This design comes from an exercise in tuning for small area, a short achievable clock period and few clock cycles per item on the open sky130 flow, not from production work. RTL that was checked went through simulation tests only; none was proved equivalent to the original. Not every run is shown, and edits may drop behaviour that the tests do not exercise. No functional check of the RTL was part of runs 9 to 13.

==> flow/design.v, too long to show whole: its modules and the start of the top module <==
// module requant: 3809 lines
// module requant_top: 54 lines
module requant_top (
    input  wire        clk,
    input  wire        rst,
    input  wire [31:0] in_A_tdata,
    input  wire        in_A_tlast,
    input  wire        in_A_tvalid,
    output wire        in_A_tready,
    input  wire [31:0] in_bias_tdata,
    input  wire        in_bias_tlast,
    input  wire        in_bias_tvalid,
    output wire        in_bias_tready,
    input  wire [31:0] in_m_tdata,
    input  wire        in_m_tlast,
    input  wire        in_m_tvalid,
    output wire        in_m_tready,
    input  wire [7:0]  in_e_tdata,
    input  wire        in_e_tlast,
    input  wire        in_e_tvalid,
    output wire        in_e_tready,
    output wire [7:0]  out_D_tdata,
    output wire        out_D_tlast,
    output wire        out_D_tvalid,
    input  wire        out_D_tready
);
  // ...
==> flow/run.sh <==
#!/bin/bash
# synth_recipe.tcl (not shown) runs the flow's synth.tcl, then flattens the netlist and writes it again
# the make line also repeats each setting of config.mk as NAME=value (left out here)
make -C /OpenROAD-flow-scripts/flow DESIGN_CONFIG=/design/flow/config.mk WORK_HOME=/design/flow/orfs CLKGATE_MAP_FILE= SYNTH_SCRIPT=/design/flow/synth_recipe.tcl finish
==> flow/config.mk <==
export PLATFORM = sky130hd
export DESIGN_NAME = requant_top
export DESIGN_NICKNAME = requant_top
export VERILOG_FILES = /design/flow/design.v
export SDC_FILE = /design/flow/constraint.sdc
export NUM_CORES = 4
export LEC_CHECK = 0
export CAP_MARGIN = 20
export CORE_MARGIN = 2
export CORE_UTILIZATION = 40
export SETUP_SLACK_MARGIN = 5
export SLEW_MARGIN = 20
==> flow/constraint.sdc <==
create_clock -name core_clock -period 9.0 [get_ports {clk}]
set_input_delay 1.8000 -clock core_clock [delete_from_list [all_inputs] [get_ports {clk}]]
set_output_delay 1.8000 -clock core_clock [all_outputs]
set_load 0.01 [all_outputs]
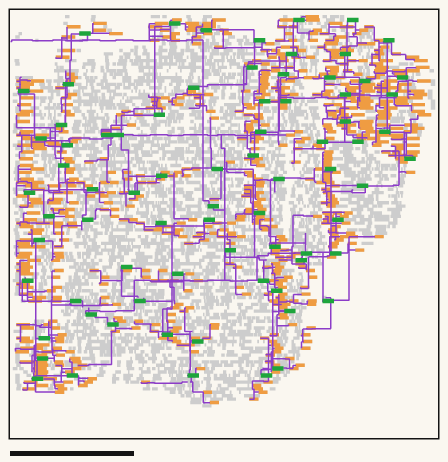
Figure 1: run 1, clock distribution.
The bar under the picture is 100 um long.
orange -> flip-flops  # count 660
green -> cells driving clock nets  # count 76
purple -> clock wires  # length 9130 um
routed clock nets = 77
flops lie = spread over the die
Skew-Pair Late Insertion Delay: 0.67 ns
clock skew: 0.0331 ns

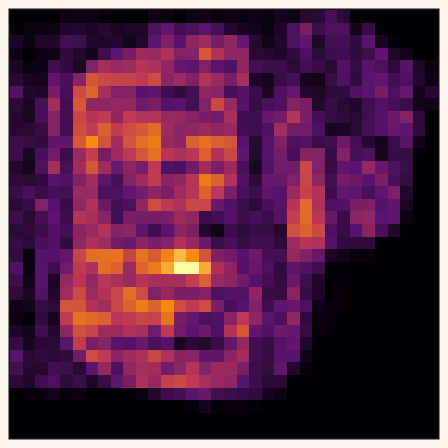
Figure 2: run 1, signal metal coverage by tile.
The die is cut into 34 by 34 equal tiles; black is low, pale yellow is high, scaled to the fullest tile. Values are wire area over tile area, all layers added.
tiles over half the peak = 9.8%
mean over tiles = 0.18
fullest tile = 0.83

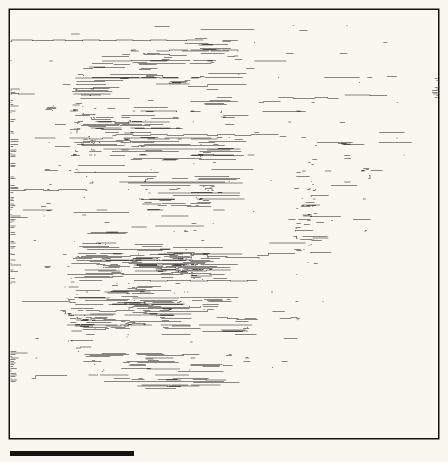
Figure 3: run 1, metal 3.
The bar under the picture is 100 um long.
longest straight run = 110 um
nets with wire on the layer = 337
main direction = horizontal
Via Count: 32.6k
met3 Use GR: 4.65%

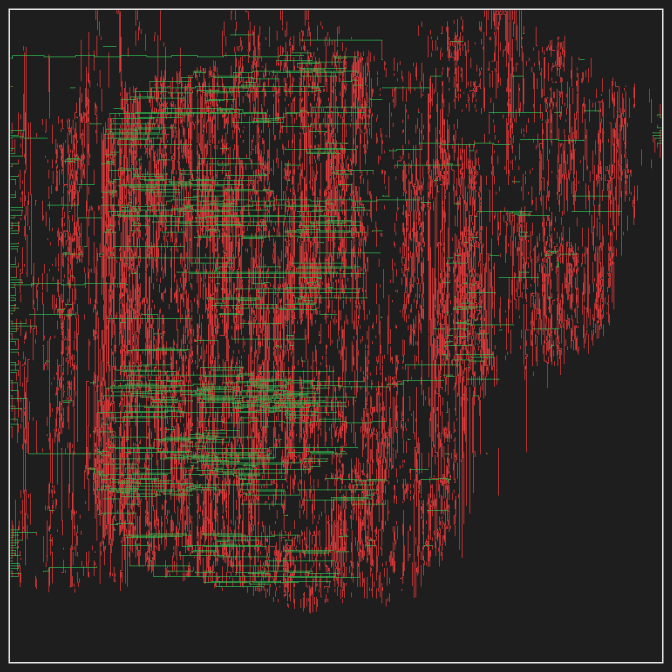
Figure 4: run 1, signal wires by layer.
Two of the layers only.
red -> met2  # wire length 58.7 mm
green -> met3  # wire length 10900 um

==> reports/results.tsv, run 1 <==
metric	value	unit
max-slew violations	0	
Die Wd	344	um
H-tree levels	3	
dpl cells	5802	
Initial DRC Count	2954	
Post-Synth Adder-Cell Area	23.5	%
HP Class	reg2reg	
flip-flop and latch area	0.0150	mm2
Ys Warns	1	
cell family with most CP delay	adder cells	
multi-input logic area	0.0273	mm2
synthesis-stage register bit count	660	
Max clock buf depth	3	
Clock buf/inv share	5.16	%
clock-pin slew on the worst setup and hold paths	0.06	ns
Ports	129	
minimum clock period	3.89	ns
Setup Buffers After CTS	0	
Post-synth top cells	684 x inv_1, 504 x a22oi_1, 489 x dfxtp_1	
RSZ-0062 raised after global routing	no	
largest net degree at the start of global routing	67	
Layout fillers	10700	
synth top area cells	dfxtp_1 21%, fa_1 18%, edfxtp_1 11%	
status	timing/DRC/antenna clean	
clkbuf count	98	
most common flop cell mapped by yosys	dfxtp_1	
total grt overflow	0	
Testbench counts for the RTL of run 1, summed over its fixed seeds: cycles 8,056, items 8,000.
## run 1: placed cells by master, fill, tap and decap left out, types with 17 or more instances in the layout
cell and n:
dfxtp_2 61, o21a_1 17, edfxtp_1 171, mux4_1 25, o21ai_0 100, a21oi_1 117, nand3b_1 17, mux2_2 20
nor2b_1 36, a22oi_1 504, nand3_1 27, nand2_1 146, a21o_1 44, ha_1 187, mux4_2 26, nor2_1 108
clkbuf_16 77, dfxtp_1 427, a31oi_1 17, fa_1 426, o211ai_1 24, a211oi_1 22, nand2b_1 24, mux2i_1 57
clkdlybuf4s50_1 128, nor3_1 17, xnor2_1 374, xor2_1 260, inv_1 685, buf_4 45
## run 1: repair_timing
item	CTS	global route
hold buffers	0	0
gates resized for setup	0	5
endpoints found under the setup margin	0	41
## run 1: per-layer routing
metal / vias to the layer above / track usage, %
met5: - / 0
met4: 4 / 7.91
met3: 329 / 4.65
met2: 1515 / 34.7
met1: 16100 / 28.5
li1: 14700 / -
## run 1: metrics by stage
step | setup WS, ns
final | 5.11
after global routing | 5.01
after CTS | 5.01
after detailed placement | 4.70
after global placement | 4.46
after floorplan | 5.35
## Run 2: what changed since run 1
==> flow/flow/run.sh (new file) <==
#!/bin/bash
set -euo pipefail
MARGIN=${MARGIN:-5.9}
sed "s/SETUP_SLACK_MARGIN=[-0-9.]*/SETUP_SLACK_MARGIN=${MARGIN}/" standard.sh > standard_margin.sh
grep -q "SETUP_SLACK_MARGIN=${MARGIN}" standard_margin.sh
bash standard_margin.sh > flow_make.log 2>&1
==> flow/standard.sh (new file) <==
#!/bin/bash
# synth_recipe.tcl (not shown) runs the flow's synth.tcl, then flattens the netlist and writes it again
# the make line also repeats each setting of config.mk as NAME=value (left out here)
make -C /OpenROAD-flow-scripts/flow DESIGN_CONFIG=/design/flow/config.mk WORK_HOME=/design/flow/orfs CLKGATE_MAP_FILE= SYNTH_SCRIPT=/design/flow/synth_recipe.tcl "${@:-finish}"
removed: flow/run.sh
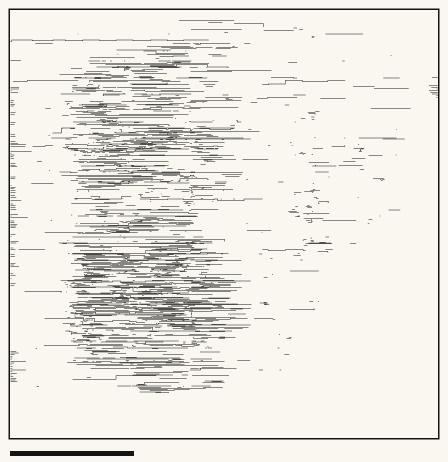
Figure 5: run 2, metal 3.
The bar under the picture is 100 um long.
wire length on this layer = 18000 um
nets with wire on the layer = 562
Via Count: 35.3k
final wirelength: 157000 um
met3 Use GR: 7.08%

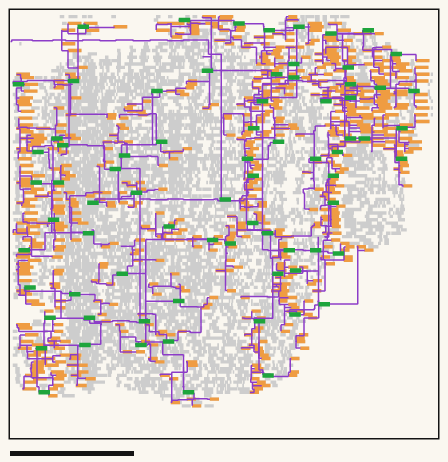
Figure 6: run 2, clock distribution.
The bar under the picture is 100 um long.
purple -> clock wires  # length 8970 um
orange -> flip-flops  # count 660
green -> cells driving clock nets  # count 75
flops lie = spread over the die
routed clock nets = 76

==> run 2 against run 1 <==
Compared with the run above: hold slack got worse by 0.016 ns; sequential share of layout area fell by 3.1 points; critical endpoint is now requant_QKV.lo3[30].
==> reports/results.tsv, run 2 <==
metric	value	unit	change
flip-flop and latch area	0.0152	mm2	was 0.0150 mm2
synth top area cells	dfxtp_1 21%, fa_1 18%, edfxtp_1 11%		unchanged
RSZ-0062 raised after global routing	yes		was no
Routed met3 length	18000	um	was 10900 um
busiest grt layer	met2		unchanged
met1 Usage GRT	31.9	%	was 28.5%
Worst EP required	9.55	ns	was 9.52 ns
most common flop cell mapped by yosys	dfxtp_1		unchanged
max_cap viols	0		unchanged
hold_buf cts	0		unchanged
Seq/Total Area, Yosys	32.3	%	unchanged
WL/cell	25.3	um	was 21.4 um
Skew-Pair Late Insertion Delay	0.69	ns	was 0.67 ns
HP Class	reg2reg		unchanged
Initial DRC Count	3457		was 2954
Fin. Hold Viols	0		unchanged
worst hold path cell count	0		unchanged
synthesis-stage register bit count	660		unchanged
core area	0.115	mm2	unchanged
dpl cells	5807		was 5802
clock skew	0.0536	ns	was 0.0331 ns
total grt overflow	0		unchanged
multi-input logic area	0.0294	mm2	was 0.0273 mm2
Die Wd	344	um	unchanged
minimum clock period	3.33	ns	was 3.89 ns
max-slew violations	0		unchanged
Vias/cell	5.69		was 5.49
largest net degree at the start of global routing	67		unchanged
Worst R2R Setup Slack	5.67	ns	was 5.11 ns
H-tree levels	3		unchanged
Ports	129		unchanged
Post-synth top cells	684 x inv_1, 504 x a22oi_1, 489 x dfxtp_1		unchanged
setup_tns	0	ns	unchanged
Rows	124		unchanged
clock-pin slew on the worst setup and hold paths	0.07	ns	was 0.06 ns
hpwl dp	85400	um	was 83300 um
commonest cells after routing, fill and taps aside	628 x inv_1, 403 x dfxtp_1, 354 x xnor2_1		was 685 x inv_1, 504 x a22oi_1, 427 x dfxtp_1
Ys Warns	1		unchanged
cell family with most CP delay	adder cells		unchanged
post-route worst setup slack	5.67	ns	was 5.11 ns
Max clock buf depth	3		unchanged
status	timing/DRC/antenna clean		unchanged
root buf cell	clkbuf_16		unchanged
Placement Setup Slack	5.04	ns	was 4.70 ns
met2 usage	39.2	%	was 34.7%
placed inst area	0.0485	mm2	was 0.0484 mm2
commonest non-fill, non-tap cell in the layout	inv_1		unchanged
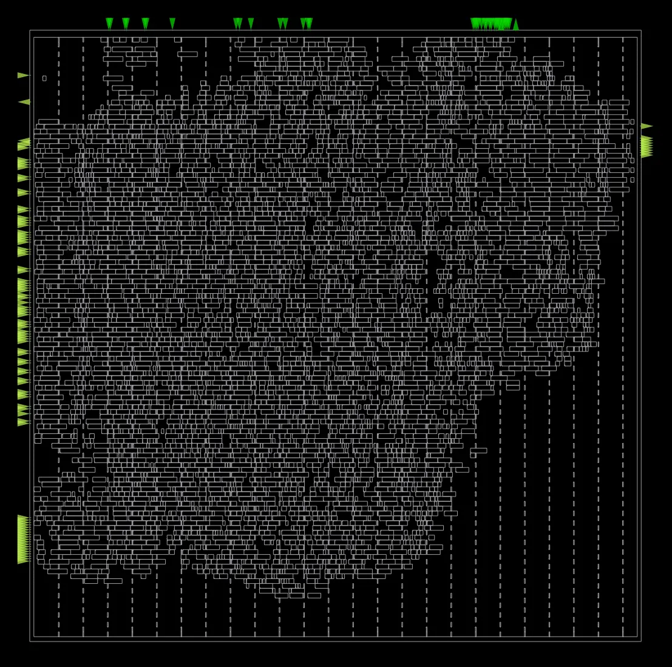
Figure 7: run 2, placed standard cells.
final non-filler cell total: 6202
final sequential cell count: 660
Seq area share: 26.2%
Layout fillers: 9964
Tapcell Cnt: 1512

[run 2: cell counts after synthesis]
No cell type changed its count.
[run 2: final cells by class]
class	count	area share (%)
multi-input combinational	2766	50.7
sequential	660	26.2
timing repair buffer	433	10.7
inverter	690	4.55
clock buffer	99	3.68
tap	1512	3.27
clock inverter	41	0.886
antenna	1	0.00432
[run 2: cells by family (layout without fill, tap and decap cells)]
kind of cell               after synthesis  count (layout)  share of synthesized area, %
AOI/OAI and AO/OA                      932             932                          14.1
xor gates and xnor gates               637             637                          12.1
adders and majority gates              613             613                          23.5
buffers and inverters                 1024            1263                          8.62
DFF                                    660             660                          32.3
muxes                                  129             129                          4.46
other                                    0               1                             0
and+or+nand+nor                        455             455                          4.87
[run 2: repair_timing]
action                                  in CTS  in global routing
pin swaps                                   97                315
cloned                                      19                 20
gates resized for setup                    373                398
endpoints found under the setup margin     240                209
buffers inserted                           132                 83
## Run 3: what changed since run 2
==> flow/flow/run.sh (replaced) <==
#!/bin/bash
set -euo pipefail
MARGIN=${MARGIN:-5.6}
sed "s/SETUP_SLACK_MARGIN=[-0-9.]*/SETUP_SLACK_MARGIN=${MARGIN}/" standard.sh > standard_margin.sh
grep -q "SETUP_SLACK_MARGIN=${MARGIN}" standard_margin.sh
bash standard_margin.sh > flow_make.log 2>&1
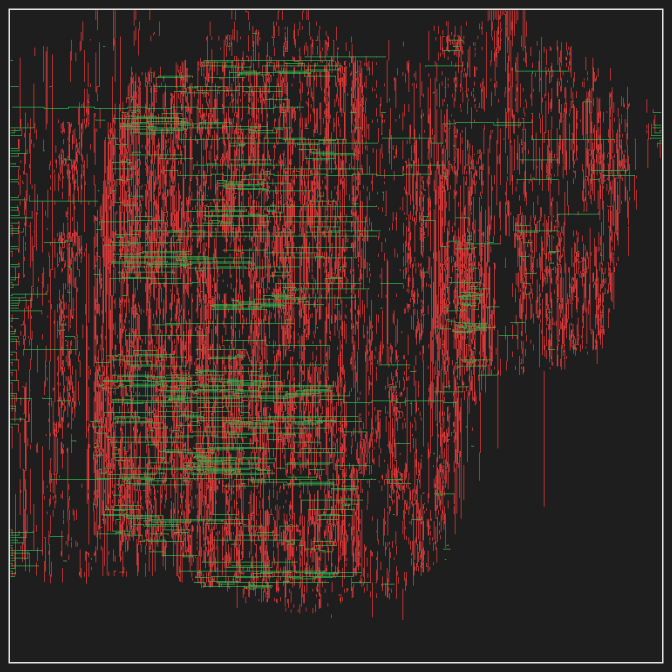
Figure 8: run 3, signal wires by layer.
Two of the layers only.
red -> met2  # wire length 59.6 mm
green -> met3  # wire length 10700 um

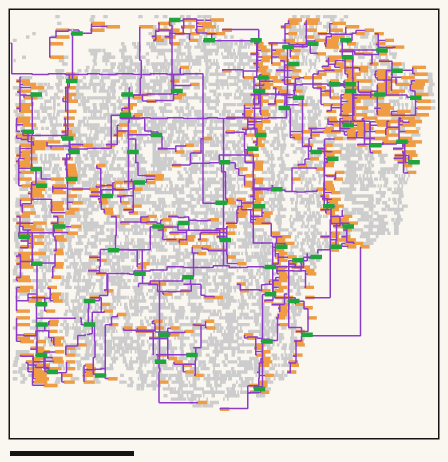
Figure 9: run 3, clock distribution.
The bar under the picture is 100 um long.
orange -> flip-flops  # count 660
purple -> clock wires  # length 9050 um
green -> cells driving clock nets  # count 78
routed clock nets = 79

==> run 3 against run 2 <==
Compared with the run above: final area fell by 10%; area after synthesis did not move; maximum frequency increased by 0.23%; synthesized cell count is the same; core utilization down 5.3 points; non-clock buffer count down 233; first-iteration DRC count shrank 7.3%; final cell count decreased by 3.7%.
==> reports/results.tsv, run 3 <==
metric	value	unit	change
status	timing/DRC/antenna clean		unchanged
Tapcell Cnt	1512		unchanged
met1 Usage GRT	28.3	%	was 31.9%
number of signal-net buffers in the layout	200		was 433
Skew-Pair Late Insertion Delay	0.67	ns	was 0.69 ns
RSZ-0062 raised after global routing	yes		unchanged
Max clock buf depth	3		unchanged
clock-pin slew on the worst setup and hold paths	0.06	ns	was 0.07 ns
Ys Warns	1		unchanged
post-route worst setup slack	5.68	ns	was 5.67 ns
Placement Setup Slack	4.79	ns	was 5.04 ns
synthesis-stage register bit count	660		unchanged
multi-input gates	2766		unchanged
minimum clock period	3.32	ns	was 3.33 ns
Ports	129		unchanged
diodes inserted	1		unchanged
flip-flop and latch area	0.0151	mm2	was 0.0152 mm2
met2 usage	34.7	%	was 39.2%
final sequential cell count	660		unchanged
worst hold path cell count	0		unchanged
Worst EP required	7.20	ns	was 9.55 ns
Layout non-clock buf frac	3.92	%	was 10.7%
total grt overflow	0		unchanged
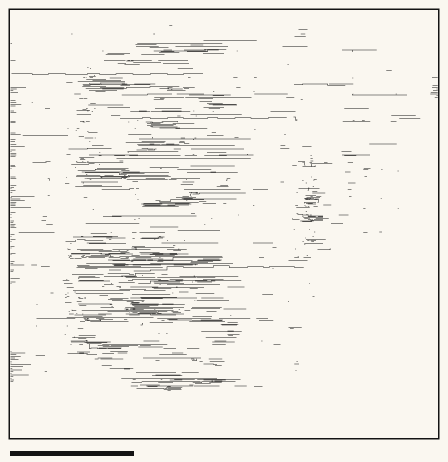
Figure 10: run 3, metal 3.
The bar under the picture is 100 um long.
main direction = horizontal
share of all routed wire = 8.2%
wire length on this layer = 10700 um
nets with wire on the layer = 358
met3 Use GR: 4.48%
Via Count: 32.5k
final wirelength: 130000 um

==> run 3: cell counts after synthesis <==
Identical to the previous run, type by type.
==> run 3: logic make-up (layout without fill, tap and decap cells) <==
kind of cell	Yosys count	in the layout	share of synthesized area, %
XOR/XNOR	637	637	12.1
buffers and inverters	1024	1034	8.62
AO/OA/AOI/OAI	932	932	14.1
multiplexers	129	129	4.46
flip-flops	660	660	32.3
other	0	1	0
adder cells (fa/ha/maj)	613	613	23.5
AND/OR/NAND/NOR	455	455	4.87
==> run 3: what timing repair did <==
item | CTS | global route
endpoints found under the setup margin | 156 | 140
pin swaps | 6 | 28
resized for setup | 71 | 53
buffers inserted | 5 | 14
gates cloned | 1 | 0
hold endpoints to repair | 0 | 0
## Run 4: what changed since run 3
--- a/flow/design.v
+++ b/flow/design.v
@@ -3788,20 +3788,20 @@
 reg  [5:0] nt;                  
 wire take = ~ov | pop;
-wire from_mem = nt[0];
-wire wr = wv & ~(take & ~from_mem);
+wire have = nt[0] | wv;
+wire rd   = take & have;
 always @(posedge clk) begin
     if (rst) begin
         ov <= 1'b0; rp <= 0; wp <= 0; nt <= 0;
     end else begin
-        if (take) ov <= from_mem | wv;
-        if (take & from_mem) rp <= (rp == 5) ? 0 : rp + 1'b1;
-        if (wr) wp <= (wp == 5) ? 0 : wp + 1'b1;
-        if (wr & ~(take & from_mem)) nt <= {nt[4:0], 1'b1};
-        else if (~wr & take & from_mem) nt <= {1'b0, nt[5:1]};
+        if (take) ov <= have;
+        if (rd) rp <= (rp == 5) ? 0 : rp + 1'b1;
+        if (wv) wp <= (wp == 5) ? 0 : wp + 1'b1;
+        if (wv & ~rd) nt <= {nt[4:0], 1'b1};
+        else if (~wv & rd) nt <= {1'b0, nt[5:1]};
     end
 end
 always @(posedge clk) begin
-    if (take) od <= from_mem ? mem[rp] : wd;
-    if (wr) mem[wp] <= wd;
+    if (take) od <= nt[0] ? mem[rp] : wd;
+    if (wv) mem[wp] <= wd;
 end
 assign out_D_tvalid = ov;
==> flow/flow/run.sh (replaced) <==
#!/bin/bash
# The standard layout (standard.sh: same synthesis, SDC and clock period),
# with a few extra ORFS knobs on the make command line:
#  - plain buffers (instead of delay buffers) as the port buffers.
set -euo pipefail
MARGIN=5.6
EXTRA="'BUFFER_PORTS_ARGS=-buffer_cell sky130_fd_sc_hd__buf_2'"
sed -e "s/SETUP_SLACK_MARGIN=[-0-9.]*/SETUP_SLACK_MARGIN=${MARGIN}/" \
    -e "s|\"\${@:-finish}\"|${EXTRA} \"\${@:-finish}\"|" standard.sh > standard_mod.sh
grep -q "SETUP_SLACK_MARGIN=${MARGIN}" standard_mod.sh
grep -q "BUFFER_PORTS_ARGS" standard_mod.sh
bash standard_mod.sh > flow_make.log 2>&1
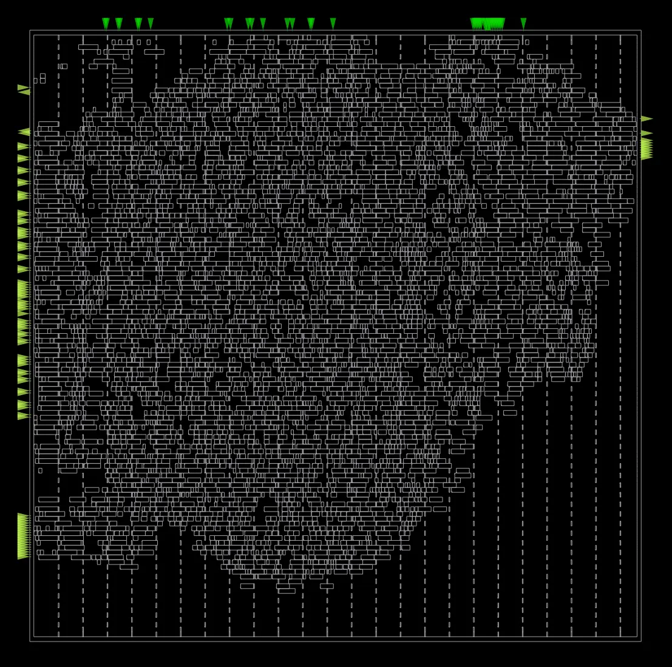
Figure 11: run 4, placed standard cells.
Rows: 125
Layout fillers: 10.9k
Tapcell Cnt: 1524
final non-filler cell total: 6099
core area: 0.116 mm2

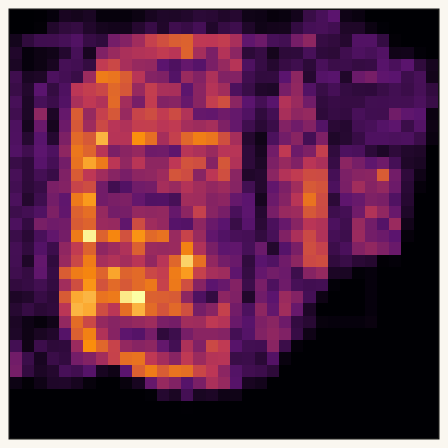
Figure 12: run 4, signal metal coverage by tile.
The die is cut into 35 by 35 equal tiles; black is low, pale yellow is high, scaled to the fullest tile. Values are wire area over tile area, all layers added.
tiles over half the peak = 14%
emptiest ninth of the die = south-east
nearly empty tiles = 24%
mean over tiles = 0.19
fullest tile = 0.79

==> run 4 against run 3 <==
Compared with the run above: synthesized cell count up 2.0%; maximum frequency down 2.4%; largest cell class unchanged; highest routed layer is now met5; final area up 0.38%; sequential share of layout area down 0.18 points.
==> reports/results.tsv, run 4 <==
metric	value	unit	change
status	timing/DRC/antenna clean		unchanged
Post-synth top cells	696 x inv_1, 500 x a22oi_1, 489 x dfxtp_1		was 684 x inv_1, 504 x a22oi_1, 489 x dfxtp_1
post-route worst setup slack	5.60	ns	was 5.68 ns
setup_tns	0	ns	unchanged
synth top area cells	dfxtp_1 21%, fa_1 18%, edfxtp_1 11%		unchanged
Vias/cell	5.52		was 5.45
placed inst area	0.0484	mm2	was 0.0485 mm2
multiplexer share of the synthesized area	4.94	%	was 4.46%
dpl cells	5917		was 5808
Ports	129		unchanged
Via Count	33700		was 32.5k
final wirelength	135000	um	was 130000 um
Synth Area in Simple Gates	5.04	%	was 4.87%
Initial DRC Count	2912		was 3205
Seq/Total Area, Yosys	32.0	%	was 32.3%
Die Wd	345	um	was 344 um
Ys Warns	1		unchanged
total grt overflow	0		unchanged
Max clock buf depth	3		unchanged
minimum clock period	3.40	ns	was 3.32 ns
hold_buf cts	0		unchanged
Skew-Pair Late Insertion Delay	0.67	ns	about the same
Post-Synth Adder-Cell Area	23.3	%	was 23.5%
Worst R2R Setup Slack	5.60	ns	was 5.69 ns
HP Class	reg2reg		unchanged
root buf cell	clkbuf_16		unchanged
commonest non-fill, non-tap cell in the layout	inv_1		unchanged
Fin. Hold Viols	0		unchanged
Setup Buffers After CTS	10		was 5
largest net degree at the start of global routing	61		was 67
commonest cells after routing, fill and taps aside	692 x inv_1, 499 x a22oi_1, 436 x dfxtp_1		was 681 x inv_1, 503 x a22oi_1, 425 x dfxtp_1
compound-cell area share of the yosys netlist	14.4	%	was 14.1%
Placement Setup Slack	5.17	ns	was 4.79 ns
hpwl dp	87000	um	was 84000 um
cell family with most CP delay	buffers and inverters		unchanged
largest family of logic cells by synthesized area	adder cells		unchanged
max-slew violations	0		unchanged
worst hold path cell count	0		unchanged
xor and xnor area share after synthesis	11.7	%	was 12.1%
RSZ-0062 raised after global routing	yes		unchanged
post_cts resized	63		was 71
Testbench counts for the RTL of run 4, summed over its fixed seeds: cycles 8,056, items 8,000.
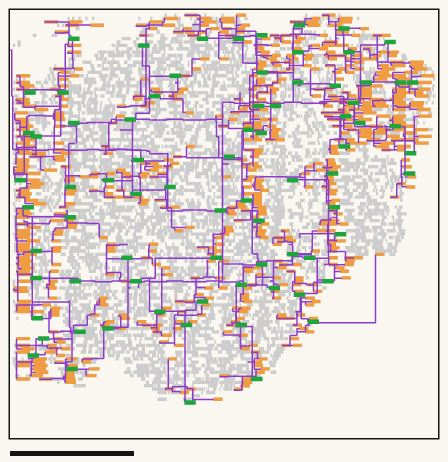
Figure 13: run 4, clock distribution.
The bar under the picture is 100 um long.
orange -> flip-flops  # count 660
green -> cells driving clock nets  # count 77
purple -> clock wires  # length 9130 um
routed clock nets = 78
clock skew: 0.0233 ns

==> run 4: changes by cell type in the layout (fill, tap and decap cells not counted), moves of 15 or more <==
| cell | previous run | this run |
|---|---|---|
| mux4_2 | 26 | 55 |
| mux2i_1 | 57 | 85 |
| a21oi_1 | 115 | 131 |
| mux4_1 | 25 | 0 |
| buf_2 | 0 | 128 |
| clkdlybuf4s50_1 | 121 | 0 |
| nor2_1 | 106 | 121 |
==> run 4: cell type report <==
| cell class | count | area (um2) | share of cell area (%) |
|---|---|---|---|
| Antenna cell | 2 | 5.00 | 0.00961 |
| Clock buffer | 105 | 2190 | 4.20 |
| Clock inverter | 39 | 537 | 1.03 |
| Inverter | 704 | 2660 | 5.10 |
| Multi-Input combinational cell | 2839 | 28100 | 53.9 |
| Sequential cell | 660 | 15100 | 28.9 |
| Tap cell | 1524 | 1910 | 3.66 |
| Timing Repair Buffer | 226 | 1670 | 3.21 |
==> run 4: layer usage <==
layer	up-vias	global-route usage (%)	part of all wire (%)
li1	15100	-	-
met4	2	8.49	4.2
met5	-	0	0.0074
met3	350	4.65	9.1
met2	1639	35.1	46
met1	16600	28.8	41
## Run 5: what changed since run 4
==> flow/flow/run.sh (replaced) <==
#!/bin/bash
set -euo pipefail
MARGIN=5.6
EXTRA="'BUFFER_PORTS_ARGS=-buffer_cell sky130_fd_sc_hd__buf_2'"
sed -e "s/SETUP_SLACK_MARGIN=[-0-9.]*/SETUP_SLACK_MARGIN=${MARGIN}/" \
    -e "s|\"\${@:-finish}\"|${EXTRA} \"\${@:-finish}\"|" standard.sh > standard_mod.sh
grep -q "SETUP_SLACK_MARGIN=${MARGIN}" standard_mod.sh
grep -q "BUFFER_PORTS_ARGS" standard_mod.sh
bash standard_mod.sh synth > flow_synth.log 2>&1
RES="$PWD/orfs/results/${FLOW_PLATFORM:-sky130hd}/requant_top/base"
cp "$RES/1_synth.odb" "$RES/1_synth_std.odb"
openroad -python -exit flow/fa_polarity.py "$RES/1_synth_std.odb" "$RES/1_synth.odb" > fa_polarity.log 2>&1
touch "$RES/1_synth.sdc"
bash standard_mod.sh > flow_make.log 2>&1
==> flow/flow/fa_polarity.py (new file) <==
# Inverter clean-up around full adders, run on the synthesized netlist
# (1_synth.odb) before floorplanning.
#
# Yosys's full-adder extraction leaves many inverters between full-adder
# cells.  A full adder is self-dual: FA(~a, ~b, ~c) = (~cout, ~sum).  So any
# full adder may be "flipped" (all three inputs and both outputs complemented)
# without changing the logic.  This script removes the plain inverters of the
# netlist, chooses a flip for each full adder that needs few inverters, and
# puts back one inverter per signal whose complement some pin needs.  Only
# combinational cells change; registers and ports are untouched.
import sys
import odb

src, dst = sys.argv[1], sys.argv[2]
db = odb.dbDatabase.create()
odb.read_db(db, src)
blk = db.getChip().getBlock()

INV = 'sky130_fd_sc_hd__inv_1'
inv_master = db.findMaster(INV)

def is_inv(inst):
    n = inst.getMaster().getName()
    return n.startswith('sky130_fd_sc_hd__inv_') or n.startswith('sky130_fd_sc_hd__clkinv_')

def is_fa(inst):
    return inst.getMaster().getName().startswith('sky130_fd_sc_hd__fa_')

def sig_iterms(inst):
    return [it for it in inst.getITerms() if it.getSigType() not in ('POWER', 'GROUND')]

def net_has_port(net):
    return net is not None and len(list(net.getBTerms())) > 0

def driver(net):
    for it in net.getITerms():
        if it.isOutputSignal():
            return it
    return None

# inverters we may remove: input and output nets are plain internal nets
removable = []
for inst in blk.getInsts():
    if not is_inv(inst):
        continue
    a = inst.findITerm('A').getNet()
    y = inst.findITerm('Y').getNet()
    if a is None or y is None or net_has_port(a) or net_has_port(y):
        continue
    if a.getSigType() == 'CLOCK' or y.getSigType() == 'CLOCK':
        continue
    removable.append(inst)
rem_set = set(r.getName() for r in removable)

def root(net):
    """(root net, polarity) after stripping removable inverters."""
    p = 0
    seen = 0
    while True:
        d = driver(net)
        if d is None or d.getInst().getName() not in rem_set:
            return net, p
        net = d.getInst().findITerm('A').getNet()
        p ^= 1
        seen += 1
        if seen > 1000:
            raise RuntimeError('inverter loop')

# every load pin that is not a removable inverter input: its (root, polarity)
loads = []          # [iterm, rootnet, pol, fa_inst_name or None]
for inst in blk.getInsts():
    if inst.getName() in rem_set:
        continue
    for it in sig_iterms(inst):
        if it.isOutputSignal() or it.getNet() is None:
            continue
        if not it.isInputSignal():
            continue
        r, p = root(it.getNet())
        loads.append([it, r, p, inst.getName() if is_fa(inst) else None])
# output ports driven through removable inverters cannot occur (excluded above)

fa_names = [i.getName() for i in blk.getInsts() if is_fa(i)]
flip = {n: 0 for n in fa_names}
# root net -> FA name that drives it (if any)
drv_fa = {}
for inst in blk.getInsts():
    if is_fa(inst):
        for it in sig_iterms(inst):
            if it.isOutputSignal() and it.getNet() is not None:
                drv_fa[it.getNet().getName()] = inst.getName()

by_root = {}
for ld in loads:
    by_root.setdefault(ld[1].getName(), []).append(ld)
fa_roots = {n: set() for n in fa_names}   # roots an FA touches (inputs and outputs)
for ld in loads:
    if ld[3] is not None:
        fa_roots[ld[3]].add(ld[1].getName())
for rn, fn in drv_fa.items():
    fa_roots[fn].add(rn)

def need(ld):
    rn = ld[1].getName()
    f = flip[drv_fa[rn]] if rn in drv_fa else 0
    g = flip[ld[3]] if ld[3] is not None else 0
    return ld[2] ^ f ^ g

def cost_root(rn):
    return 1 if any(need(ld) for ld in by_root.get(rn, [])) else 0

def total():
    return sum(cost_root(rn) for rn in by_root)

before_inv = len(removable)
c0 = total()
improved = True
rounds = 0
while improved and rounds < 50:
    improved = False
    rounds += 1
    for fn in fa_names:
        rs = fa_roots[fn]
        old = sum(cost_root(r) for r in rs)
        flip[fn] ^= 1
        new = sum(cost_root(r) for r in rs)
        if new < old:
            improved = True
        else:
            flip[fn] ^= 1
c1 = total()
print('fa_polarity: %d full adders, %d removable inverters, %d needed before, %d after (%d rounds, %d flipped)'
      % (len(fa_names), before_inv, c0, c1, rounds, sum(flip.values())))

# rebuild: disconnect loads, drop removable inverters, add one inverter per root needing it
inv_net = {}
cnt = [0]
def get_inv(rnet):
    rn = rnet.getName()
    if rn in inv_net:
        return inv_net[rn]
    cnt[0] += 1
    n = odb.dbNet_create(blk, 'fapol_n%d' % cnt[0])
    i = odb.dbInst_create(blk, inv_master, 'fapol_inv%d' % cnt[0])
    i.findITerm('A').connect(rnet)
    i.findITerm('Y').connect(n)
    inv_net[rn] = n
    return n

plan = [(ld[0], ld[1], need(ld)) for ld in loads]
for it, r, p in plan:
    it.disconnect()
old_nets = set()
for inst in removable:
    for it in sig_iterms(inst):
        if it.getNet() is not None:
            old_nets.add(it.getNet().getName())
        it.disconnect()
    odb.dbInst_destroy(inst)
for it, r, p in plan:
    it.connect(get_inv(r) if p else r)
# drop nets left without any connection
for nn in old_nets:
    n = blk.findNet(nn)
    if n is not None and len(list(n.getITerms())) == 0 and len(list(n.getBTerms())) == 0:
        odb.dbNet_destroy(n)
print('fa_polarity: %d inverters in place of %d' % (cnt[0], before_inv))
# a flipped adder's output nets carry the complement of what their names
# (from the RTL) say: give them fresh names
k = 0
for inst in blk.getInsts():
    if is_fa(inst) and flip.get(inst.getName()):
        for it in sig_iterms(inst):
            if it.isOutputSignal() and it.getNet() is not None:
                k += 1
                it.getNet().rename('fapol_x%d' % k)
odb.write_db(db, dst)
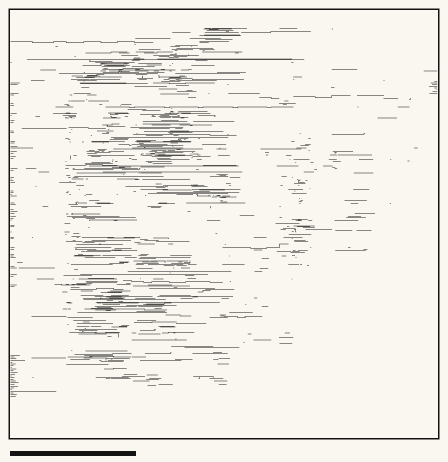
Figure 14: run 5, metal 3.
The bar under the picture is 100 um long.
main direction = horizontal
nets with wire on the layer = 371
share of all routed wire = 8.5%
wire length on this layer = 10800 um
longest straight run = 220 um
Via Count: 31.9k
met3 Use GR: 5.24%
final wirelength: 128000 um

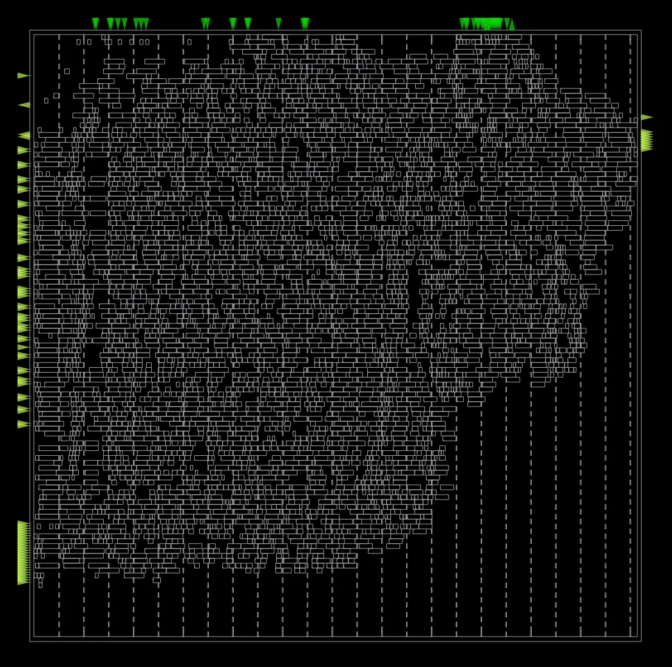
Figure 15: run 5, placed standard cells.
Layout fillers: 10.5k
Rows: 123
final core utilization: 44.9%
Tapcell Cnt: 1500
Seq area share: 29.9%

==> run 5 against run 4 <==
Compared with the run above: still clean on timing, DRC and antenna; final area is 3.3% lower; sequential share of layout area is 1.0 points higher; register-to-register slack better by 0.02 ns; global-route usage hardly changed; flip-flop and latch count stayed put; clock skew is 0.014 ns higher; critical path depth is 5 lower; hold slack better by 0.00075 ns; clock-buffer cell count is 2 lower; critical path type unchanged; largest cell class unchanged; highest routed layer unchanged.
==> reports/results.tsv, run 5 <==
metric	value	unit	change
final non-filler cell total	5663		was 6099
Hold WS	0.321	ns	was 0.320 ns
cell family with most CP delay	adder cells		was buffers and inverters
flip-flop and latch area	0.0151	mm2	about the same
hpwl dp	84300	um	was 87000 um
post-route worst setup slack	5.62	ns	was 5.60 ns
clock-pin slew on the worst setup and hold paths	0.06	ns	about the same
initial antenna violation count	5		was 1
Initial DRC Count	2521		was 2912
Die Wd	340	um	was 345 um
Max clock buf depth	3		unchanged
commonest non-fill, non-tap cell in the layout	a22oi_1		was inv_1
Fin. Hold Viols	0		unchanged
multi-input logic area	0.0280	mm2	was 0.0281 mm2
clock skew	0.0374	ns	was 0.0233 ns
Worst EP required	9.59	ns	about the same
Worst R2R Setup Slack	5.62	ns	was 5.60 ns
max_cap viols	0		unchanged
Vias/cell	5.63		was 5.52
root buf cell	clkbuf_16		unchanged
Skew-Pair Late Insertion Delay	0.69	ns	was 0.67 ns
Buf+Inv Stages, Crit Path	1		was 9
dpl cells	5480		was 5917
minimum clock period	3.38	ns	was 3.40 ns
status	timing/DRC/antenna clean		unchanged
largest net degree at the start of global routing	61		unchanged
H-tree levels	3		unchanged
core area	0.112	mm2	was 0.116 mm2
commonest cells after routing, fill and taps aside	499 x a22oi_1, 438 x dfxtp_1, 423 x fa_1		was 692 x inv_1, 499 x a22oi_1, 436 x dfxtp_1
RSZ-0062 raised after global routing	yes		unchanged
Ys Warns	1		unchanged
max-slew violations	0		unchanged
Ports	129		unchanged
setup_tns	0	ns	unchanged
fmax	296	MHz	was 294 MHz
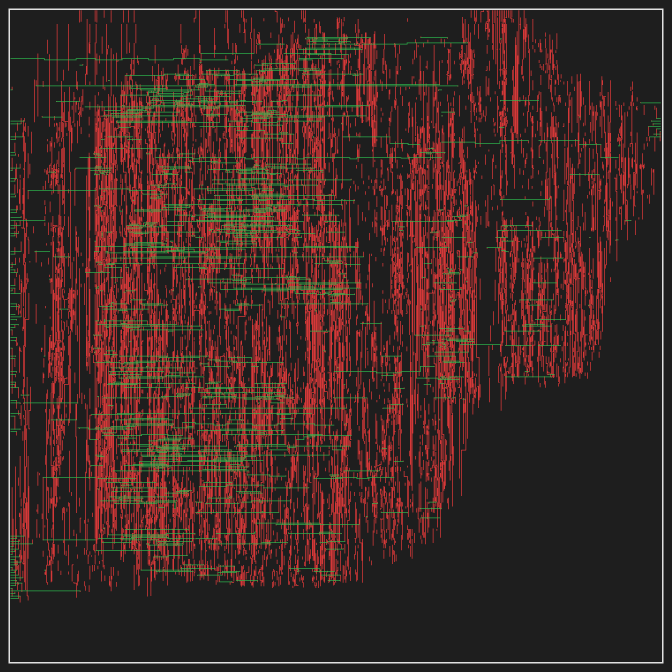
Figure 16: run 5, signal wires by layer.
Two of the layers only.
green -> met3  # wire length 10800 um
red -> met2  # wire length 59.5 mm
gr usage total: 21.8%
WL/cell: 22.6 um

-- run 5: changes by cell type in the layout (fill, tap and decap cells not counted), sizes merged --
cell,before,now
a21oi,138,139
buf,223,229
bufinv,8,6
clkbuf,108,103
clkinv,21,24
clkinvlp,5,7
inv,709,293
o211ai,29,28
-- run 5: final cells by class --
cell class | instances | area share, %
diodes | 2 | 0.00993
clock buffers | 103 | 4.18
clock inverters | 37 | 1.05
inverters | 293 | 2.22
multi-input cells | 2839 | 55.6
flip-flops and latches | 660 | 29.9
well taps | 1500 | 3.73
repair buffers | 229 | 3.26
-- run 5: per-layer routing --
layer / track usage (%) / wire (um) / part of all wire [%]
met4: 8.71 / 5490 / 4.3
met2: 35.4 / 59500 / 47
met5: 0 / 29 / 0.023
met1: 27.9 / 51900 / 41
met3: 5.24 / 10800 / 8.5
-- run 5: repair_timing --
item / CTS / global route
cloned: 0 / 1
hold buffers: 0 / 0
gates resized for setup: 69 / 63
endpoints found under the setup margin: 144 / 96
buffers inserted: 9 / 30
pin swaps: 9 / 23
## Run 6: what changed since run 5
--- a/flow/config.mk
+++ b/flow/config.mk
@@ -6,7 +6,8 @@
 export NUM_CORES = 4
 export LEC_CHECK = 0
+export ABC_AREA = 1
 export CAP_MARGIN = 20
 export CORE_MARGIN = 2
-export CORE_UTILIZATION = 40
+export CORE_UTILIZATION = 65
 export SETUP_SLACK_MARGIN = 5
 export SLEW_MARGIN = 20
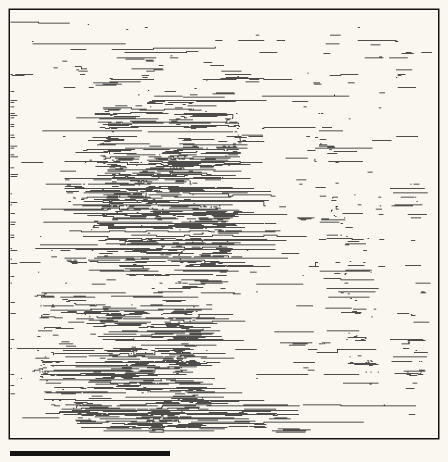
Figure 17: run 6, metal 3.
The bar under the picture is 100 um long.
share of all routed wire = 12%
main direction = horizontal
nets with wire on the layer = 470

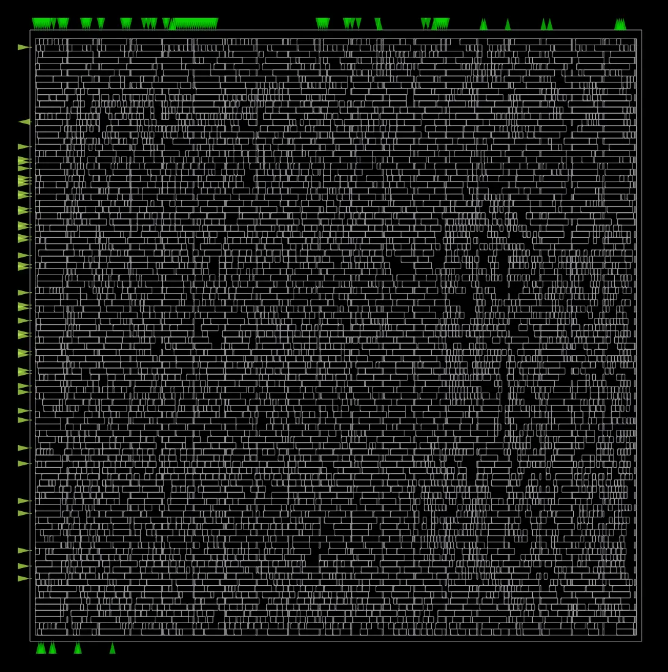
Figure 18: run 6, placed standard cells.
Seq area share: 30.3%
final core utilization: 72.0%
final non-filler cell total: 5825
Layout fillers: 5338
Rows: 96

==> run 6 against run 5 <==
Compared with the run above: synthesized cell count grew 17%; first-iteration DRC count rose by 48%; area after synthesis up 0.19%; still clean on timing, DRC and antenna; maximum frequency is 0.41% lower; largest cell class unchanged; clock skew rose by 0.0038 ns; die area is 38% lower; clock-buffer cell count down 12; final area decreased by 1.8%; global-route usage rose by 15 points; highest routed layer unchanged.
==> reports/results.tsv, run 6 <==
metric	value	unit	change
Die Wd	268	um	was 340 um
Max clock buf depth	3		unchanged
clkbuf count	91		was 103
gr usage total	37.1	%	was 21.8%
fmax	295	MHz	was 296 MHz
largest net degree at the start of global routing	51		was 61
clock skew	0.0412	ns	was 0.0374 ns
initial antenna violation count	5		unchanged
Ys Warns	1		unchanged
total grt overflow	0		unchanged
final wirelength	132000	um	was 128000 um
Worst R2R Setup Slack	5.61	ns	was 5.62 ns
minimum clock period	3.39	ns	was 3.38 ns
fraction of area in multi-input gates	54.6	%	was 55.6%
WL/cell	22.7	um	was 22.6 um
post-route worst setup slack	5.61	ns	was 5.62 ns
H-tree levels	3		unchanged
Ports	129		unchanged
final sequential cell count	660		unchanged
max-slew violations	0		unchanged
hpwl dp	91500	um	was 84300 um
multi-input logic area	0.0270	mm2	was 0.0280 mm2
Hold WS	0.324	ns	was 0.321 ns
root buf cell	clkbuf_16		unchanged
max_cap viols	0		unchanged
flip-flop and latch area	0.0150	mm2	was 0.0151 mm2
HP Class	reg2reg		unchanged
multi-input gates	3326		was 2839
core area	0.0687	mm2	was 0.112 mm2
Skew-Pair Late Insertion Delay	0.65	ns	was 0.69 ns
Tapcell Cnt	931		was 1500
RSZ-0062 raised after global routing	yes		unchanged
status	timing/DRC/antenna clean		unchanged
commonest cells after routing, fill and taps aside	590 x nand2_1, 583 x xor2_1, 506 x inv_1		was 499 x a22oi_1, 438 x dfxtp_1, 423 x fa_1
dpl cells	5663		was 5480
Placement Setup Slack	5.02	ns	was 4.99 ns
setup_tns	0	ns	unchanged
worst hold path cell count	0		unchanged
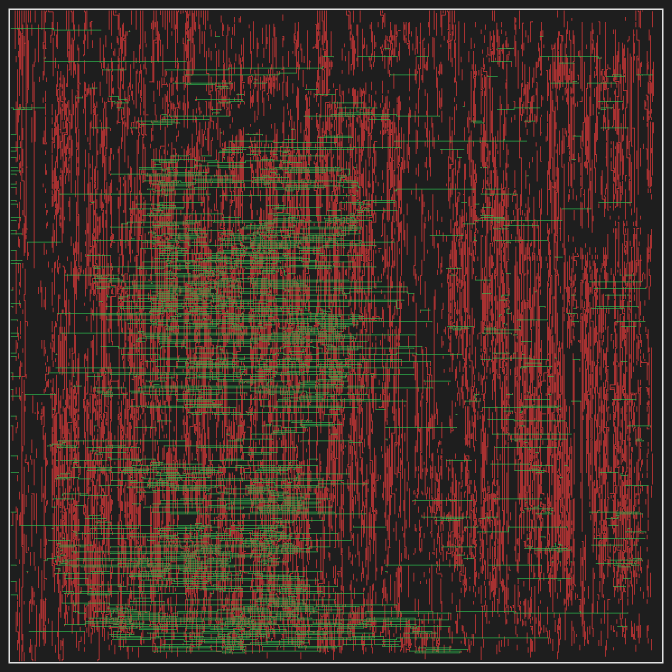
Figure 19: run 6, signal wires by layer.
Two of the layers only.
green -> met3  # wire length 16500 um
red -> met2  # wire length 58.0 mm

run 6: what timing repair did:
item | CTS | global route
buffers inserted | 17 | 11
resized for setup | 46 | 71
pin swaps | 1 | 8
cloned | 4 | 0
hold buffers | 0 | 0
setup endpoints to repair | 116 | 79
run 6: layer usage:
| layer | part of all wire [%] | routed length (um) | vias up | GRT usage, % |
|---|---|---|---|---|
| met4 | 5.4 | 7190 | 6 | 19.0 |
| met5 | 0.033 | 44 | - | 0 |
| met1 | 38 | 50400 | 16900 | 47.0 |
| li1 | - | - | 16100 | - |
| met2 | 44 | 58000 | 2168 | 56.7 |
| met3 | 12 | 16500 | 516 | 12.6 |
run 6: critical path, stage by stage, from the launching register on:
cell     delay [ns]
dfxtp_1        0.30
inv_1          0.05
buf_4          0.40
o22ai_1        0.19
xor2_1         0.18
fa_1           0.50
inv_1          0.05
fa_1           0.45
fa_1           0.51
fa_1           0.51
## Run 7: what changed since run 6
--- a/flow/config.mk
+++ b/flow/config.mk
@@ -6,5 +6,4 @@
 export NUM_CORES = 4
 export LEC_CHECK = 0
-export ABC_AREA = 1
 export CAP_MARGIN = 20
 export CORE_MARGIN = 2
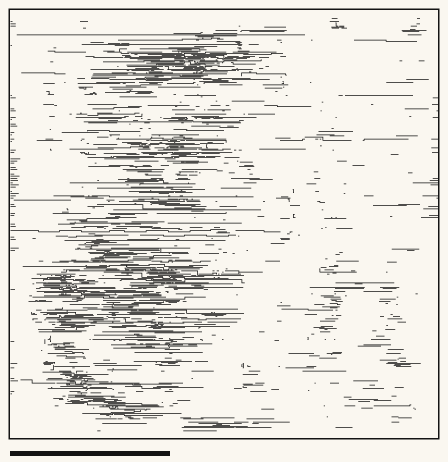
Figure 20: run 7, metal 3.
The bar under the picture is 100 um long.
share of all routed wire = 11%
longest straight run = 180 um
nets with wire on the layer = 481
wire length on this layer = 14000 um
main direction = horizontal
met3 Use GR: 8.40%
Via Count: 33.3k
final wirelength: 131000 um

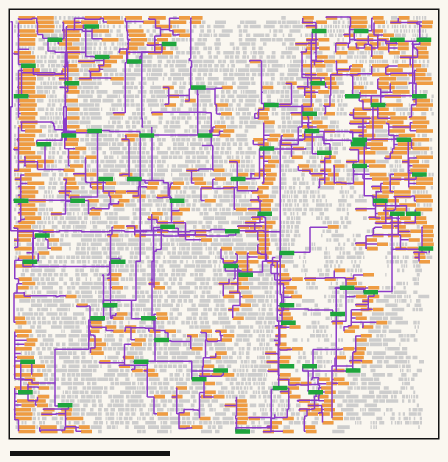
Figure 21: run 7, clock distribution.
The bar under the picture is 100 um long.
orange -> flip-flops  # count 660
purple -> clock wires  # length 7800 um
green -> cells driving clock nets  # count 72
flops lie = spread over the die
clock skew: 0.0351 ns

==> run 7 against run 6 <==
Compared with the run above: synthesized cell count shrank 14%; final cell count fell by 13%; clock-buffer cell count up 3; area after synthesis shrank 0.19%; hold slack improved by 0.00093 ns; register-to-register slack better by 0.02 ns.
==> reports/results.tsv, run 7 <==
metric	value	unit	change
Fin. Hold Viols	0		unchanged
Rows	96		unchanged
slowest cell on the critical path	dfxtp_4		was fa_1
Hold WS	0.324	ns	about the same
setup_tns	0	ns	unchanged
dpl cells	4917		was 5663
total grt overflow	0		unchanged
diodes inserted	0		was 1
Max clock buf depth	3		unchanged
status	timing/DRC/antenna clean		unchanged
Initial DRC Count	4010		was 3743
Worst R2R Setup Slack	5.63	ns	was 5.61 ns
Most common cell on crit path	fa_1		unchanged
final non-filler cell total	5080		was 5825
Worst EP required	9.51	ns	was 9.48 ns
initial antenna violation count	3		was 5
max-slew violations	0		unchanged
largest net degree at the start of global routing	61		was 51
hpwl dp	85900	um	was 91500 um
worst path cell trace	a22oi_1 -> xor2_1 -> fa_1 -> fa_1 -> fa_1 -> fa_1 -> inv_1		was inv_1 -> buf_4 -> o22ai_1 -> xor2_1 -> fa_1 -> inv_1 -> fa_1 -> fa_1 -> fa_1
max_cap viols	0		unchanged
HP Class	reg2reg		unchanged
Ports	129		unchanged
fmax	296	MHz	was 295 MHz
commonest non-fill, non-tap cell in the layout	a22oi_1		was nand2_1
hold_buf cts	0		unchanged
RSZ-0062 raised after global routing	yes		unchanged
clock-pin slew on the worst setup and hold paths	0.06	ns	about the same
Skew-Pair Late Insertion Delay	0.64	ns	was 0.65 ns
minimum clock period	3.37	ns	was 3.39 ns
Vias/cell	6.55		was 6.12
core area	0.0686	mm2	was 0.0687 mm2
gr usage total	35.8	%	was 37.1%
commonest cells after routing, fill and taps aside	499 x a22oi_1, 437 x dfxtp_1, 424 x fa_1		was 590 x nand2_1, 583 x xor2_1, 506 x inv_1
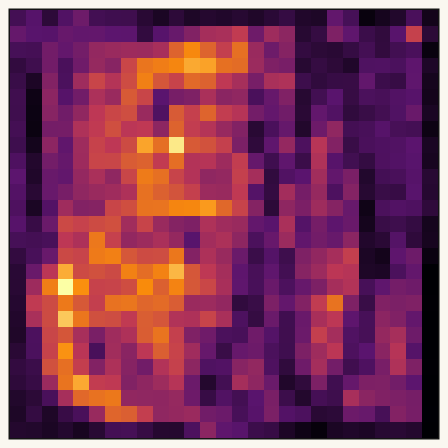
Figure 22: run 7, signal metal coverage by tile.
The die is cut into 27 by 27 equal tiles; black is low, pale yellow is high, scaled to the fullest tile. Values are wire area over tile area, all layers added.
nearly empty tiles = 1.6%
emptiest ninth of the die = north-east
tiles over half the peak = 21%
mean over tiles = 0.32
fullest tile = 0.97

==> run 7: final cells by class <==
class	count	area, um2
timing repair buffer	225	1730
sequential	660	15100
multi-input combinational	2838	28000
clock buffer	94	2020
tap	931	1160
fill	4768	19100
inverter	293	1110
clock inverter	39	437
==> run 7: metrics by stage <==
step           util, %  instance area [um2]
2_1_floorplan        -                45100
3_3_place_gp      67.2                46100
6_report          72.2                49500
4_1_cts           71.3                48900
3_5_place_dp      67.2                46100
5_1_grt           72.2                49500
==> run 7: what timing repair did <==
item | in CTS | in global routing
pin swaps | 6 | 18
buffers inserted | 9 | 21
gates resized for setup | 75 | 53
setup endpoints to repair | 143 | 93
==> run 7: metal layers <==
layer / global-route usage, % / vias up / wire length [um]
met5: 1.04 / - / 117
met4: 19.8 / 6 / 8660
met3: 8.40 / 586 / 14000
met2: 57.9 / 2180 / 60700
met1: 44.3 / 16200 / 47700
li1: - / 14300 / -
==> run 7: worst max-delay path, delay by kind of cell, from the launching register on <==
| family | cells | cell delay, ns |
|---|---|---|
| adders and majority gates | 4 | 2.07 |
| DFF | 1 | 0.70 |
| buffers and inverters | 1 | 0.04 |
| AOI/OAI and AO/OA | 1 | 0.21 |
| xor gates and xnor gates | 1 | 0.19 |
## Run 8: what changed since run 7
--- a/flow/config.mk
+++ b/flow/config.mk
@@ -9,4 +9,6 @@
 export CORE_MARGIN = 2
 export CORE_UTILIZATION = 65
+export CTS_BUF_LIST = sky130_fd_sc_hd__clkbuf_8
+export CTS_CLUSTER_SIZE = 30
 export SETUP_SLACK_MARGIN = 5
 export SLEW_MARGIN = 20
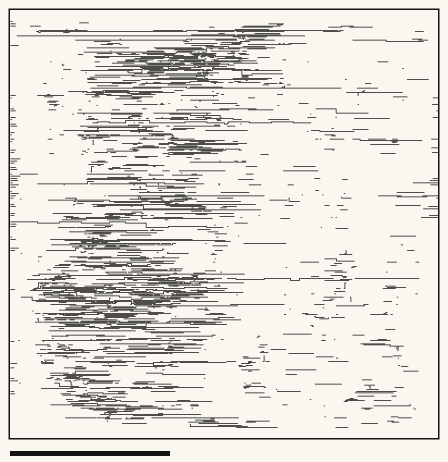
Figure 23: run 8, metal 3.
The bar under the picture is 100 um long.
share of all routed wire = 12%
nets with wire on the layer = 506
main direction = horizontal
longest straight run = 180 um
wire length on this layer = 15400 um
met3 Use GR: 9.56%
final wirelength: 133000 um

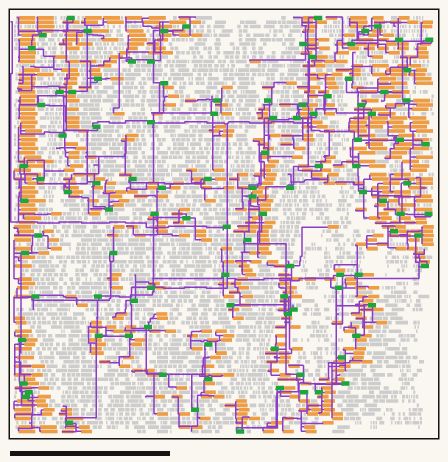
Figure 24: run 8, clock distribution.
The bar under the picture is 100 um long.
purple -> clock wires  # length 8570 um
green -> cells driving clock nets  # count 107
orange -> flip-flops  # count 660
flops lie = spread over the die
clock skew: 0.0433 ns
Skew-Pair Late Insertion Delay: 0.77 ns

==> run 8 against run 7 <==
Compared with the run above: area after synthesis unchanged; register-to-register slack worse by 0.03 ns; highest routed layer unchanged; via count increased by 1.1%; critical path depth did not move; clock skew is 0.0082 ns higher; synthesized cell count stayed put; sequential share of layout area is essentially flat; maximum frequency is 0.99% lower.
==> reports/results.tsv, run 8 <==
metric	value	unit	change
TritonCTS clock tree	yes		unchanged
placed inst area	0.0461	mm2	unchanged
Initial DRC Count	3761		was 4010
fmax	293	MHz	was 296 MHz
post-route worst setup slack	5.59	ns	was 5.63 ns
final core utilization	72.3	%	was 72.2%
Max clock buf depth	3		unchanged
commonest non-fill, non-tap cell in the layout	a22oi_1		unchanged
clock-pin slew on the worst setup and hold paths	0.06	ns	about the same
commonest cells after routing, fill and taps aside	499 x a22oi_1, 437 x dfxtp_1, 424 x fa_1		unchanged
Ports	129		unchanged
initial antenna violation count	4		was 3
Vias/cell	6.53		was 6.55
max FFs per register	186		unchanged
DRC Markers	0		unchanged
RSZ-0062 raised after global routing	yes		unchanged
H-tree levels	3		unchanged
synthesized instance count	4128		unchanged
gr usage total	35.9	%	was 35.8%
dpl cells	4917		unchanged
Die Wd	267	um	unchanged
core area	0.0686	mm2	unchanged
Crit. End Element	flip-flop		unchanged
Setup Crit Path Kind	reg2reg		unchanged
hpwl dp	85900	um	unchanged
largest net degree at the start of global routing	61		unchanged
Placement Setup Slack	5.13	ns	unchanged
Ys Warns	1		unchanged
status	timing/DRC/antenna clean		unchanged
worst-margin pin slew	0.863	ns	was 0.870 ns
Worst EP required	9.64	ns	was 9.51 ns
total grt overflow	0		unchanged
cell depth of the worst flop-to-flop path	7		unchanged
root buf cell	clkbuf_8		was clkbuf_16
Fin. Hold Viols	0		unchanged
WL/cell	25.8	um	about the same
post-route cell area	0.0496	mm2	was 0.0495 mm2
Rows	96		unchanged
max-slew violations	0		unchanged
Worst R2R Setup Slack	5.59	ns	was 5.63 ns
max_cap viols	0		unchanged
setup_tns	0	ns	unchanged
Via Count	33700		was 33.3k
HP Class	reg2reg		unchanged
worst hold path cell count	0		unchanged
CTS Sinks	660		unchanged
Hold WS	0.325	ns	was 0.324 ns
final non-filler cell total	5155		was 5080
minimum clock period	3.41	ns	was 3.37 ns
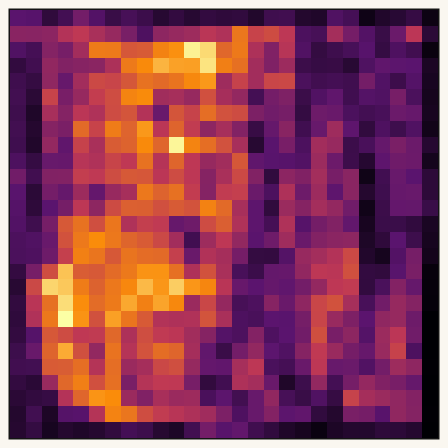
Figure 25: run 8, signal metal coverage by tile.
The die is cut into 27 by 27 equal tiles; black is low, pale yellow is high, scaled to the fullest tile. Values are wire area over tile area, all layers added.
tiles over half the peak = 27%
mean over tiles = 0.33
nearly empty tiles = 1.5%
fullest tile = 0.88

[run 8: layout make-up]
class                   count  area, um2
well taps                 931       1160
repair buffers            232       1850
diodes                      2       5.00
flip-flops and latches    660      15100
inverters                 293       1110
fillers                  4796      19000
multi-input cells        2838      28000
clock buffers             127       1750
clock inverters            72        633
[run 8: repair_timing]
action                                 4_1_cts  5_1_grt
hold buffers                                 0        0
gates resized for setup                     77       59
pin swaps                                    6       24
endpoints found under the hold margin        0        0
setup endpoints to repair                  145      101
setup buffers                                9       26
gates cloned                                 0        2
[run 8: critical path, stage by stage, from the launching register on]
cell     delay [ns]
dfxtp_4        0.73
a22oi_1        0.20
xor2_1         0.19
fa_1           0.55
fa_1           0.48
fa_1           0.50
fa_1           0.56
inv_1          0.04
[run 8: per-layer routing]
metal | track usage, % | wire, um
met5 | 0 | 105
met4 | 18.9 | 8490
met3 | 9.56 | 15400
met2 | 57.9 | 61600
met1 | 44.4 | 47700
## Run 9: what changed since run 8
--- a/flow/design.v
+++ b/flow/design.v
@@ -72,8 +72,8 @@
 end
 always @(posedge clk) begin
-    if (ra) begin a_r <= in_A_tdata;    la <= in_A_tlast;    end
-    if (rb) begin b_r <= in_bias_tdata; lb <= in_bias_tlast; end
-    if (rm) begin m_r <= in_m_tdata;    lm <= in_m_tlast;    end
-    if (re) begin e_r <= in_e_tdata;    le <= in_e_tlast;    end
+    if (~va | fire) begin a_r <= in_A_tdata;    la <= in_A_tlast;    end
+    if (~vb | fire) begin b_r <= in_bias_tdata; lb <= in_bias_tlast; end
+    if (~vm | fire) begin m_r <= in_m_tdata;    lm <= in_m_tlast;    end
+    if (~ve | fire) begin e_r <= in_e_tdata;    le <= in_e_tlast;    end
 end
 reg  [31:0] X;
--- a/flow/flow/run.sh
+++ b/flow/flow/run.sh
@@ -1,5 +1,5 @@
 #!/bin/bash
 set -euo pipefail
-MARGIN=5.6
+MARGIN=5.75
 EXTRA="'BUFFER_PORTS_ARGS=-buffer_cell sky130_fd_sc_hd__buf_2'"
 sed -e "s/SETUP_SLACK_MARGIN=[-0-9.]*/SETUP_SLACK_MARGIN=${MARGIN}/" \
--- a/flow/flow/fa_polarity.py
+++ b/flow/flow/fa_polarity.py
@@ -115,18 +115,46 @@
 before_inv = len(removable)
 c0 = total()
-improved = True
-rounds = 0
-while improved and rounds < 50:
-    improved = False
-    rounds += 1
+import random
+
+def greedy():
+    improved = True
+    rounds = 0
+    while improved and rounds < 50:
+        improved = False
+        rounds += 1
+        for fn in fa_names:
+            rs = fa_roots[fn]
+            old = sum(cost_root(r) for r in rs)
+            flip[fn] ^= 1
+            new = sum(cost_root(r) for r in rs)
+            if new < old:
+                improved = True
+            else:
+                flip[fn] ^= 1
+    return rounds
+
+rounds = greedy()
+best = total()
+best_flip = dict(flip)
+# perturb and re-descend (deterministic seed)
+rng = random.Random(1)
+for it in range(int(sys.argv[3]) if len(sys.argv) > 3 else 40):
+    for fn in fa_names:
+        flip[fn] = best_flip[fn]
+    for fn in rng.sample(fa_names, max(1, len(fa_names) // 10)):
+        flip[fn] ^= 1
     for fn in fa_names:
         rs = fa_roots[fn]
         old = sum(cost_root(r) for r in rs)
         flip[fn] ^= 1
-        new = sum(cost_root(r) for r in rs)
-        if new < old:
-            improved = True
-        else:
+        if sum(cost_root(r) for r in rs) > old:
             flip[fn] ^= 1
+    greedy()
+    t = total()
+    if t < best:
+        best = t
+        best_flip = dict(flip)
+for fn in fa_names:
+    flip[fn] = best_flip[fn]
 c1 = total()
 print('fa_polarity: %d full adders, %d removable inverters, %d needed before, %d after (%d rounds, %d flipped)'
--- a/flow/config.mk
+++ b/flow/config.mk
@@ -9,6 +9,4 @@
 export CORE_MARGIN = 2
 export CORE_UTILIZATION = 65
-export CTS_BUF_LIST = sky130_fd_sc_hd__clkbuf_8
-export CTS_CLUSTER_SIZE = 30
 export SETUP_SLACK_MARGIN = 5
 export SLEW_MARGIN = 20
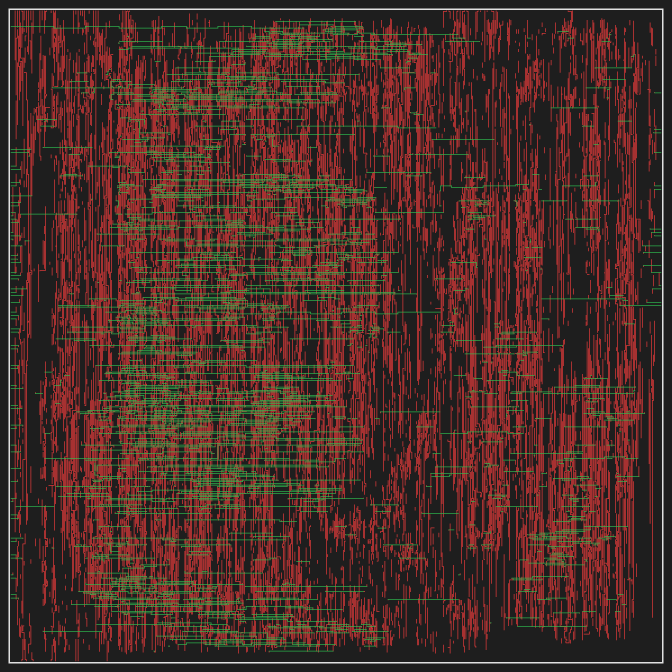
Figure 26: run 9, signal wires by layer.
Two of the layers only.
green -> met3  # wire length 14400 um
red -> met2  # wire length 62.5 mm

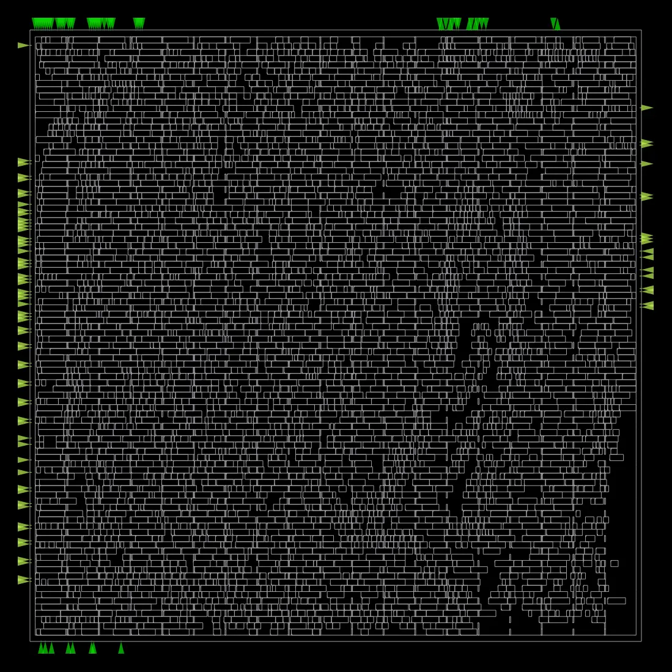
Figure 27: run 9, placed standard cells.
Layout fillers: 4493
core area: 0.0685 mm2
final non-filler cell total: 5091
Seq area share: 29.4%
Tapcell Cnt: 882

==> run 9 against run 8 <==
Compared with the run above: clock skew increased by 0.00087 ns; flip-flop and latch count unchanged; largest cell class unchanged; synthesized cell count fell by 0.94%; clock-buffer cell count fell by 28; critical endpoint is now requant_QKV.t4r[13]; wire length increased by 0.77%; global-route usage up 0.70 points; first-iteration DRC count grew 7.8%.
==> reports/results.tsv, run 9 <==
metric	value	unit	change
worst-margin pin slew	0.978	ns	was 0.863 ns
max-slew violations	0		unchanged
Ports	129		unchanged
fmax	298	MHz	was 293 MHz
Worst R2R Setup Slack	5.64	ns	was 5.59 ns
dpl cells	4840		was 4917
Initial DRC Count	4053		was 3761
met1 Usage GRT	44.7	%	was 44.4%
Ys Warns	1		unchanged
total grt overflow	0		unchanged
RSZ-0062 raised after global routing	yes		unchanged
H-tree levels	3		unchanged
top sig layer	met4		was met5
placed inst area	0.0459	mm2	was 0.0461 mm2
Fin. Hold Viols	0		unchanged
hpwl dp	84200	um	was 85900 um
clock-pin slew on the worst setup and hold paths	0.06	ns	about the same
met1 WL	48300	um	was 47700 um
worst path cell trace	fa_2 -> fa_2 -> a211oi_2 -> o21ai_2 -> nand3_1 -> o211ai_1 -> a31o_2 -> a311o_1 -> a311oi_2 -> nor2_1 -> o311ai_1		was a22oi_1 -> xor2_1 -> fa_1 -> fa_1 -> fa_1 -> fa_1 -> inv_1
Hold WS	0.305	ns	was 0.325 ns
post-route cell area	0.0513	mm2	was 0.0496 mm2
slowest cell on the critical path	fa_2		was dfxtp_4
Skew-Pair Late Insertion Delay	0.65	ns	was 0.77 ns
commonest cells after routing, fill and taps aside	471 x a22oi_1, 451 x dfxtp_1, 415 x fa_1		was 499 x a22oi_1, 437 x dfxtp_1, 424 x fa_1
max FFs per register	186		unchanged
TritonCTS clock tree	yes		unchanged
Max clock buf depth	3		unchanged
gr usage total	36.6	%	was 35.9%
Rows	96		unchanged
largest net degree at the start of global routing	59		was 61
Placement Setup Slack	5.17	ns	was 5.13 ns
commonest non-fill, non-tap cell in the layout	a22oi_1		unchanged
status	timing/DRC/antenna clean		unchanged
DRC Markers	0		unchanged
Crit. End Element	flip-flop		unchanged
Most common cell on crit path	fa_2		was fa_1
CTS Sinks	660		unchanged
final core utilization	74.9	%	was 72.3%
root buf cell	clkbuf_16		was clkbuf_8
setup_tns	0	ns	unchanged
Die Wd	267	um	about the same
cell depth of the worst flop-to-flop path	11		was 7
met2 usage	59.3	%	was 57.9%
worst hold path cell count	0		unchanged
HP Class	reg2reg		unchanged
Setup Crit Path Kind	reg2reg		unchanged
minimum clock period	3.36	ns	was 3.41 ns
met2 wire len	62500	um	was 61600 um
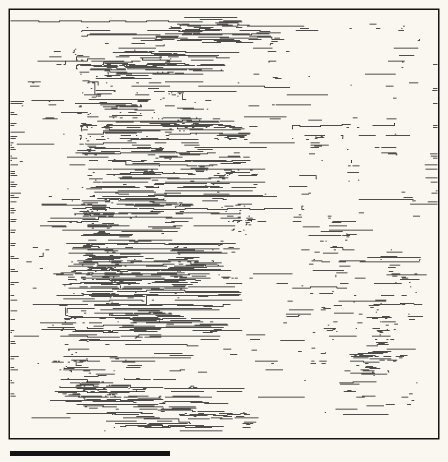
Figure 28: run 9, metal 3.
The bar under the picture is 100 um long.
nets with wire on the layer = 541
longest straight run = 98.9 um
share of all routed wire = 11%
wire length on this layer = 14400 um
main direction = horizontal
Via Count: 33.9k
final wirelength: 134000 um
met3 Use GR: 8.87%

==> run 9: worst max-delay path: cells and delay by family (launching register included) <==
kind                       cells  cell delay [ns]
DFF                            1             0.32
and+or+nand+nor                2             0.20
AOI/OAI and AO/OA              7             1.93
adders and majority gates      2             0.79
==> run 9: timing repair <==
item,4_1_cts,5_1_grt
setup endpoints to repair,168,118
pin swaps,12,52
cloned,1,8
buffers inserted,39,65
gates resized for setup,122,197
endpoints found under the hold margin,0,0
==> run 9: final cells by class <==
class / instances / area [um2] / share of cell area (%)
Antenna cell: 3 / 7.51 / 0.0146
Inverter: 278 / 1050 / 2.06
Multi-Input combinational cell: 2819 / 28300 / 55.2
Sequential cell: 660 / 15000 / 29.4
Clock buffer: 99 / 2080 / 4.05
Tap cell: 882 / 1100 / 2.15
Timing Repair Buffer: 314 / 3220 / 6.29
Clock inverter: 36 / 442 / 0.862
## Run 10: what changed since run 9
--- a/flow/design.v
+++ b/flow/design.v
@@ -72,8 +72,8 @@
 end
 always @(posedge clk) begin
-    if (~va | fire) begin a_r <= in_A_tdata;    la <= in_A_tlast;    end
-    if (~vb | fire) begin b_r <= in_bias_tdata; lb <= in_bias_tlast; end
-    if (~vm | fire) begin m_r <= in_m_tdata;    lm <= in_m_tlast;    end
-    if (~ve | fire) begin e_r <= in_e_tdata;    le <= in_e_tlast;    end
+    if (ra) begin a_r <= in_A_tdata;    la <= in_A_tlast;    end
+    if (rb) begin b_r <= in_bias_tdata; lb <= in_bias_tlast; end
+    if (rm) begin m_r <= in_m_tdata;    lm <= in_m_tlast;    end
+    if (re) begin e_r <= in_e_tdata;    le <= in_e_tlast;    end
 end
 reg  [31:0] X;
@@ -3490,5 +3490,5 @@
 wire [63:0] rs = {tc1056, tc1054, tc1052, tc1050, tc1048, tc1046, tc1044, tc1042, tc1040, tc1038, tc1036, tc1034, tc1032, tc1030, tc1028, tc1026, tc1024, tc1022, tc1020, tc1018, tc1016, tc1014, tc1012, tc1010, tc1008, tc1006, tc1004, tc1002, tc1000, tc998, tc996, tc994, tc992, tc990, tc988, tc986, tc984, tc982, tc980, tc978, tc976, tc974, tc972, tc970, tc968, tc966, tc964, ts963, q2[29], q2[27], q2[25], q2[23], q2[21], q2[19], q2[17], q2[15], q2[13], q2[11], q2[9], q2[7], q2[5], q2[3], q2[2], q2[0]};
 wire [63:0] rc = {1'b1, ts1055, ts1053, ts1051, ts1049, ts1047, ts1045, ts1043, ts1041, ts1039, ts1037, ts1035, ts1033, ts1031, ts1029, ts1027, ts1025, ts1023, ts1021, ts1019, ts1017, ts1015, ts1013, ts1011, ts1009, ts1007, ts1005, ts1003, ts1001, ts999, ts997, ts995, ts993, ts991, ts989, ts987, ts985, ts983, ts981, ts979, ts977, ts975, ts973, ts971, ts969, ts967, ts965, q2[94], q2[30], q2[28], q2[26], q2[24], q2[22], q2[20], q2[18], q2[16], q2[14], q2[12], q2[10], q2[8], q2[6], q2[4], 1'b0, q2[1]};
-reg  [31:0] lo3, hs3, hc3;
+reg  [31:0] lo3, hs3;
 reg         c3;
 reg  [6:0]  sh3;
@@ -3496,8 +3496,8 @@
 always @(posedge clk) begin
     {c3, lo3} <= {1'b0, rs[31:0]} + {1'b0, rc[31:0]};
-    hs3 <= rs[63:32]; hc3 <= rc[63:32];
+    hs3 <= rs[63:32] + rc[63:32];
     sh3 <= sh2; nr3 <= nr2; l3 <= l2;
 end
-wire [31:0] hi4 = hs3 + hc3 + {31'd0, c3};
+wire [31:0] hi4 = hs3 + {31'd0, c3};
 wire [63:0] mul = {hi4, lo3};
 wire        sgn = mul[63];
@@ -3617,88 +3617,88 @@
 assign t4[46] = sh3[4] ? t5[62] : t5[46];
 assign t4[47] = sh3[4] ? t5[63] : t5[47];
-reg  [47:0] t4r;
+wire [39:0] t3;
+assign t3[0] = sh3[3] ? t4[8] : t4[0];
+assign t3[1] = sh3[3] ? t4[9] : t4[1];
+assign t3[2] = sh3[3] ? t4[10] : t4[2];
+assign t3[3] = sh3[3] ? t4[11] : t4[3];
+assign t3[4] = sh3[3] ? t4[12] : t4[4];
+assign t3[5] = sh3[3] ? t4[13] : t4[5];
+assign t3[6] = sh3[3] ? t4[14] : t4[6];
+assign t3[7] = sh3[3] ? t4[15] : t4[7];
+assign t3[8] = sh3[3] ? t4[16] : t4[8];
+assign t3[9] = sh3[3] ? t4[17] : t4[9];
+assign t3[10] = sh3[3] ? t4[18] : t4[10];
+assign t3[11] = sh3[3] ? t4[19] : t4[11];
+assign t3[12] = sh3[3] ? t4[20] : t4[12];
+assign t3[13] = sh3[3] ? t4[21] : t4[13];
+assign t3[14] = sh3[3] ? t4[22] : t4[14];
+assign t3[15] = sh3[3] ? t4[23] : t4[15];
+assign t3[16] = sh3[3] ? t4[24] : t4[16];
+assign t3[17] = sh3[3] ? t4[25] : t4[17];
+assign t3[18] = sh3[3] ? t4[26] : t4[18];
+assign t3[19] = sh3[3] ? t4[27] : t4[19];
+assign t3[20] = sh3[3] ? t4[28] : t4[20];
+assign t3[21] = sh3[3] ? t4[29] : t4[21];
+assign t3[22] = sh3[3] ? t4[30] : t4[22];
+assign t3[23] = sh3[3] ? t4[31] : t4[23];
+assign t3[24] = sh3[3] ? t4[32] : t4[24];
+assign t3[25] = sh3[3] ? t4[33] : t4[25];
+assign t3[26] = sh3[3] ? t4[34] : t4[26];
+assign t3[27] = sh3[3] ? t4[35] : t4[27];
+assign t3[28] = sh3[3] ? t4[36] : t4[28];
+assign t3[29] = sh3[3] ? t4[37] : t4[29];
+assign t3[30] = sh3[3] ? t4[38] : t4[30];
+assign t3[31] = sh3[3] ? t4[39] : t4[31];
+assign t3[32] = sh3[3] ? t4[40] : t4[32];
+assign t3[33] = sh3[3] ? t4[41] : t4[33];
+assign t3[34] = sh3[3] ? t4[42] : t4[34];
+assign t3[35] = sh3[3] ? t4[43] : t4[35];
+assign t3[36] = sh3[3] ? t4[44] : t4[36];
+assign t3[37] = sh3[3] ? t4[45] : t4[37];
+assign t3[38] = sh3[3] ? t4[46] : t4[38];
+assign t3[39] = sh3[3] ? t4[47] : t4[39];
+reg  [39:0] t4r;
 reg  [3:0]  sh4;
 reg         nr4;
 always @(posedge clk) begin
-    t4r <= t4; sh4 <= sh3[3:0]; nr4 <= nr3; l4 <= l3;
+    t4r <= t3; sh4 <= sh3[3:0]; nr4 <= nr3; l4 <= l3;
 end
-wire [39:0] t3;
-assign t3[0] = sh4[3] ? t4r[8] : t4r[0];
-assign t3[1] = sh4[3] ? t4r[9] : t4r[1];
-assign t3[2] = sh4[3] ? t4r[10] : t4r[2];
-assign t3[3] = sh4[3] ? t4r[11] : t4r[3];
-assign t3[4] = sh4[3] ? t4r[12] : t4r[4];
-assign t3[5] = sh4[3] ? t4r[13] : t4r[5];
-assign t3[6] = sh4[3] ? t4r[14] : t4r[6];
-assign t3[7] = sh4[3] ? t4r[15] : t4r[7];
-assign t3[8] = sh4[3] ? t4r[16] : t4r[8];
-assign t3[9] = sh4[3] ? t4r[17] : t4r[9];
-assign t3[10] = sh4[3] ? t4r[18] : t4r[10];
-assign t3[11] = sh4[3] ? t4r[19] : t4r[11];
-assign t3[12] = sh4[3] ? t4r[20] : t4r[12];
-assign t3[13] = sh4[3] ? t4r[21] : t4r[13];
-assign t3[14] = sh4[3] ? t4r[22] : t4r[14];
-assign t3[15] = sh4[3] ? t4r[23] : t4r[15];
-assign t3[16] = sh4[3] ? t4r[24] : t4r[16];
-assign t3[17] = sh4[3] ? t4r[25] : t4r[17];
-assign t3[18] = sh4[3] ? t4r[26] : t4r[18];
-assign t3[19] = sh4[3] ? t4r[27] : t4r[19];
-assign t3[20] = sh4[3] ? t4r[28] : t4r[20];
-assign t3[21] = sh4[3] ? t4r[29] : t4r[21];
-assign t3[22] = sh4[3] ? t4r[30] : t4r[22];
-assign t3[23] = sh4[3] ? t4r[31] : t4r[23];
-assign t3[24] = sh4[3] ? t4r[32] : t4r[24];
-assign t3[25] = sh4[3] ? t4r[33] : t4r[25];
-assign t3[26] = sh4[3] ? t4r[34] : t4r[26];
-assign t3[27] = sh4[3] ? t4r[35] : t4r[27];
-assign t3[28] = sh4[3] ? t4r[36] : t4r[28];
-assign t3[29] = sh4[3] ? t4r[37] : t4r[29];
-assign t3[30] = sh4[3] ? t4r[38] : t4r[30];
-assign t3[31] = sh4[3] ? t4r[39] : t4r[31];
-assign t3[32] = sh4[3] ? t4r[40] : t4r[32];
-assign t3[33] = sh4[3] ? t4r[41] : t4r[33];
-assign t3[34] = sh4[3] ? t4r[42] : t4r[34];
-assign t3[35] = sh4[3] ? t4r[43] : t4r[35];
-assign t3[36] = sh4[3] ? t4r[44] : t4r[36];
-assign t3[37] = sh4[3] ? t4r[45] : t4r[37];
-assign t3[38] = sh4[3] ? t4r[46] : t4r[38];
-assign t3[39] = sh4[3] ? t4r[47] : t4r[39];
 wire [35:0] t2;
-assign t2[0] = sh4[2] ? t3[4] : t3[0];
-assign t2[1] = sh4[2] ? t3[5] : t3[1];
-assign t2[2] = sh4[2] ? t3[6] : t3[2];
-assign t2[3] = sh4[2] ? t3[7] : t3[3];
-assign t2[4] = sh4[2] ? t3[8] : t3[4];
-assign t2[5] = sh4[2] ? t3[9] : t3[5];
-assign t2[6] = sh4[2] ? t3[10] : t3[6];
-assign t2[7] = sh4[2] ? t3[11] : t3[7];
-assign t2[8] = sh4[2] ? t3[12] : t3[8];
-assign t2[9] = sh4[2] ? t3[13] : t3[9];
-assign t2[10] = sh4[2] ? t3[14] : t3[10];
-assign t2[11] = sh4[2] ? t3[15] : t3[11];
-assign t2[12] = sh4[2] ? t3[16] : t3[12];
-assign t2[13] = sh4[2] ? t3[17] : t3[13];
-assign t2[14] = sh4[2] ? t3[18] : t3[14];
-assign t2[15] = sh4[2] ? t3[19] : t3[15];
-assign t2[16] = sh4[2] ? t3[20] : t3[16];
-assign t2[17] = sh4[2] ? t3[21] : t3[17];
-assign t2[18] = sh4[2] ? t3[22] : t3[18];
-assign t2[19] = sh4[2] ? t3[23] : t3[19];
-assign t2[20] = sh4[2] ? t3[24] : t3[20];
-assign t2[21] = sh4[2] ? t3[25] : t3[21];
-assign t2[22] = sh4[2] ? t3[26] : t3[22];
-assign t2[23] = sh4[2] ? t3[27] : t3[23];
-assign t2[24] = sh4[2] ? t3[28] : t3[24];
-assign t2[25] = sh4[2] ? t3[29] : t3[25];
-assign t2[26] = sh4[2] ? t3[30] : t3[26];
-assign t2[27] = sh4[2] ? t3[31] : t3[27];
-assign t2[28] = sh4[2] ? t3[32] : t3[28];
-assign t2[29] = sh4[2] ? t3[33] : t3[29];
-assign t2[30] = sh4[2] ? t3[34] : t3[30];
-assign t2[31] = sh4[2] ? t3[35] : t3[31];
-assign t2[32] = sh4[2] ? t3[36] : t3[32];
-assign t2[33] = sh4[2] ? t3[37] : t3[33];
-assign t2[34] = sh4[2] ? t3[38] : t3[34];
-assign t2[35] = sh4[2] ? t3[39] : t3[35];
+assign t2[0] = sh4[2] ? t4r[4] : t4r[0];
+assign t2[1] = sh4[2] ? t4r[5] : t4r[1];
+assign t2[2] = sh4[2] ? t4r[6] : t4r[2];
+assign t2[3] = sh4[2] ? t4r[7] : t4r[3];
+assign t2[4] = sh4[2] ? t4r[8] : t4r[4];
+assign t2[5] = sh4[2] ? t4r[9] : t4r[5];
+assign t2[6] = sh4[2] ? t4r[10] : t4r[6];
+assign t2[7] = sh4[2] ? t4r[11] : t4r[7];
+assign t2[8] = sh4[2] ? t4r[12] : t4r[8];
+assign t2[9] = sh4[2] ? t4r[13] : t4r[9];
+assign t2[10] = sh4[2] ? t4r[14] : t4r[10];
+assign t2[11] = sh4[2] ? t4r[15] : t4r[11];
+assign t2[12] = sh4[2] ? t4r[16] : t4r[12];
+assign t2[13] = sh4[2] ? t4r[17] : t4r[13];
+assign t2[14] = sh4[2] ? t4r[18] : t4r[14];
+assign t2[15] = sh4[2] ? t4r[19] : t4r[15];
+assign t2[16] = sh4[2] ? t4r[20] : t4r[16];
+assign t2[17] = sh4[2] ? t4r[21] : t4r[17];
+assign t2[18] = sh4[2] ? t4r[22] : t4r[18];
+assign t2[19] = sh4[2] ? t4r[23] : t4r[19];
+assign t2[20] = sh4[2] ? t4r[24] : t4r[20];
+assign t2[21] = sh4[2] ? t4r[25] : t4r[21];
+assign t2[22] = sh4[2] ? t4r[26] : t4r[22];
+assign t2[23] = sh4[2] ? t4r[27] : t4r[23];
+assign t2[24] = sh4[2] ? t4r[28] : t4r[24];
+assign t2[25] = sh4[2] ? t4r[29] : t4r[25];
+assign t2[26] = sh4[2] ? t4r[30] : t4r[26];
+assign t2[27] = sh4[2] ? t4r[31] : t4r[27];
+assign t2[28] = sh4[2] ? t4r[32] : t4r[28];
+assign t2[29] = sh4[2] ? t4r[33] : t4r[29];
+assign t2[30] = sh4[2] ? t4r[34] : t4r[30];
+assign t2[31] = sh4[2] ? t4r[35] : t4r[31];
+assign t2[32] = sh4[2] ? t4r[36] : t4r[32];
+assign t2[33] = sh4[2] ? t4r[37] : t4r[33];
+assign t2[34] = sh4[2] ? t4r[38] : t4r[34];
+assign t2[35] = sh4[2] ? t4r[39] : t4r[35];
 wire [33:0] t1;
 assign t1[0] = sh4[1] ? t2[2] : t2[0];
--- a/flow/flow/run.sh
+++ b/flow/flow/run.sh
@@ -1,5 +1,5 @@
 #!/bin/bash
 set -euo pipefail
-MARGIN=5.75
+MARGIN=5.6
 EXTRA="'BUFFER_PORTS_ARGS=-buffer_cell sky130_fd_sc_hd__buf_2'"
 sed -e "s/SETUP_SLACK_MARGIN=[-0-9.]*/SETUP_SLACK_MARGIN=${MARGIN}/" \
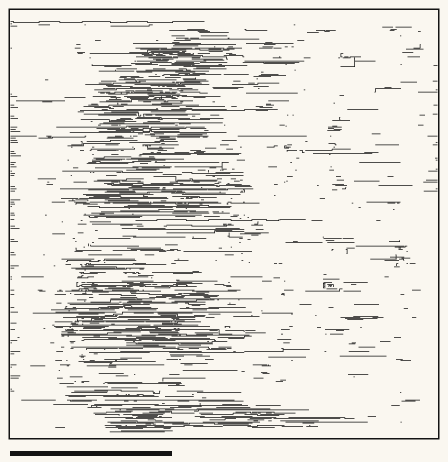
Figure 29: run 10, metal 3.
The bar under the picture is 100 um long.
nets with wire on the layer = 483
longest straight run = 80.0 um
wire length on this layer = 15300 um
main direction = horizontal
share of all routed wire = 12%
Via Count: 33.2k
final wirelength: 129000 um
met3 Use GR: 9.46%

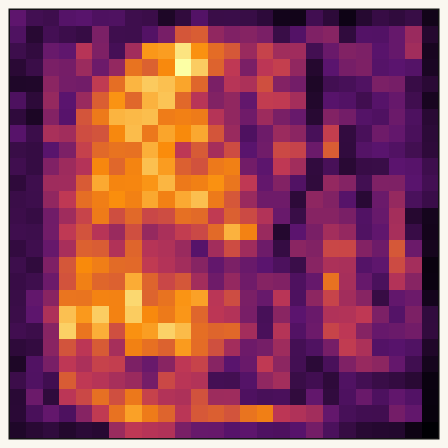
Figure 30: run 10, signal metal coverage by tile.
The die is cut into 26 by 26 equal tiles; black is low, pale yellow is high, scaled to the fullest tile. Values are wire area over tile area, all layers added.
nearly empty tiles = 0.10%
tiles over half the peak = 30%
fullest tile = 0.84
mean over tiles = 0.33
gr usage total: 35.8%
WL/cell: 25.8 um

==> run 10 against run 9 <==
Compared with the run above: still clean; via count down 2.2%; die area down 1.7%; area after synthesis down 1.7%; setup slack worse by 0.22 ns; critical path depth unchanged; maximum frequency down 6.2%.
==> reports/results.tsv, run 10 <==
metric	value	unit	change
Placement Setup Slack	4.81	ns	was 5.17 ns
initial antenna violation count	6		was 1
max_cap viols	0		unchanged
worst-margin pin slew	1.02	ns	was 0.978 ns
final non-filler cell total	5027		was 5091
status	timing/DRC/antenna clean		unchanged
dpl cells	4856		was 4840
Hold WS	0.326	ns	was 0.305 ns
Initial DRC Count	3776		was 4053
Fin. Hold Viols	0		unchanged
total grt overflow	0		unchanged
max FFs per register	186		unchanged
Worst EP required	9.53	ns	was 9.51 ns
clock skew	0.0414	ns	was 0.0441 ns
flip-flop and latch area	0.0143	mm2	was 0.0150 mm2
hold_buf cts	0		unchanged
max-slew violations	0		unchanged
TritonCTS clock tree	yes		unchanged
Vias/cell	6.60		was 6.66
HP Class	reg2reg		unchanged
RSZ-0062 raised after global routing	yes		unchanged
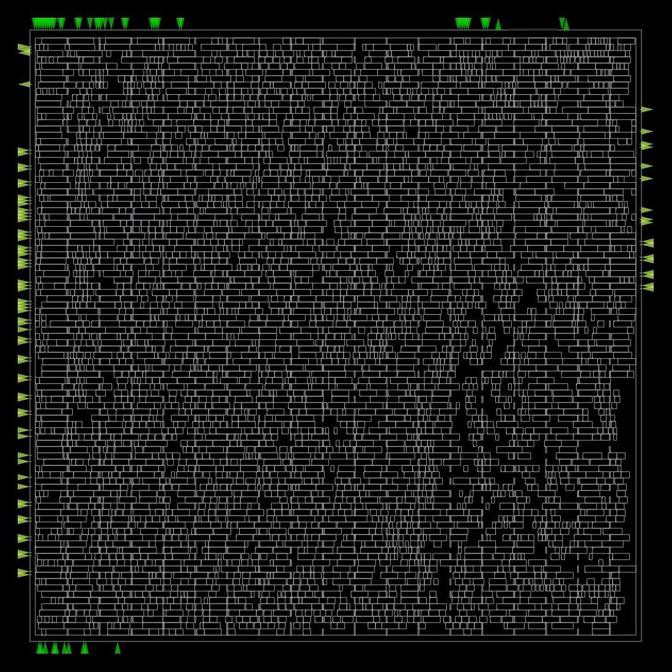
Figure 31: run 10, placed standard cells.
Layout fillers: 4647
final core utilization: 72.5%
Rows: 95

## run 10: layout make-up
class                   instances  share of cell area [%]
multi-input cells            2888                    57.4
inverters                     281                    2.19
diodes                          2                  0.0103
well taps                     873                    2.24
clock buffers                  96                    4.06
clock inverters                31                   0.879
flip-flops and latches        620                    29.3
repair buffers                236                    3.90
## run 10: timing repair
item	CTS	global route
setup buffers	15	24
pin swaps	13	9
gates resized for setup	72	63
setup endpoints to repair	132	81
gates cloned	0	3
## run 10: metal layers
| layer | track usage (%) | up-vias | wire [um] |
|---|---|---|---|
| met5 | 0.624 | - | 37 |
| li1 | - | 14300 | - |
| met1 | 45.0 | 16100 | 47100 |
| met3 | 9.46 | 565 | 15300 |
| met4 | 17.4 | 6 | 7980 |
| met2 | 57.8 | 2205 | 59100 |
## Run 11: what changed since run 10
--- a/flow/design.v
+++ b/flow/design.v
@@ -3490,14 +3490,15 @@
 wire [63:0] rs = {tc1056, tc1054, tc1052, tc1050, tc1048, tc1046, tc1044, tc1042, tc1040, tc1038, tc1036, tc1034, tc1032, tc1030, tc1028, tc1026, tc1024, tc1022, tc1020, tc1018, tc1016, tc1014, tc1012, tc1010, tc1008, tc1006, tc1004, tc1002, tc1000, tc998, tc996, tc994, tc992, tc990, tc988, tc986, tc984, tc982, tc980, tc978, tc976, tc974, tc972, tc970, tc968, tc966, tc964, ts963, q2[29], q2[27], q2[25], q2[23], q2[21], q2[19], q2[17], q2[15], q2[13], q2[11], q2[9], q2[7], q2[5], q2[3], q2[2], q2[0]};
 wire [63:0] rc = {1'b1, ts1055, ts1053, ts1051, ts1049, ts1047, ts1045, ts1043, ts1041, ts1039, ts1037, ts1035, ts1033, ts1031, ts1029, ts1027, ts1025, ts1023, ts1021, ts1019, ts1017, ts1015, ts1013, ts1011, ts1009, ts1007, ts1005, ts1003, ts1001, ts999, ts997, ts995, ts993, ts991, ts989, ts987, ts985, ts983, ts981, ts979, ts977, ts975, ts973, ts971, ts969, ts967, ts965, q2[94], q2[30], q2[28], q2[26], q2[24], q2[22], q2[20], q2[18], q2[16], q2[14], q2[12], q2[10], q2[8], q2[6], q2[4], 1'b0, q2[1]};
-reg  [31:0] lo3, hs3;
+reg  [39:0] lo3;
+reg  [23:0] hs3;
 reg         c3;
 reg  [6:0]  sh3;
 reg         nr3;
 always @(posedge clk) begin
-    {c3, lo3} <= {1'b0, rs[31:0]} + {1'b0, rc[31:0]};
-    hs3 <= rs[63:32] + rc[63:32];
+    {c3, lo3} <= {1'b0, rs[39:0]} + {1'b0, rc[39:0]};
+    hs3 <= rs[63:40] + rc[63:40];
     sh3 <= sh2; nr3 <= nr2; l3 <= l2;
 end
-wire [31:0] hi4 = hs3 + {31'd0, c3};
+wire [23:0] hi4 = hs3 + {23'd0, c3};
 wire [63:0] mul = {hi4, lo3};
 wire        sgn = mul[63];
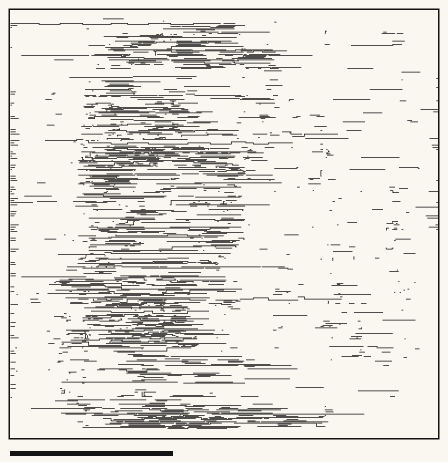
Figure 32: run 11, metal 3.
The bar under the picture is 100 um long.
wire length on this layer = 14500 um
share of all routed wire = 12%
final wirelength: 126000 um
Via Count: 32.6k
met3 Use GR: 9.62%

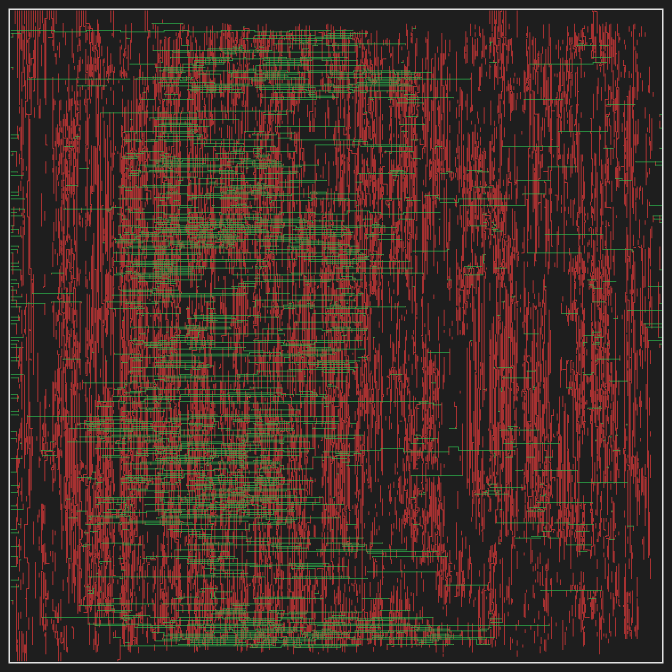
Figure 33: run 11, signal wires by layer.
Two of the layers only.
red -> met2  # wire length 57.3 mm
green -> met3  # wire length 14500 um
gr usage total: 35.7%
WL/cell: 25.4 um

==> run 11 against run 10 <==
Compared with the run above: final cell count fell by 1.5%; die area is 1.3% lower; critical endpoint is now requant_QKV.hs3[22]; core utilization shrank 0.060 points; still clean on timing, DRC and antenna; global-route usage decreased by 0.096 points.
==> reports/results.tsv, run 11 <==
metric	value	unit	change
HP Class	reg2reg		unchanged
total grt overflow	0		unchanged
DRC Markers	0		unchanged
slowest cell on the critical path	fa_1		unchanged
Worst EP required	9.55	ns	was 9.53 ns
core area	0.0661	mm2	was 0.0672 mm2
status	timing/DRC/antenna clean		unchanged
Hold WS	0.324	ns	was 0.326 ns
clock-pin slew on the worst setup and hold paths	0.06	ns	about the same
hpwl dp	82800	um	was 83200 um
Fin. Hold Viols	0		unchanged
root buf cell	clkbuf_16		unchanged
initial antenna violation count	0		was 6
chip height	263	um	was 265 um
max FFs per register	186		unchanged
commonest non-fill, non-tap cell in the layout	a22oi_1		unchanged
max-slew violations	0		unchanged
met2 usage	57.2	%	was 57.8%
H-tree levels	3		unchanged
cell depth of the worst flop-to-flop path	13		was 11
worst path cell trace	fa_1 -> fa_1 -> ha_2 -> fa_2 -> a21o_1 -> a21oi_4 -> o21ai_4 -> a21oi_4 -> a2111oi_4 -> o31ai_2 -> o21ai_1 -> a21oi_1 -> xnor2_1		was fa_1 -> fa_1 -> ha_2 -> a21o_1 -> a21oi_1 -> a21oi_2 -> a211oi_2 -> or2_4 -> or3_1 -> and4b_1 -> a2111oi_2
Rows	94		was 95
post-route cell area	0.0479	mm2	was 0.0487 mm2
busiest grt layer	met2		unchanged
minimum clock period	3.51	ns	was 3.58 ns
final period utilization	39.0	%	was 39.8%
hold_buf cts	0		unchanged
Max clock buf depth	3		unchanged
Vias/cell	6.57		was 6.60
Layout fillers	4637		was 4647
cell family with most CP delay	adder cells		unchanged
Die Wd	263	um	was 265 um
Ys Warns	1		unchanged
diodes inserted	0		was 2
synthesized instance count	4051		was 4126
worst hold path cell count	0		unchanged
flip-flop and latch area	0.0143	mm2	about the same
commonest cells after routing, fill and taps aside	499 x a22oi_1, 421 x fa_1, 401 x xnor2_1		was 502 x a22oi_1, 422 x fa_1, 399 x dfxtp_1
Crit. End Element	flip-flop		unchanged
Buf+Inv Stages, Crit Path	0		unchanged
Ports	129		unchanged
Initial DRC Count	3668		was 3776
met1 Usage GRT	44.6	%	was 45.0%
met2 wire len	57300	um	was 59100 um
CTS Sinks	620		unchanged
placed inst area	0.0446	mm2	was 0.0451 mm2
Worst R2R Setup Slack	5.49	ns	was 5.42 ns
RSZ-0062 raised after global routing	yes		unchanged
Largest stage delay, worst path	0.56	ns	about the same
fmax	285	MHz	was 279 MHz
critical path depth in cells	13		was 11
setup_tns	0	ns	unchanged
TritonCTS clock tree	yes		unchanged
largest net degree at the start of global routing	62		was 64
multi-input logic area	0.0274	mm2	was 0.0280 mm2
Setup Crit Path Kind	reg2reg		unchanged
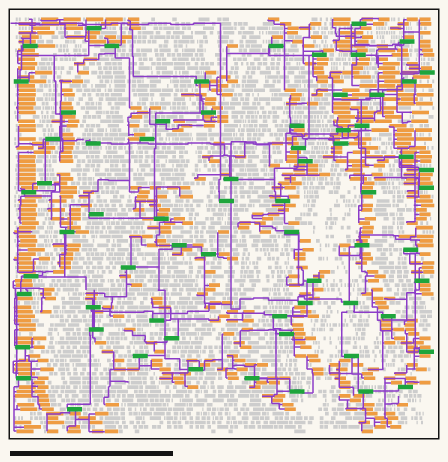
Figure 34: run 11, clock distribution.
The bar under the picture is 100 um long.
purple -> clock wires  # length 7460 um
green -> cells driving clock nets  # count 68
orange -> flip-flops  # count 620
routed clock nets = 69
Skew-Pair Late Insertion Delay: 0.63 ns
clock skew: 0.0260 ns

[run 11: metrics by stage]
stage / utilization, % / instances / setup WS (ns)
floorplan: - / 4051 / 5.58
global placement: 67.5 / 4787 / 4.99
detailed placement: 67.5 / 4787 / 4.79
CTS: 71.4 / 4925 / 5.45
global route: 72.4 / 4951 / 5.32
finish: 72.4 / 4951 / 5.49
[run 11: repair_timing]
| item | 4_1_cts | 5_1_grt |
|---|---|---|
| setup endpoints to repair | 138 | 90 |
| cloned | 0 | 1 |
| resized for setup | 77 | 85 |
| endpoints found under the hold margin | 0 | 0 |
| pin swaps | 14 | 25 |
| setup buffers | 14 | 25 |
[run 11: final cells by class]
cell class | instances | share of cell area, %
Clock inverter | 34 | 0.800
Clock buffer | 90 | 3.85
Inverter | 282 | 2.23
Sequential cell | 620 | 29.8
Timing Repair Buffer | 238 | 3.78
Tap cell | 864 | 2.26
Multi-Input combinational cell | 2823 | 57.3
## Run 12: what changed since run 11
--- a/flow/design.v
+++ b/flow/design.v
@@ -3490,15 +3490,15 @@
 wire [63:0] rs = {tc1056, tc1054, tc1052, tc1050, tc1048, tc1046, tc1044, tc1042, tc1040, tc1038, tc1036, tc1034, tc1032, tc1030, tc1028, tc1026, tc1024, tc1022, tc1020, tc1018, tc1016, tc1014, tc1012, tc1010, tc1008, tc1006, tc1004, tc1002, tc1000, tc998, tc996, tc994, tc992, tc990, tc988, tc986, tc984, tc982, tc980, tc978, tc976, tc974, tc972, tc970, tc968, tc966, tc964, ts963, q2[29], q2[27], q2[25], q2[23], q2[21], q2[19], q2[17], q2[15], q2[13], q2[11], q2[9], q2[7], q2[5], q2[3], q2[2], q2[0]};
 wire [63:0] rc = {1'b1, ts1055, ts1053, ts1051, ts1049, ts1047, ts1045, ts1043, ts1041, ts1039, ts1037, ts1035, ts1033, ts1031, ts1029, ts1027, ts1025, ts1023, ts1021, ts1019, ts1017, ts1015, ts1013, ts1011, ts1009, ts1007, ts1005, ts1003, ts1001, ts999, ts997, ts995, ts993, ts991, ts989, ts987, ts985, ts983, ts981, ts979, ts977, ts975, ts973, ts971, ts969, ts967, ts965, q2[94], q2[30], q2[28], q2[26], q2[24], q2[22], q2[20], q2[18], q2[16], q2[14], q2[12], q2[10], q2[8], q2[6], q2[4], 1'b0, q2[1]};
-reg  [39:0] lo3;
-reg  [23:0] hs3;
+reg  [43:0] lo3;
+reg  [19:0] hs3;
 reg         c3;
 reg  [6:0]  sh3;
 reg         nr3;
 always @(posedge clk) begin
-    {c3, lo3} <= {1'b0, rs[39:0]} + {1'b0, rc[39:0]};
-    hs3 <= rs[63:40] + rc[63:40];
+    {c3, lo3} <= {1'b0, rs[43:0]} + {1'b0, rc[43:0]};
+    hs3 <= rs[63:44] + rc[63:44];
     sh3 <= sh2; nr3 <= nr2; l3 <= l2;
 end
-wire [23:0] hi4 = hs3 + {23'd0, c3};
+wire [19:0] hi4 = hs3 + {19'd0, c3};
 wire [63:0] mul = {hi4, lo3};
 wire        sgn = mul[63];
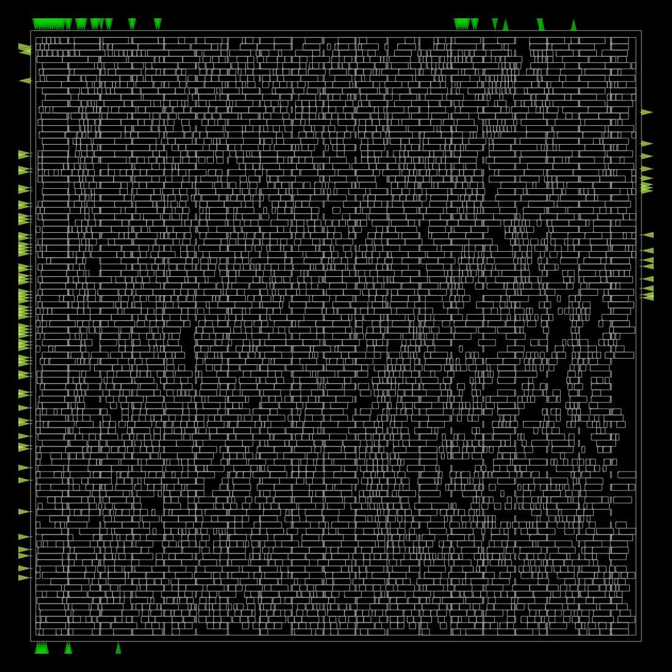
Figure 35: run 12, placed standard cells.
final sequential cell count: 620
final core utilization: 72.8%
core area: 0.0670 mm2

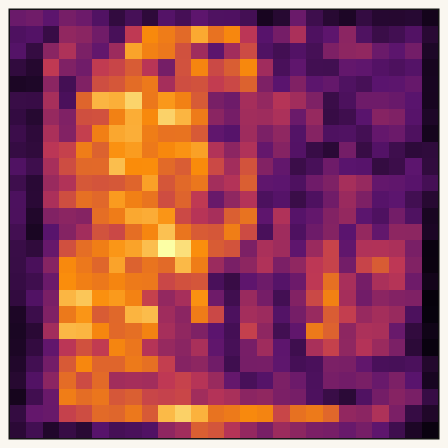
Figure 36: run 12, signal metal coverage by tile.
The die is cut into 26 by 26 equal tiles; black is low, pale yellow is high, scaled to the fullest tile. Values are wire area over tile area, all layers added.
mean over tiles = 0.34
emptiest ninth of the die = north-east
fullest tile = 0.84
tiles over half the peak = 32%
nearly empty tiles = 0.10%

==> run 12 against run 11 <==
Compared with the run above: global-route usage is 0.79 points higher; highest routed layer unchanged; clock skew down 0.0055 ns; maximum frequency fell by 4.7%; clock-buffer cell count stayed put; critical path type unchanged; setup slack got worse by 0.17 ns; critical path depth increased by 1; first-iteration DRC count increased by 12%.
==> reports/results.tsv, run 12 <==
metric	value	unit	change
Largest stage delay, worst path	0.56	ns	about the same
initial antenna violation count	0		unchanged
Buf+Inv Stages, Crit Path	0		unchanged
final period utilization	40.9	%	was 39.0%
Die Wd	264	um	was 263 um
Worst R2R Setup Slack	5.32	ns	was 5.49 ns
HP Class	reg2reg		unchanged
placed inst area	0.0450	mm2	was 0.0446 mm2
Setup Crit Path Kind	reg2reg		unchanged
commonest non-fill, non-tap cell in the layout	a22oi_1		unchanged
DRC Markers	0		unchanged
met1 WL	47900	um	was 46300 um
commonest cells after routing, fill and taps aside	497 x a22oi_1, 422 x fa_1, 402 x xnor2_1		was 499 x a22oi_1, 421 x fa_1, 401 x xnor2_1
hold_buf cts	0		unchanged
dpl cells	4886		was 4787
setup_tns	0	ns	unchanged
Worst EP required	9.56	ns	was 9.55 ns
chip height	264	um	was 263 um
worst-margin pin slew	1.08	ns	was 1.09 ns
fmax	271	MHz	was 285 MHz
status	timing/DRC/antenna clean		unchanged
Ports	129		unchanged
max-slew violations	0		unchanged
max FFs per register	186		unchanged
Crit. End Element	flip-flop		unchanged
post-route worst setup slack	5.32	ns	was 5.49 ns
Fin. Hold Viols	0		unchanged
Via Count	33700		was 32.6k
largest net degree at the start of global routing	84		was 62
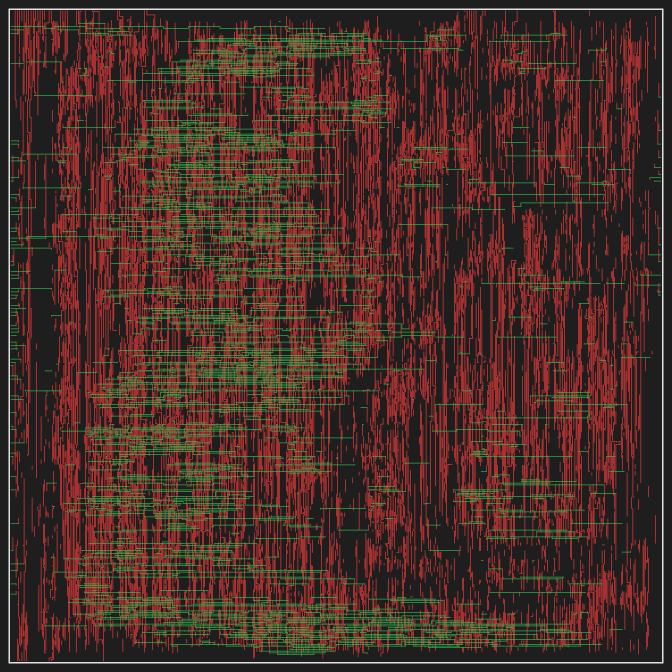
Figure 37: run 12, signal wires by layer.
Two of the layers only.
red -> met2  # wire length 60.8 mm
green -> met3  # wire length 16300 um

run 12: changes by cell type in the layout (fill, tap and decap cells not counted), sizes merged, moves of 14 or more:
cell / delta
nand3: +16
nor3: +20
o21ai: +16
a21o: +24
mux2i: -19
nand2: +38
nor2: +14
run 12: final cells by class:
class                   count  area, um2  share of cell area, %
clock inverters            37        546                   1.12
repair inverters            1       5.00                 0.0103
multi-input cells        2926      27900                   57.1
repair buffers            246       2010                   4.13
well taps                 873       1090                   2.24
clock buffers              90       1940                   3.97
flip-flops and latches    620      14300                   29.3
inverters                 275       1040                   2.13
run 12: repair_timing:
action	CTS	global route
pin swaps	10	34
endpoints found under the setup margin	140	81
buffers inserted	12	41
gates cloned	0	2
gates resized for setup	71	86
run 12: stage by stage:
step | utilization, %
after floorplan | -
after global placement | 67.1
after CTS | 71.3
after global routing | 72.8
final | 72.8
after detailed placement | 67.1
run 12: metal layers:
metal	GRT usage [%]	vias up
li1	-	14400
met1	46.2	16400
met2	58.2	2336
met3	9.81	593
met4	18.0	0
met5	0	-
## Run 13: what changed since run 12
--- a/flow/design.v
+++ b/flow/design.v
@@ -31,10 +31,10 @@
     input  wire          out_D_tready
 );
-localparam integer CAP = 7;    
+localparam integer CAP = 6;    
 reg va, vb, vm, ve;             
 reg ra, rb, rm, re;             
 reg fire;                       
 reg [CAP-1:0] th;              
-reg p1, p2, p3, p4, p5;
+reg p1, p2, p3, p4;
 reg l1, l2, l3, l4;
 reg la, lb, lm, le;
@@ -61,5 +61,5 @@
         ra <= 1'b1; rb <= 1'b1; rm <= 1'b1; re <= 1'b1;
         fire <= 1'b0; th <= 0;
-        p1 <= 1'b0; p2 <= 1'b0; p3 <= 1'b0; p4 <= 1'b0; p5 <= 1'b0;
+        p1 <= 1'b0; p2 <= 1'b0; p3 <= 1'b0; p4 <= 1'b0;
     end else begin
         va <= va_n; vb <= vb_n; vm <= vm_n; ve <= ve_n;
@@ -68,5 +68,5 @@
         fire <= fire_n;
         th <= th_n;
-        p1 <= fire; p2 <= p1; p3 <= p2; p4 <= p3; p5 <= p4;
+        p1 <= fire; p2 <= p1; p3 <= p2; p4 <= p3;
     end
 end
@@ -3490,15 +3490,14 @@
 wire [63:0] rs = {tc1056, tc1054, tc1052, tc1050, tc1048, tc1046, tc1044, tc1042, tc1040, tc1038, tc1036, tc1034, tc1032, tc1030, tc1028, tc1026, tc1024, tc1022, tc1020, tc1018, tc1016, tc1014, tc1012, tc1010, tc1008, tc1006, tc1004, tc1002, tc1000, tc998, tc996, tc994, tc992, tc990, tc988, tc986, tc984, tc982, tc980, tc978, tc976, tc974, tc972, tc970, tc968, tc966, tc964, ts963, q2[29], q2[27], q2[25], q2[23], q2[21], q2[19], q2[17], q2[15], q2[13], q2[11], q2[9], q2[7], q2[5], q2[3], q2[2], q2[0]};
 wire [63:0] rc = {1'b1, ts1055, ts1053, ts1051, ts1049, ts1047, ts1045, ts1043, ts1041, ts1039, ts1037, ts1035, ts1033, ts1031, ts1029, ts1027, ts1025, ts1023, ts1021, ts1019, ts1017, ts1015, ts1013, ts1011, ts1009, ts1007, ts1005, ts1003, ts1001, ts999, ts997, ts995, ts993, ts991, ts989, ts987, ts985, ts983, ts981, ts979, ts977, ts975, ts973, ts971, ts969, ts967, ts965, q2[94], q2[30], q2[28], q2[26], q2[24], q2[22], q2[20], q2[18], q2[16], q2[14], q2[12], q2[10], q2[8], q2[6], q2[4], 1'b0, q2[1]};
-reg  [43:0] lo3;
-reg  [19:0] hs3;
+reg  [31:0] lo3, hs3, hc3;
 reg         c3;
 reg  [6:0]  sh3;
 reg         nr3;
 always @(posedge clk) begin
-    {c3, lo3} <= {1'b0, rs[43:0]} + {1'b0, rc[43:0]};
-    hs3 <= rs[63:44] + rc[63:44];
+    {c3, lo3} <= {1'b0, rs[31:0]} + {1'b0, rc[31:0]};
+    hs3 <= rs[63:32]; hc3 <= rc[63:32];
     sh3 <= sh2; nr3 <= nr2; l3 <= l2;
 end
-wire [19:0] hi4 = hs3 + {19'd0, c3};
+wire [31:0] hi4 = hs3 + hc3 + {31'd0, c3};
 wire [63:0] mul = {hi4, lo3};
 wire        sgn = mul[63];
@@ -3780,12 +3779,10 @@
 wire [7:0]  r8 = U[7:0] + {7'd0, rnd};
 wire [7:0]  q = inr ? r8 : (neg_res ? 8'h80 : 8'h7f);
-reg  [8:0] r5;
-always @(posedge clk) r5 <= {l4, q};
-wire       wv = p5;
-wire [8:0] wd = r5;
+wire       wv = p4;
+wire [8:0] wd = {l4, q};
 reg  [8:0] od;
-reg  [8:0] mem [0:5];
+reg  [8:0] mem [0:4];
 reg  [2:0] rp, wp;
-reg  [5:0] nt;                  
+reg  [4:0] nt;                  
 wire take = ~ov | pop;
 wire have = nt[0] | wv;
@@ -3796,8 +3793,8 @@
     end else begin
         if (take) ov <= have;
-        if (rd) rp <= (rp == 5) ? 0 : rp + 1'b1;
-        if (wv) wp <= (wp == 5) ? 0 : wp + 1'b1;
-        if (wv & ~rd) nt <= {nt[4:0], 1'b1};
-        else if (~wv & rd) nt <= {1'b0, nt[5:1]};
+        if (rd) rp <= (rp == 4) ? 0 : rp + 1'b1;
+        if (wv) wp <= (wp == 4) ? 0 : wp + 1'b1;
+        if (wv & ~rd) nt <= {nt[3:0], 1'b1};
+        else if (~wv & rd) nt <= {1'b0, nt[4:1]};
     end
 end
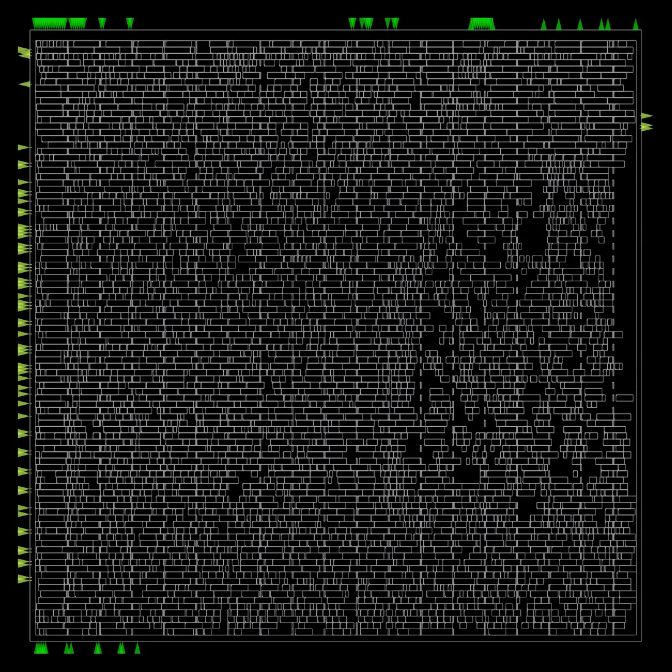
Figure 38: run 13, placed standard cells.
final non-filler cell total: 4996
final sequential cell count: 630

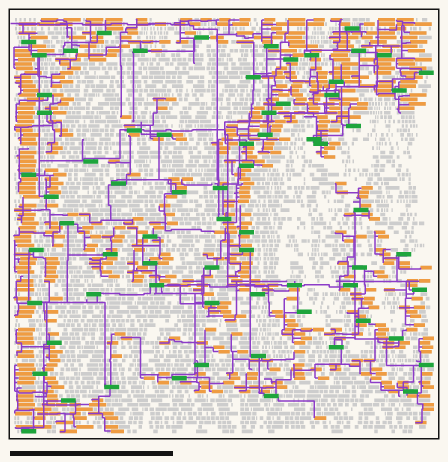
Figure 39: run 13, clock distribution.
The bar under the picture is 100 um long.
orange -> flip-flops  # count 630
purple -> clock wires  # length 7530 um
green -> cells driving clock nets  # count 70
flops lie = spread over the die

==> run 13 against run 12 <==
Compared with the run above: clock skew grew 0.017 ns; clock-buffer cell count grew 11; critical endpoint is now requant_QKV.X[31]; first-iteration DRC count shrank 2.9%; core utilization grew 1.0 points; still clean on timing, DRC and antenna; via count shrank 1.1%; critical path type unchanged; largest cell class unchanged.
==> reports/results.tsv, run 13 <==
metric	value	unit	change
DRC Markers	0		unchanged
critical path depth in cells	12		was 14
Worst R2R Setup Slack	5.54	ns	was 5.32 ns
Setup Crit Path Kind	reg2reg		unchanged
dpl cells	4799		was 4886
total grt overflow	0		unchanged
Ys Warns	1		unchanged
met3 Use GR	11.0	%	was 9.81%
status	timing/DRC/antenna clean		unchanged
CTS Sinks	630		was 620
clock-pin slew on the worst setup and hold paths	0.06	ns	about the same
minimum clock period	3.46	ns	was 3.68 ns
max-slew violations	0		unchanged
post-route cell area	0.0488	mm2	about the same
setup_tns	0	ns	unchanged
Ports	129		unchanged
TritonCTS clock tree	yes		unchanged
Placement Setup Slack	5.01	ns	about the same
multi-input logic area	0.0276	mm2	was 0.0279 mm2
max FFs per register	186		unchanged
hpwl dp	83500	um	was 85100 um
Hold WS	0.321	ns	was 0.326 ns
gr usage total	36.4	%	was 36.5%
Most common cell on crit path	a21o_1		
worst hold path cell count	0		unchanged
synthesized instance count	4079		was 4160
Layout fillers	4498		was 4761
Skew-Pair Late Insertion Delay	0.64	ns	about the same
final wirelength	134000	um	about the same
Vias/cell	6.67		was 6.65
diodes inserted	0		unchanged
chip height	263	um	was 264 um
H-tree levels	3		unchanged
met2 wire len	61400	um	was 60800 um
Largest stage delay, worst path	0.48	ns	was 0.56 ns
final period utilization	38.4	%	was 40.9%
cell family with most CP delay	compound AO/OA/AOI/OAI gates		unchanged
Max clock buf depth	3		unchanged
initial antenna violation count	2		was 0
Routed met3 length	16400	um	was 16300 um
HP Class	reg2reg		unchanged
WL/cell	26.9	um	was 26.4 um
Worst EP required	9.50	ns	was 9.56 ns
Rows	94		was 95
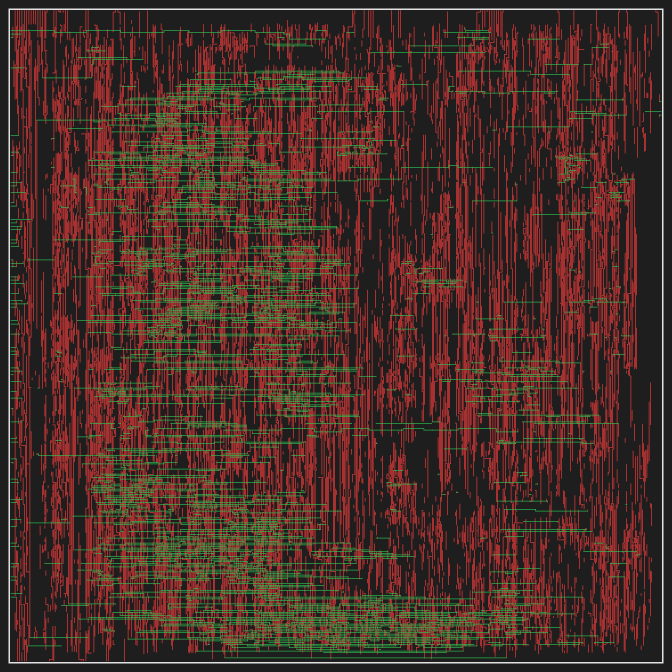
Figure 40: run 13, signal wires by layer.
Two of the layers only.
green -> met3  # wire length 16400 um
red -> met2  # wire length 61.4 mm

[run 13: cell count changes in the layout (fill, tap and decap cells not counted), sizes merged, moves of 9 or more]
cell,delta
a21o,-16
nand2,-23
o211ai,-11
o21a,+13
mux2i,+26
edfxtp,-9
xor2,+18
inv,+15
nand3,-13
xnor2,-31
clkbuf,+14
dfxtp,+19
o21ai,-22
[run 13: timing repair]
action | 4_1_cts | 5_1_grt
resized for setup | 92 | 117
setup endpoints to repair | 208 | 131
pin swaps | 19 | 50
endpoints found under the hold margin | 0 | 0
gates cloned | 2 | 5
buffers inserted | 11 | 52
[run 13: layout make-up]
type | count | area share [%]
repair buffers | 253 | 4.47
clock buffers | 101 | 4.29
well taps | 864 | 2.22
repair inverters | 1 | 0.0154
inverters | 287 | 2.22
flip-flops and latches | 630 | 29.5
clock inverters | 26 | 0.721
multi-input cells | 2834 | 56.5

==> notes/layouts.md <==
Pictures saved along the way, in no particular order.

Placed standard cells.
(a)
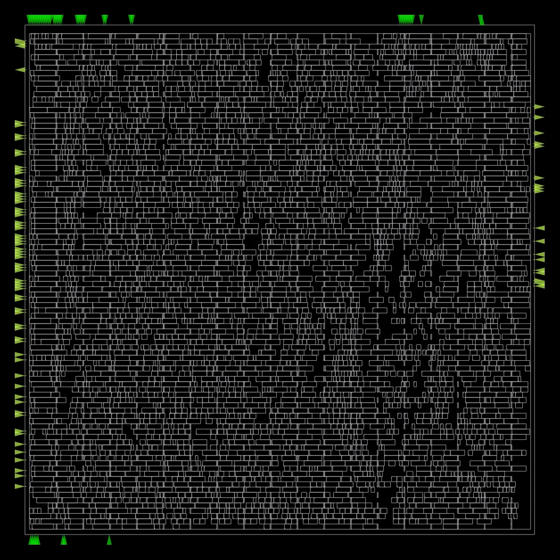
(b)
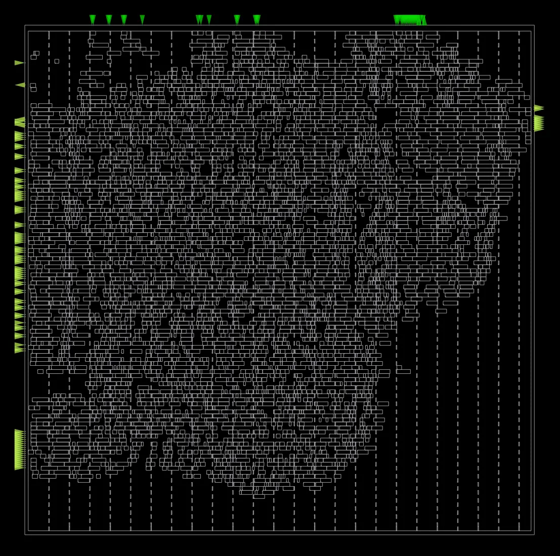
- (b) = run 1
- (a) = run 11
The one with the most cells is (b).
The one with the highest utilization is (a).


## Gallery

Placed standard cells.
image #1
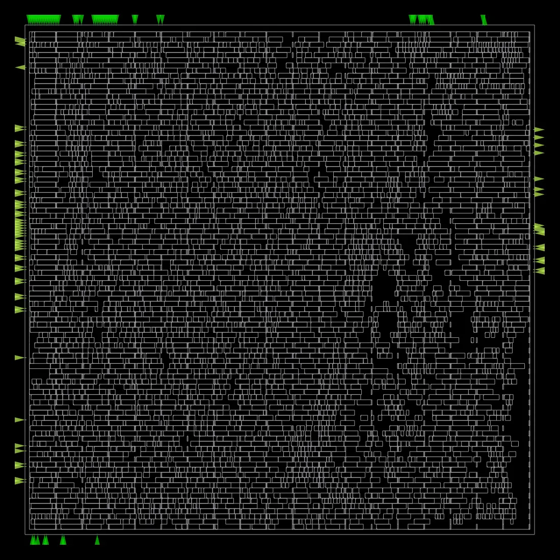
image #2
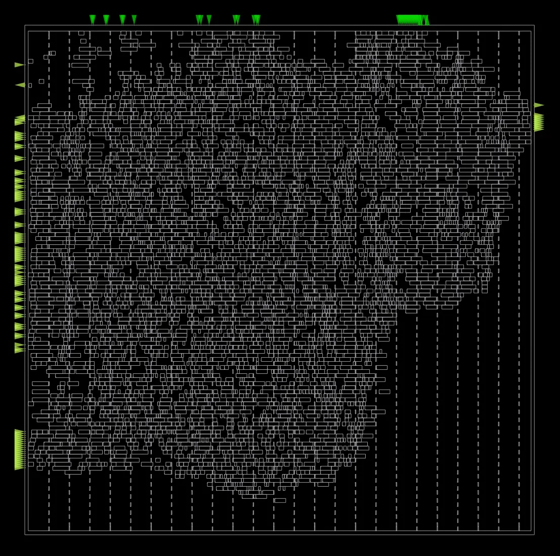
- most cells: image #2
- highest utilization: image #1
run 8: image #1
run 3: image #2

afterwards: timing with drivers on the ports:
The results above use ideal ports. As a check the final layouts listed here were re-extracted and re-timed, cells and wires unchanged.
Step 1 (the two cells are an assumption about what drives the block):
set clk [get_ports {clk}]
set_driving_cell -lib_cell sky130_fd_sc_hd__clkbuf_16 $clk
set_driving_cell -lib_cell sky130_fd_sc_hd__buf_2 [delete_from_list [all_inputs] $clk]
Step 2 adds t to the input delays and takes it off the output delays; t is the mean of the earliest and latest rising clock arrival at the registers after step 1. Input paths then give back, and output paths get back, about the clock's delay inside the block.
Three values: ideal, step 1, step 2; two values: the first two.
run | t, ns | setup WS [ns] | slew at the worst register clock pin (ns) | pins driven straight from the clock port
run 1 | 0.730 | 5.111 / 5.111 / 4.713 | 0.07 / 0.07 | 1
run 2 | 0.734 | 5.674 / 5.674 / 5.360 | 0.07 / 0.07 | 1
run 3 | 0.734 | 5.681 / 5.607 / 5.064 | 0.07 / 0.07 | 1
run 4 | 0.734 | 5.601 / 5.601 / 5.434 | 0.07 / 0.07 | 1
run 5 | 0.740 | 5.625 / 5.625 / 5.477 | 0.06 / 0.06 | 1
run 6 | 0.706 | 5.611 / 5.611 / 5.525 | 0.07 / 0.07 | 1
run 7 | 0.691 | 5.626 / 5.617 / 5.392 | 0.07 / 0.07 | 1
run 8 | 0.811 | 5.592 / 5.592 / 5.378 | 0.07 / 0.07 | 1
run 9 | 0.695 | 5.642 / 5.642 / 5.527 | 0.07 / 0.07 | 1
run 10 | 0.695 | 5.422 / 5.422 / 5.272 | 0.07 / 0.07 | 1
run 11 | 0.688 | 5.491 / 5.491 / 5.324 | 0.07 / 0.07 | 1
run 12 | 0.701 | 5.316 / 5.316 / 5.316 | 0.07 / 0.07 | 1
run 13 | 0.685 | 5.543 / 5.543 / 5.234 | 0.06 / 0.06 | 1
After both steps every run listed still meets setup and hold. The setup slack of run 3, which loses most, moves by -0.074 ns with the drivers and by -0.617 ns with both steps.
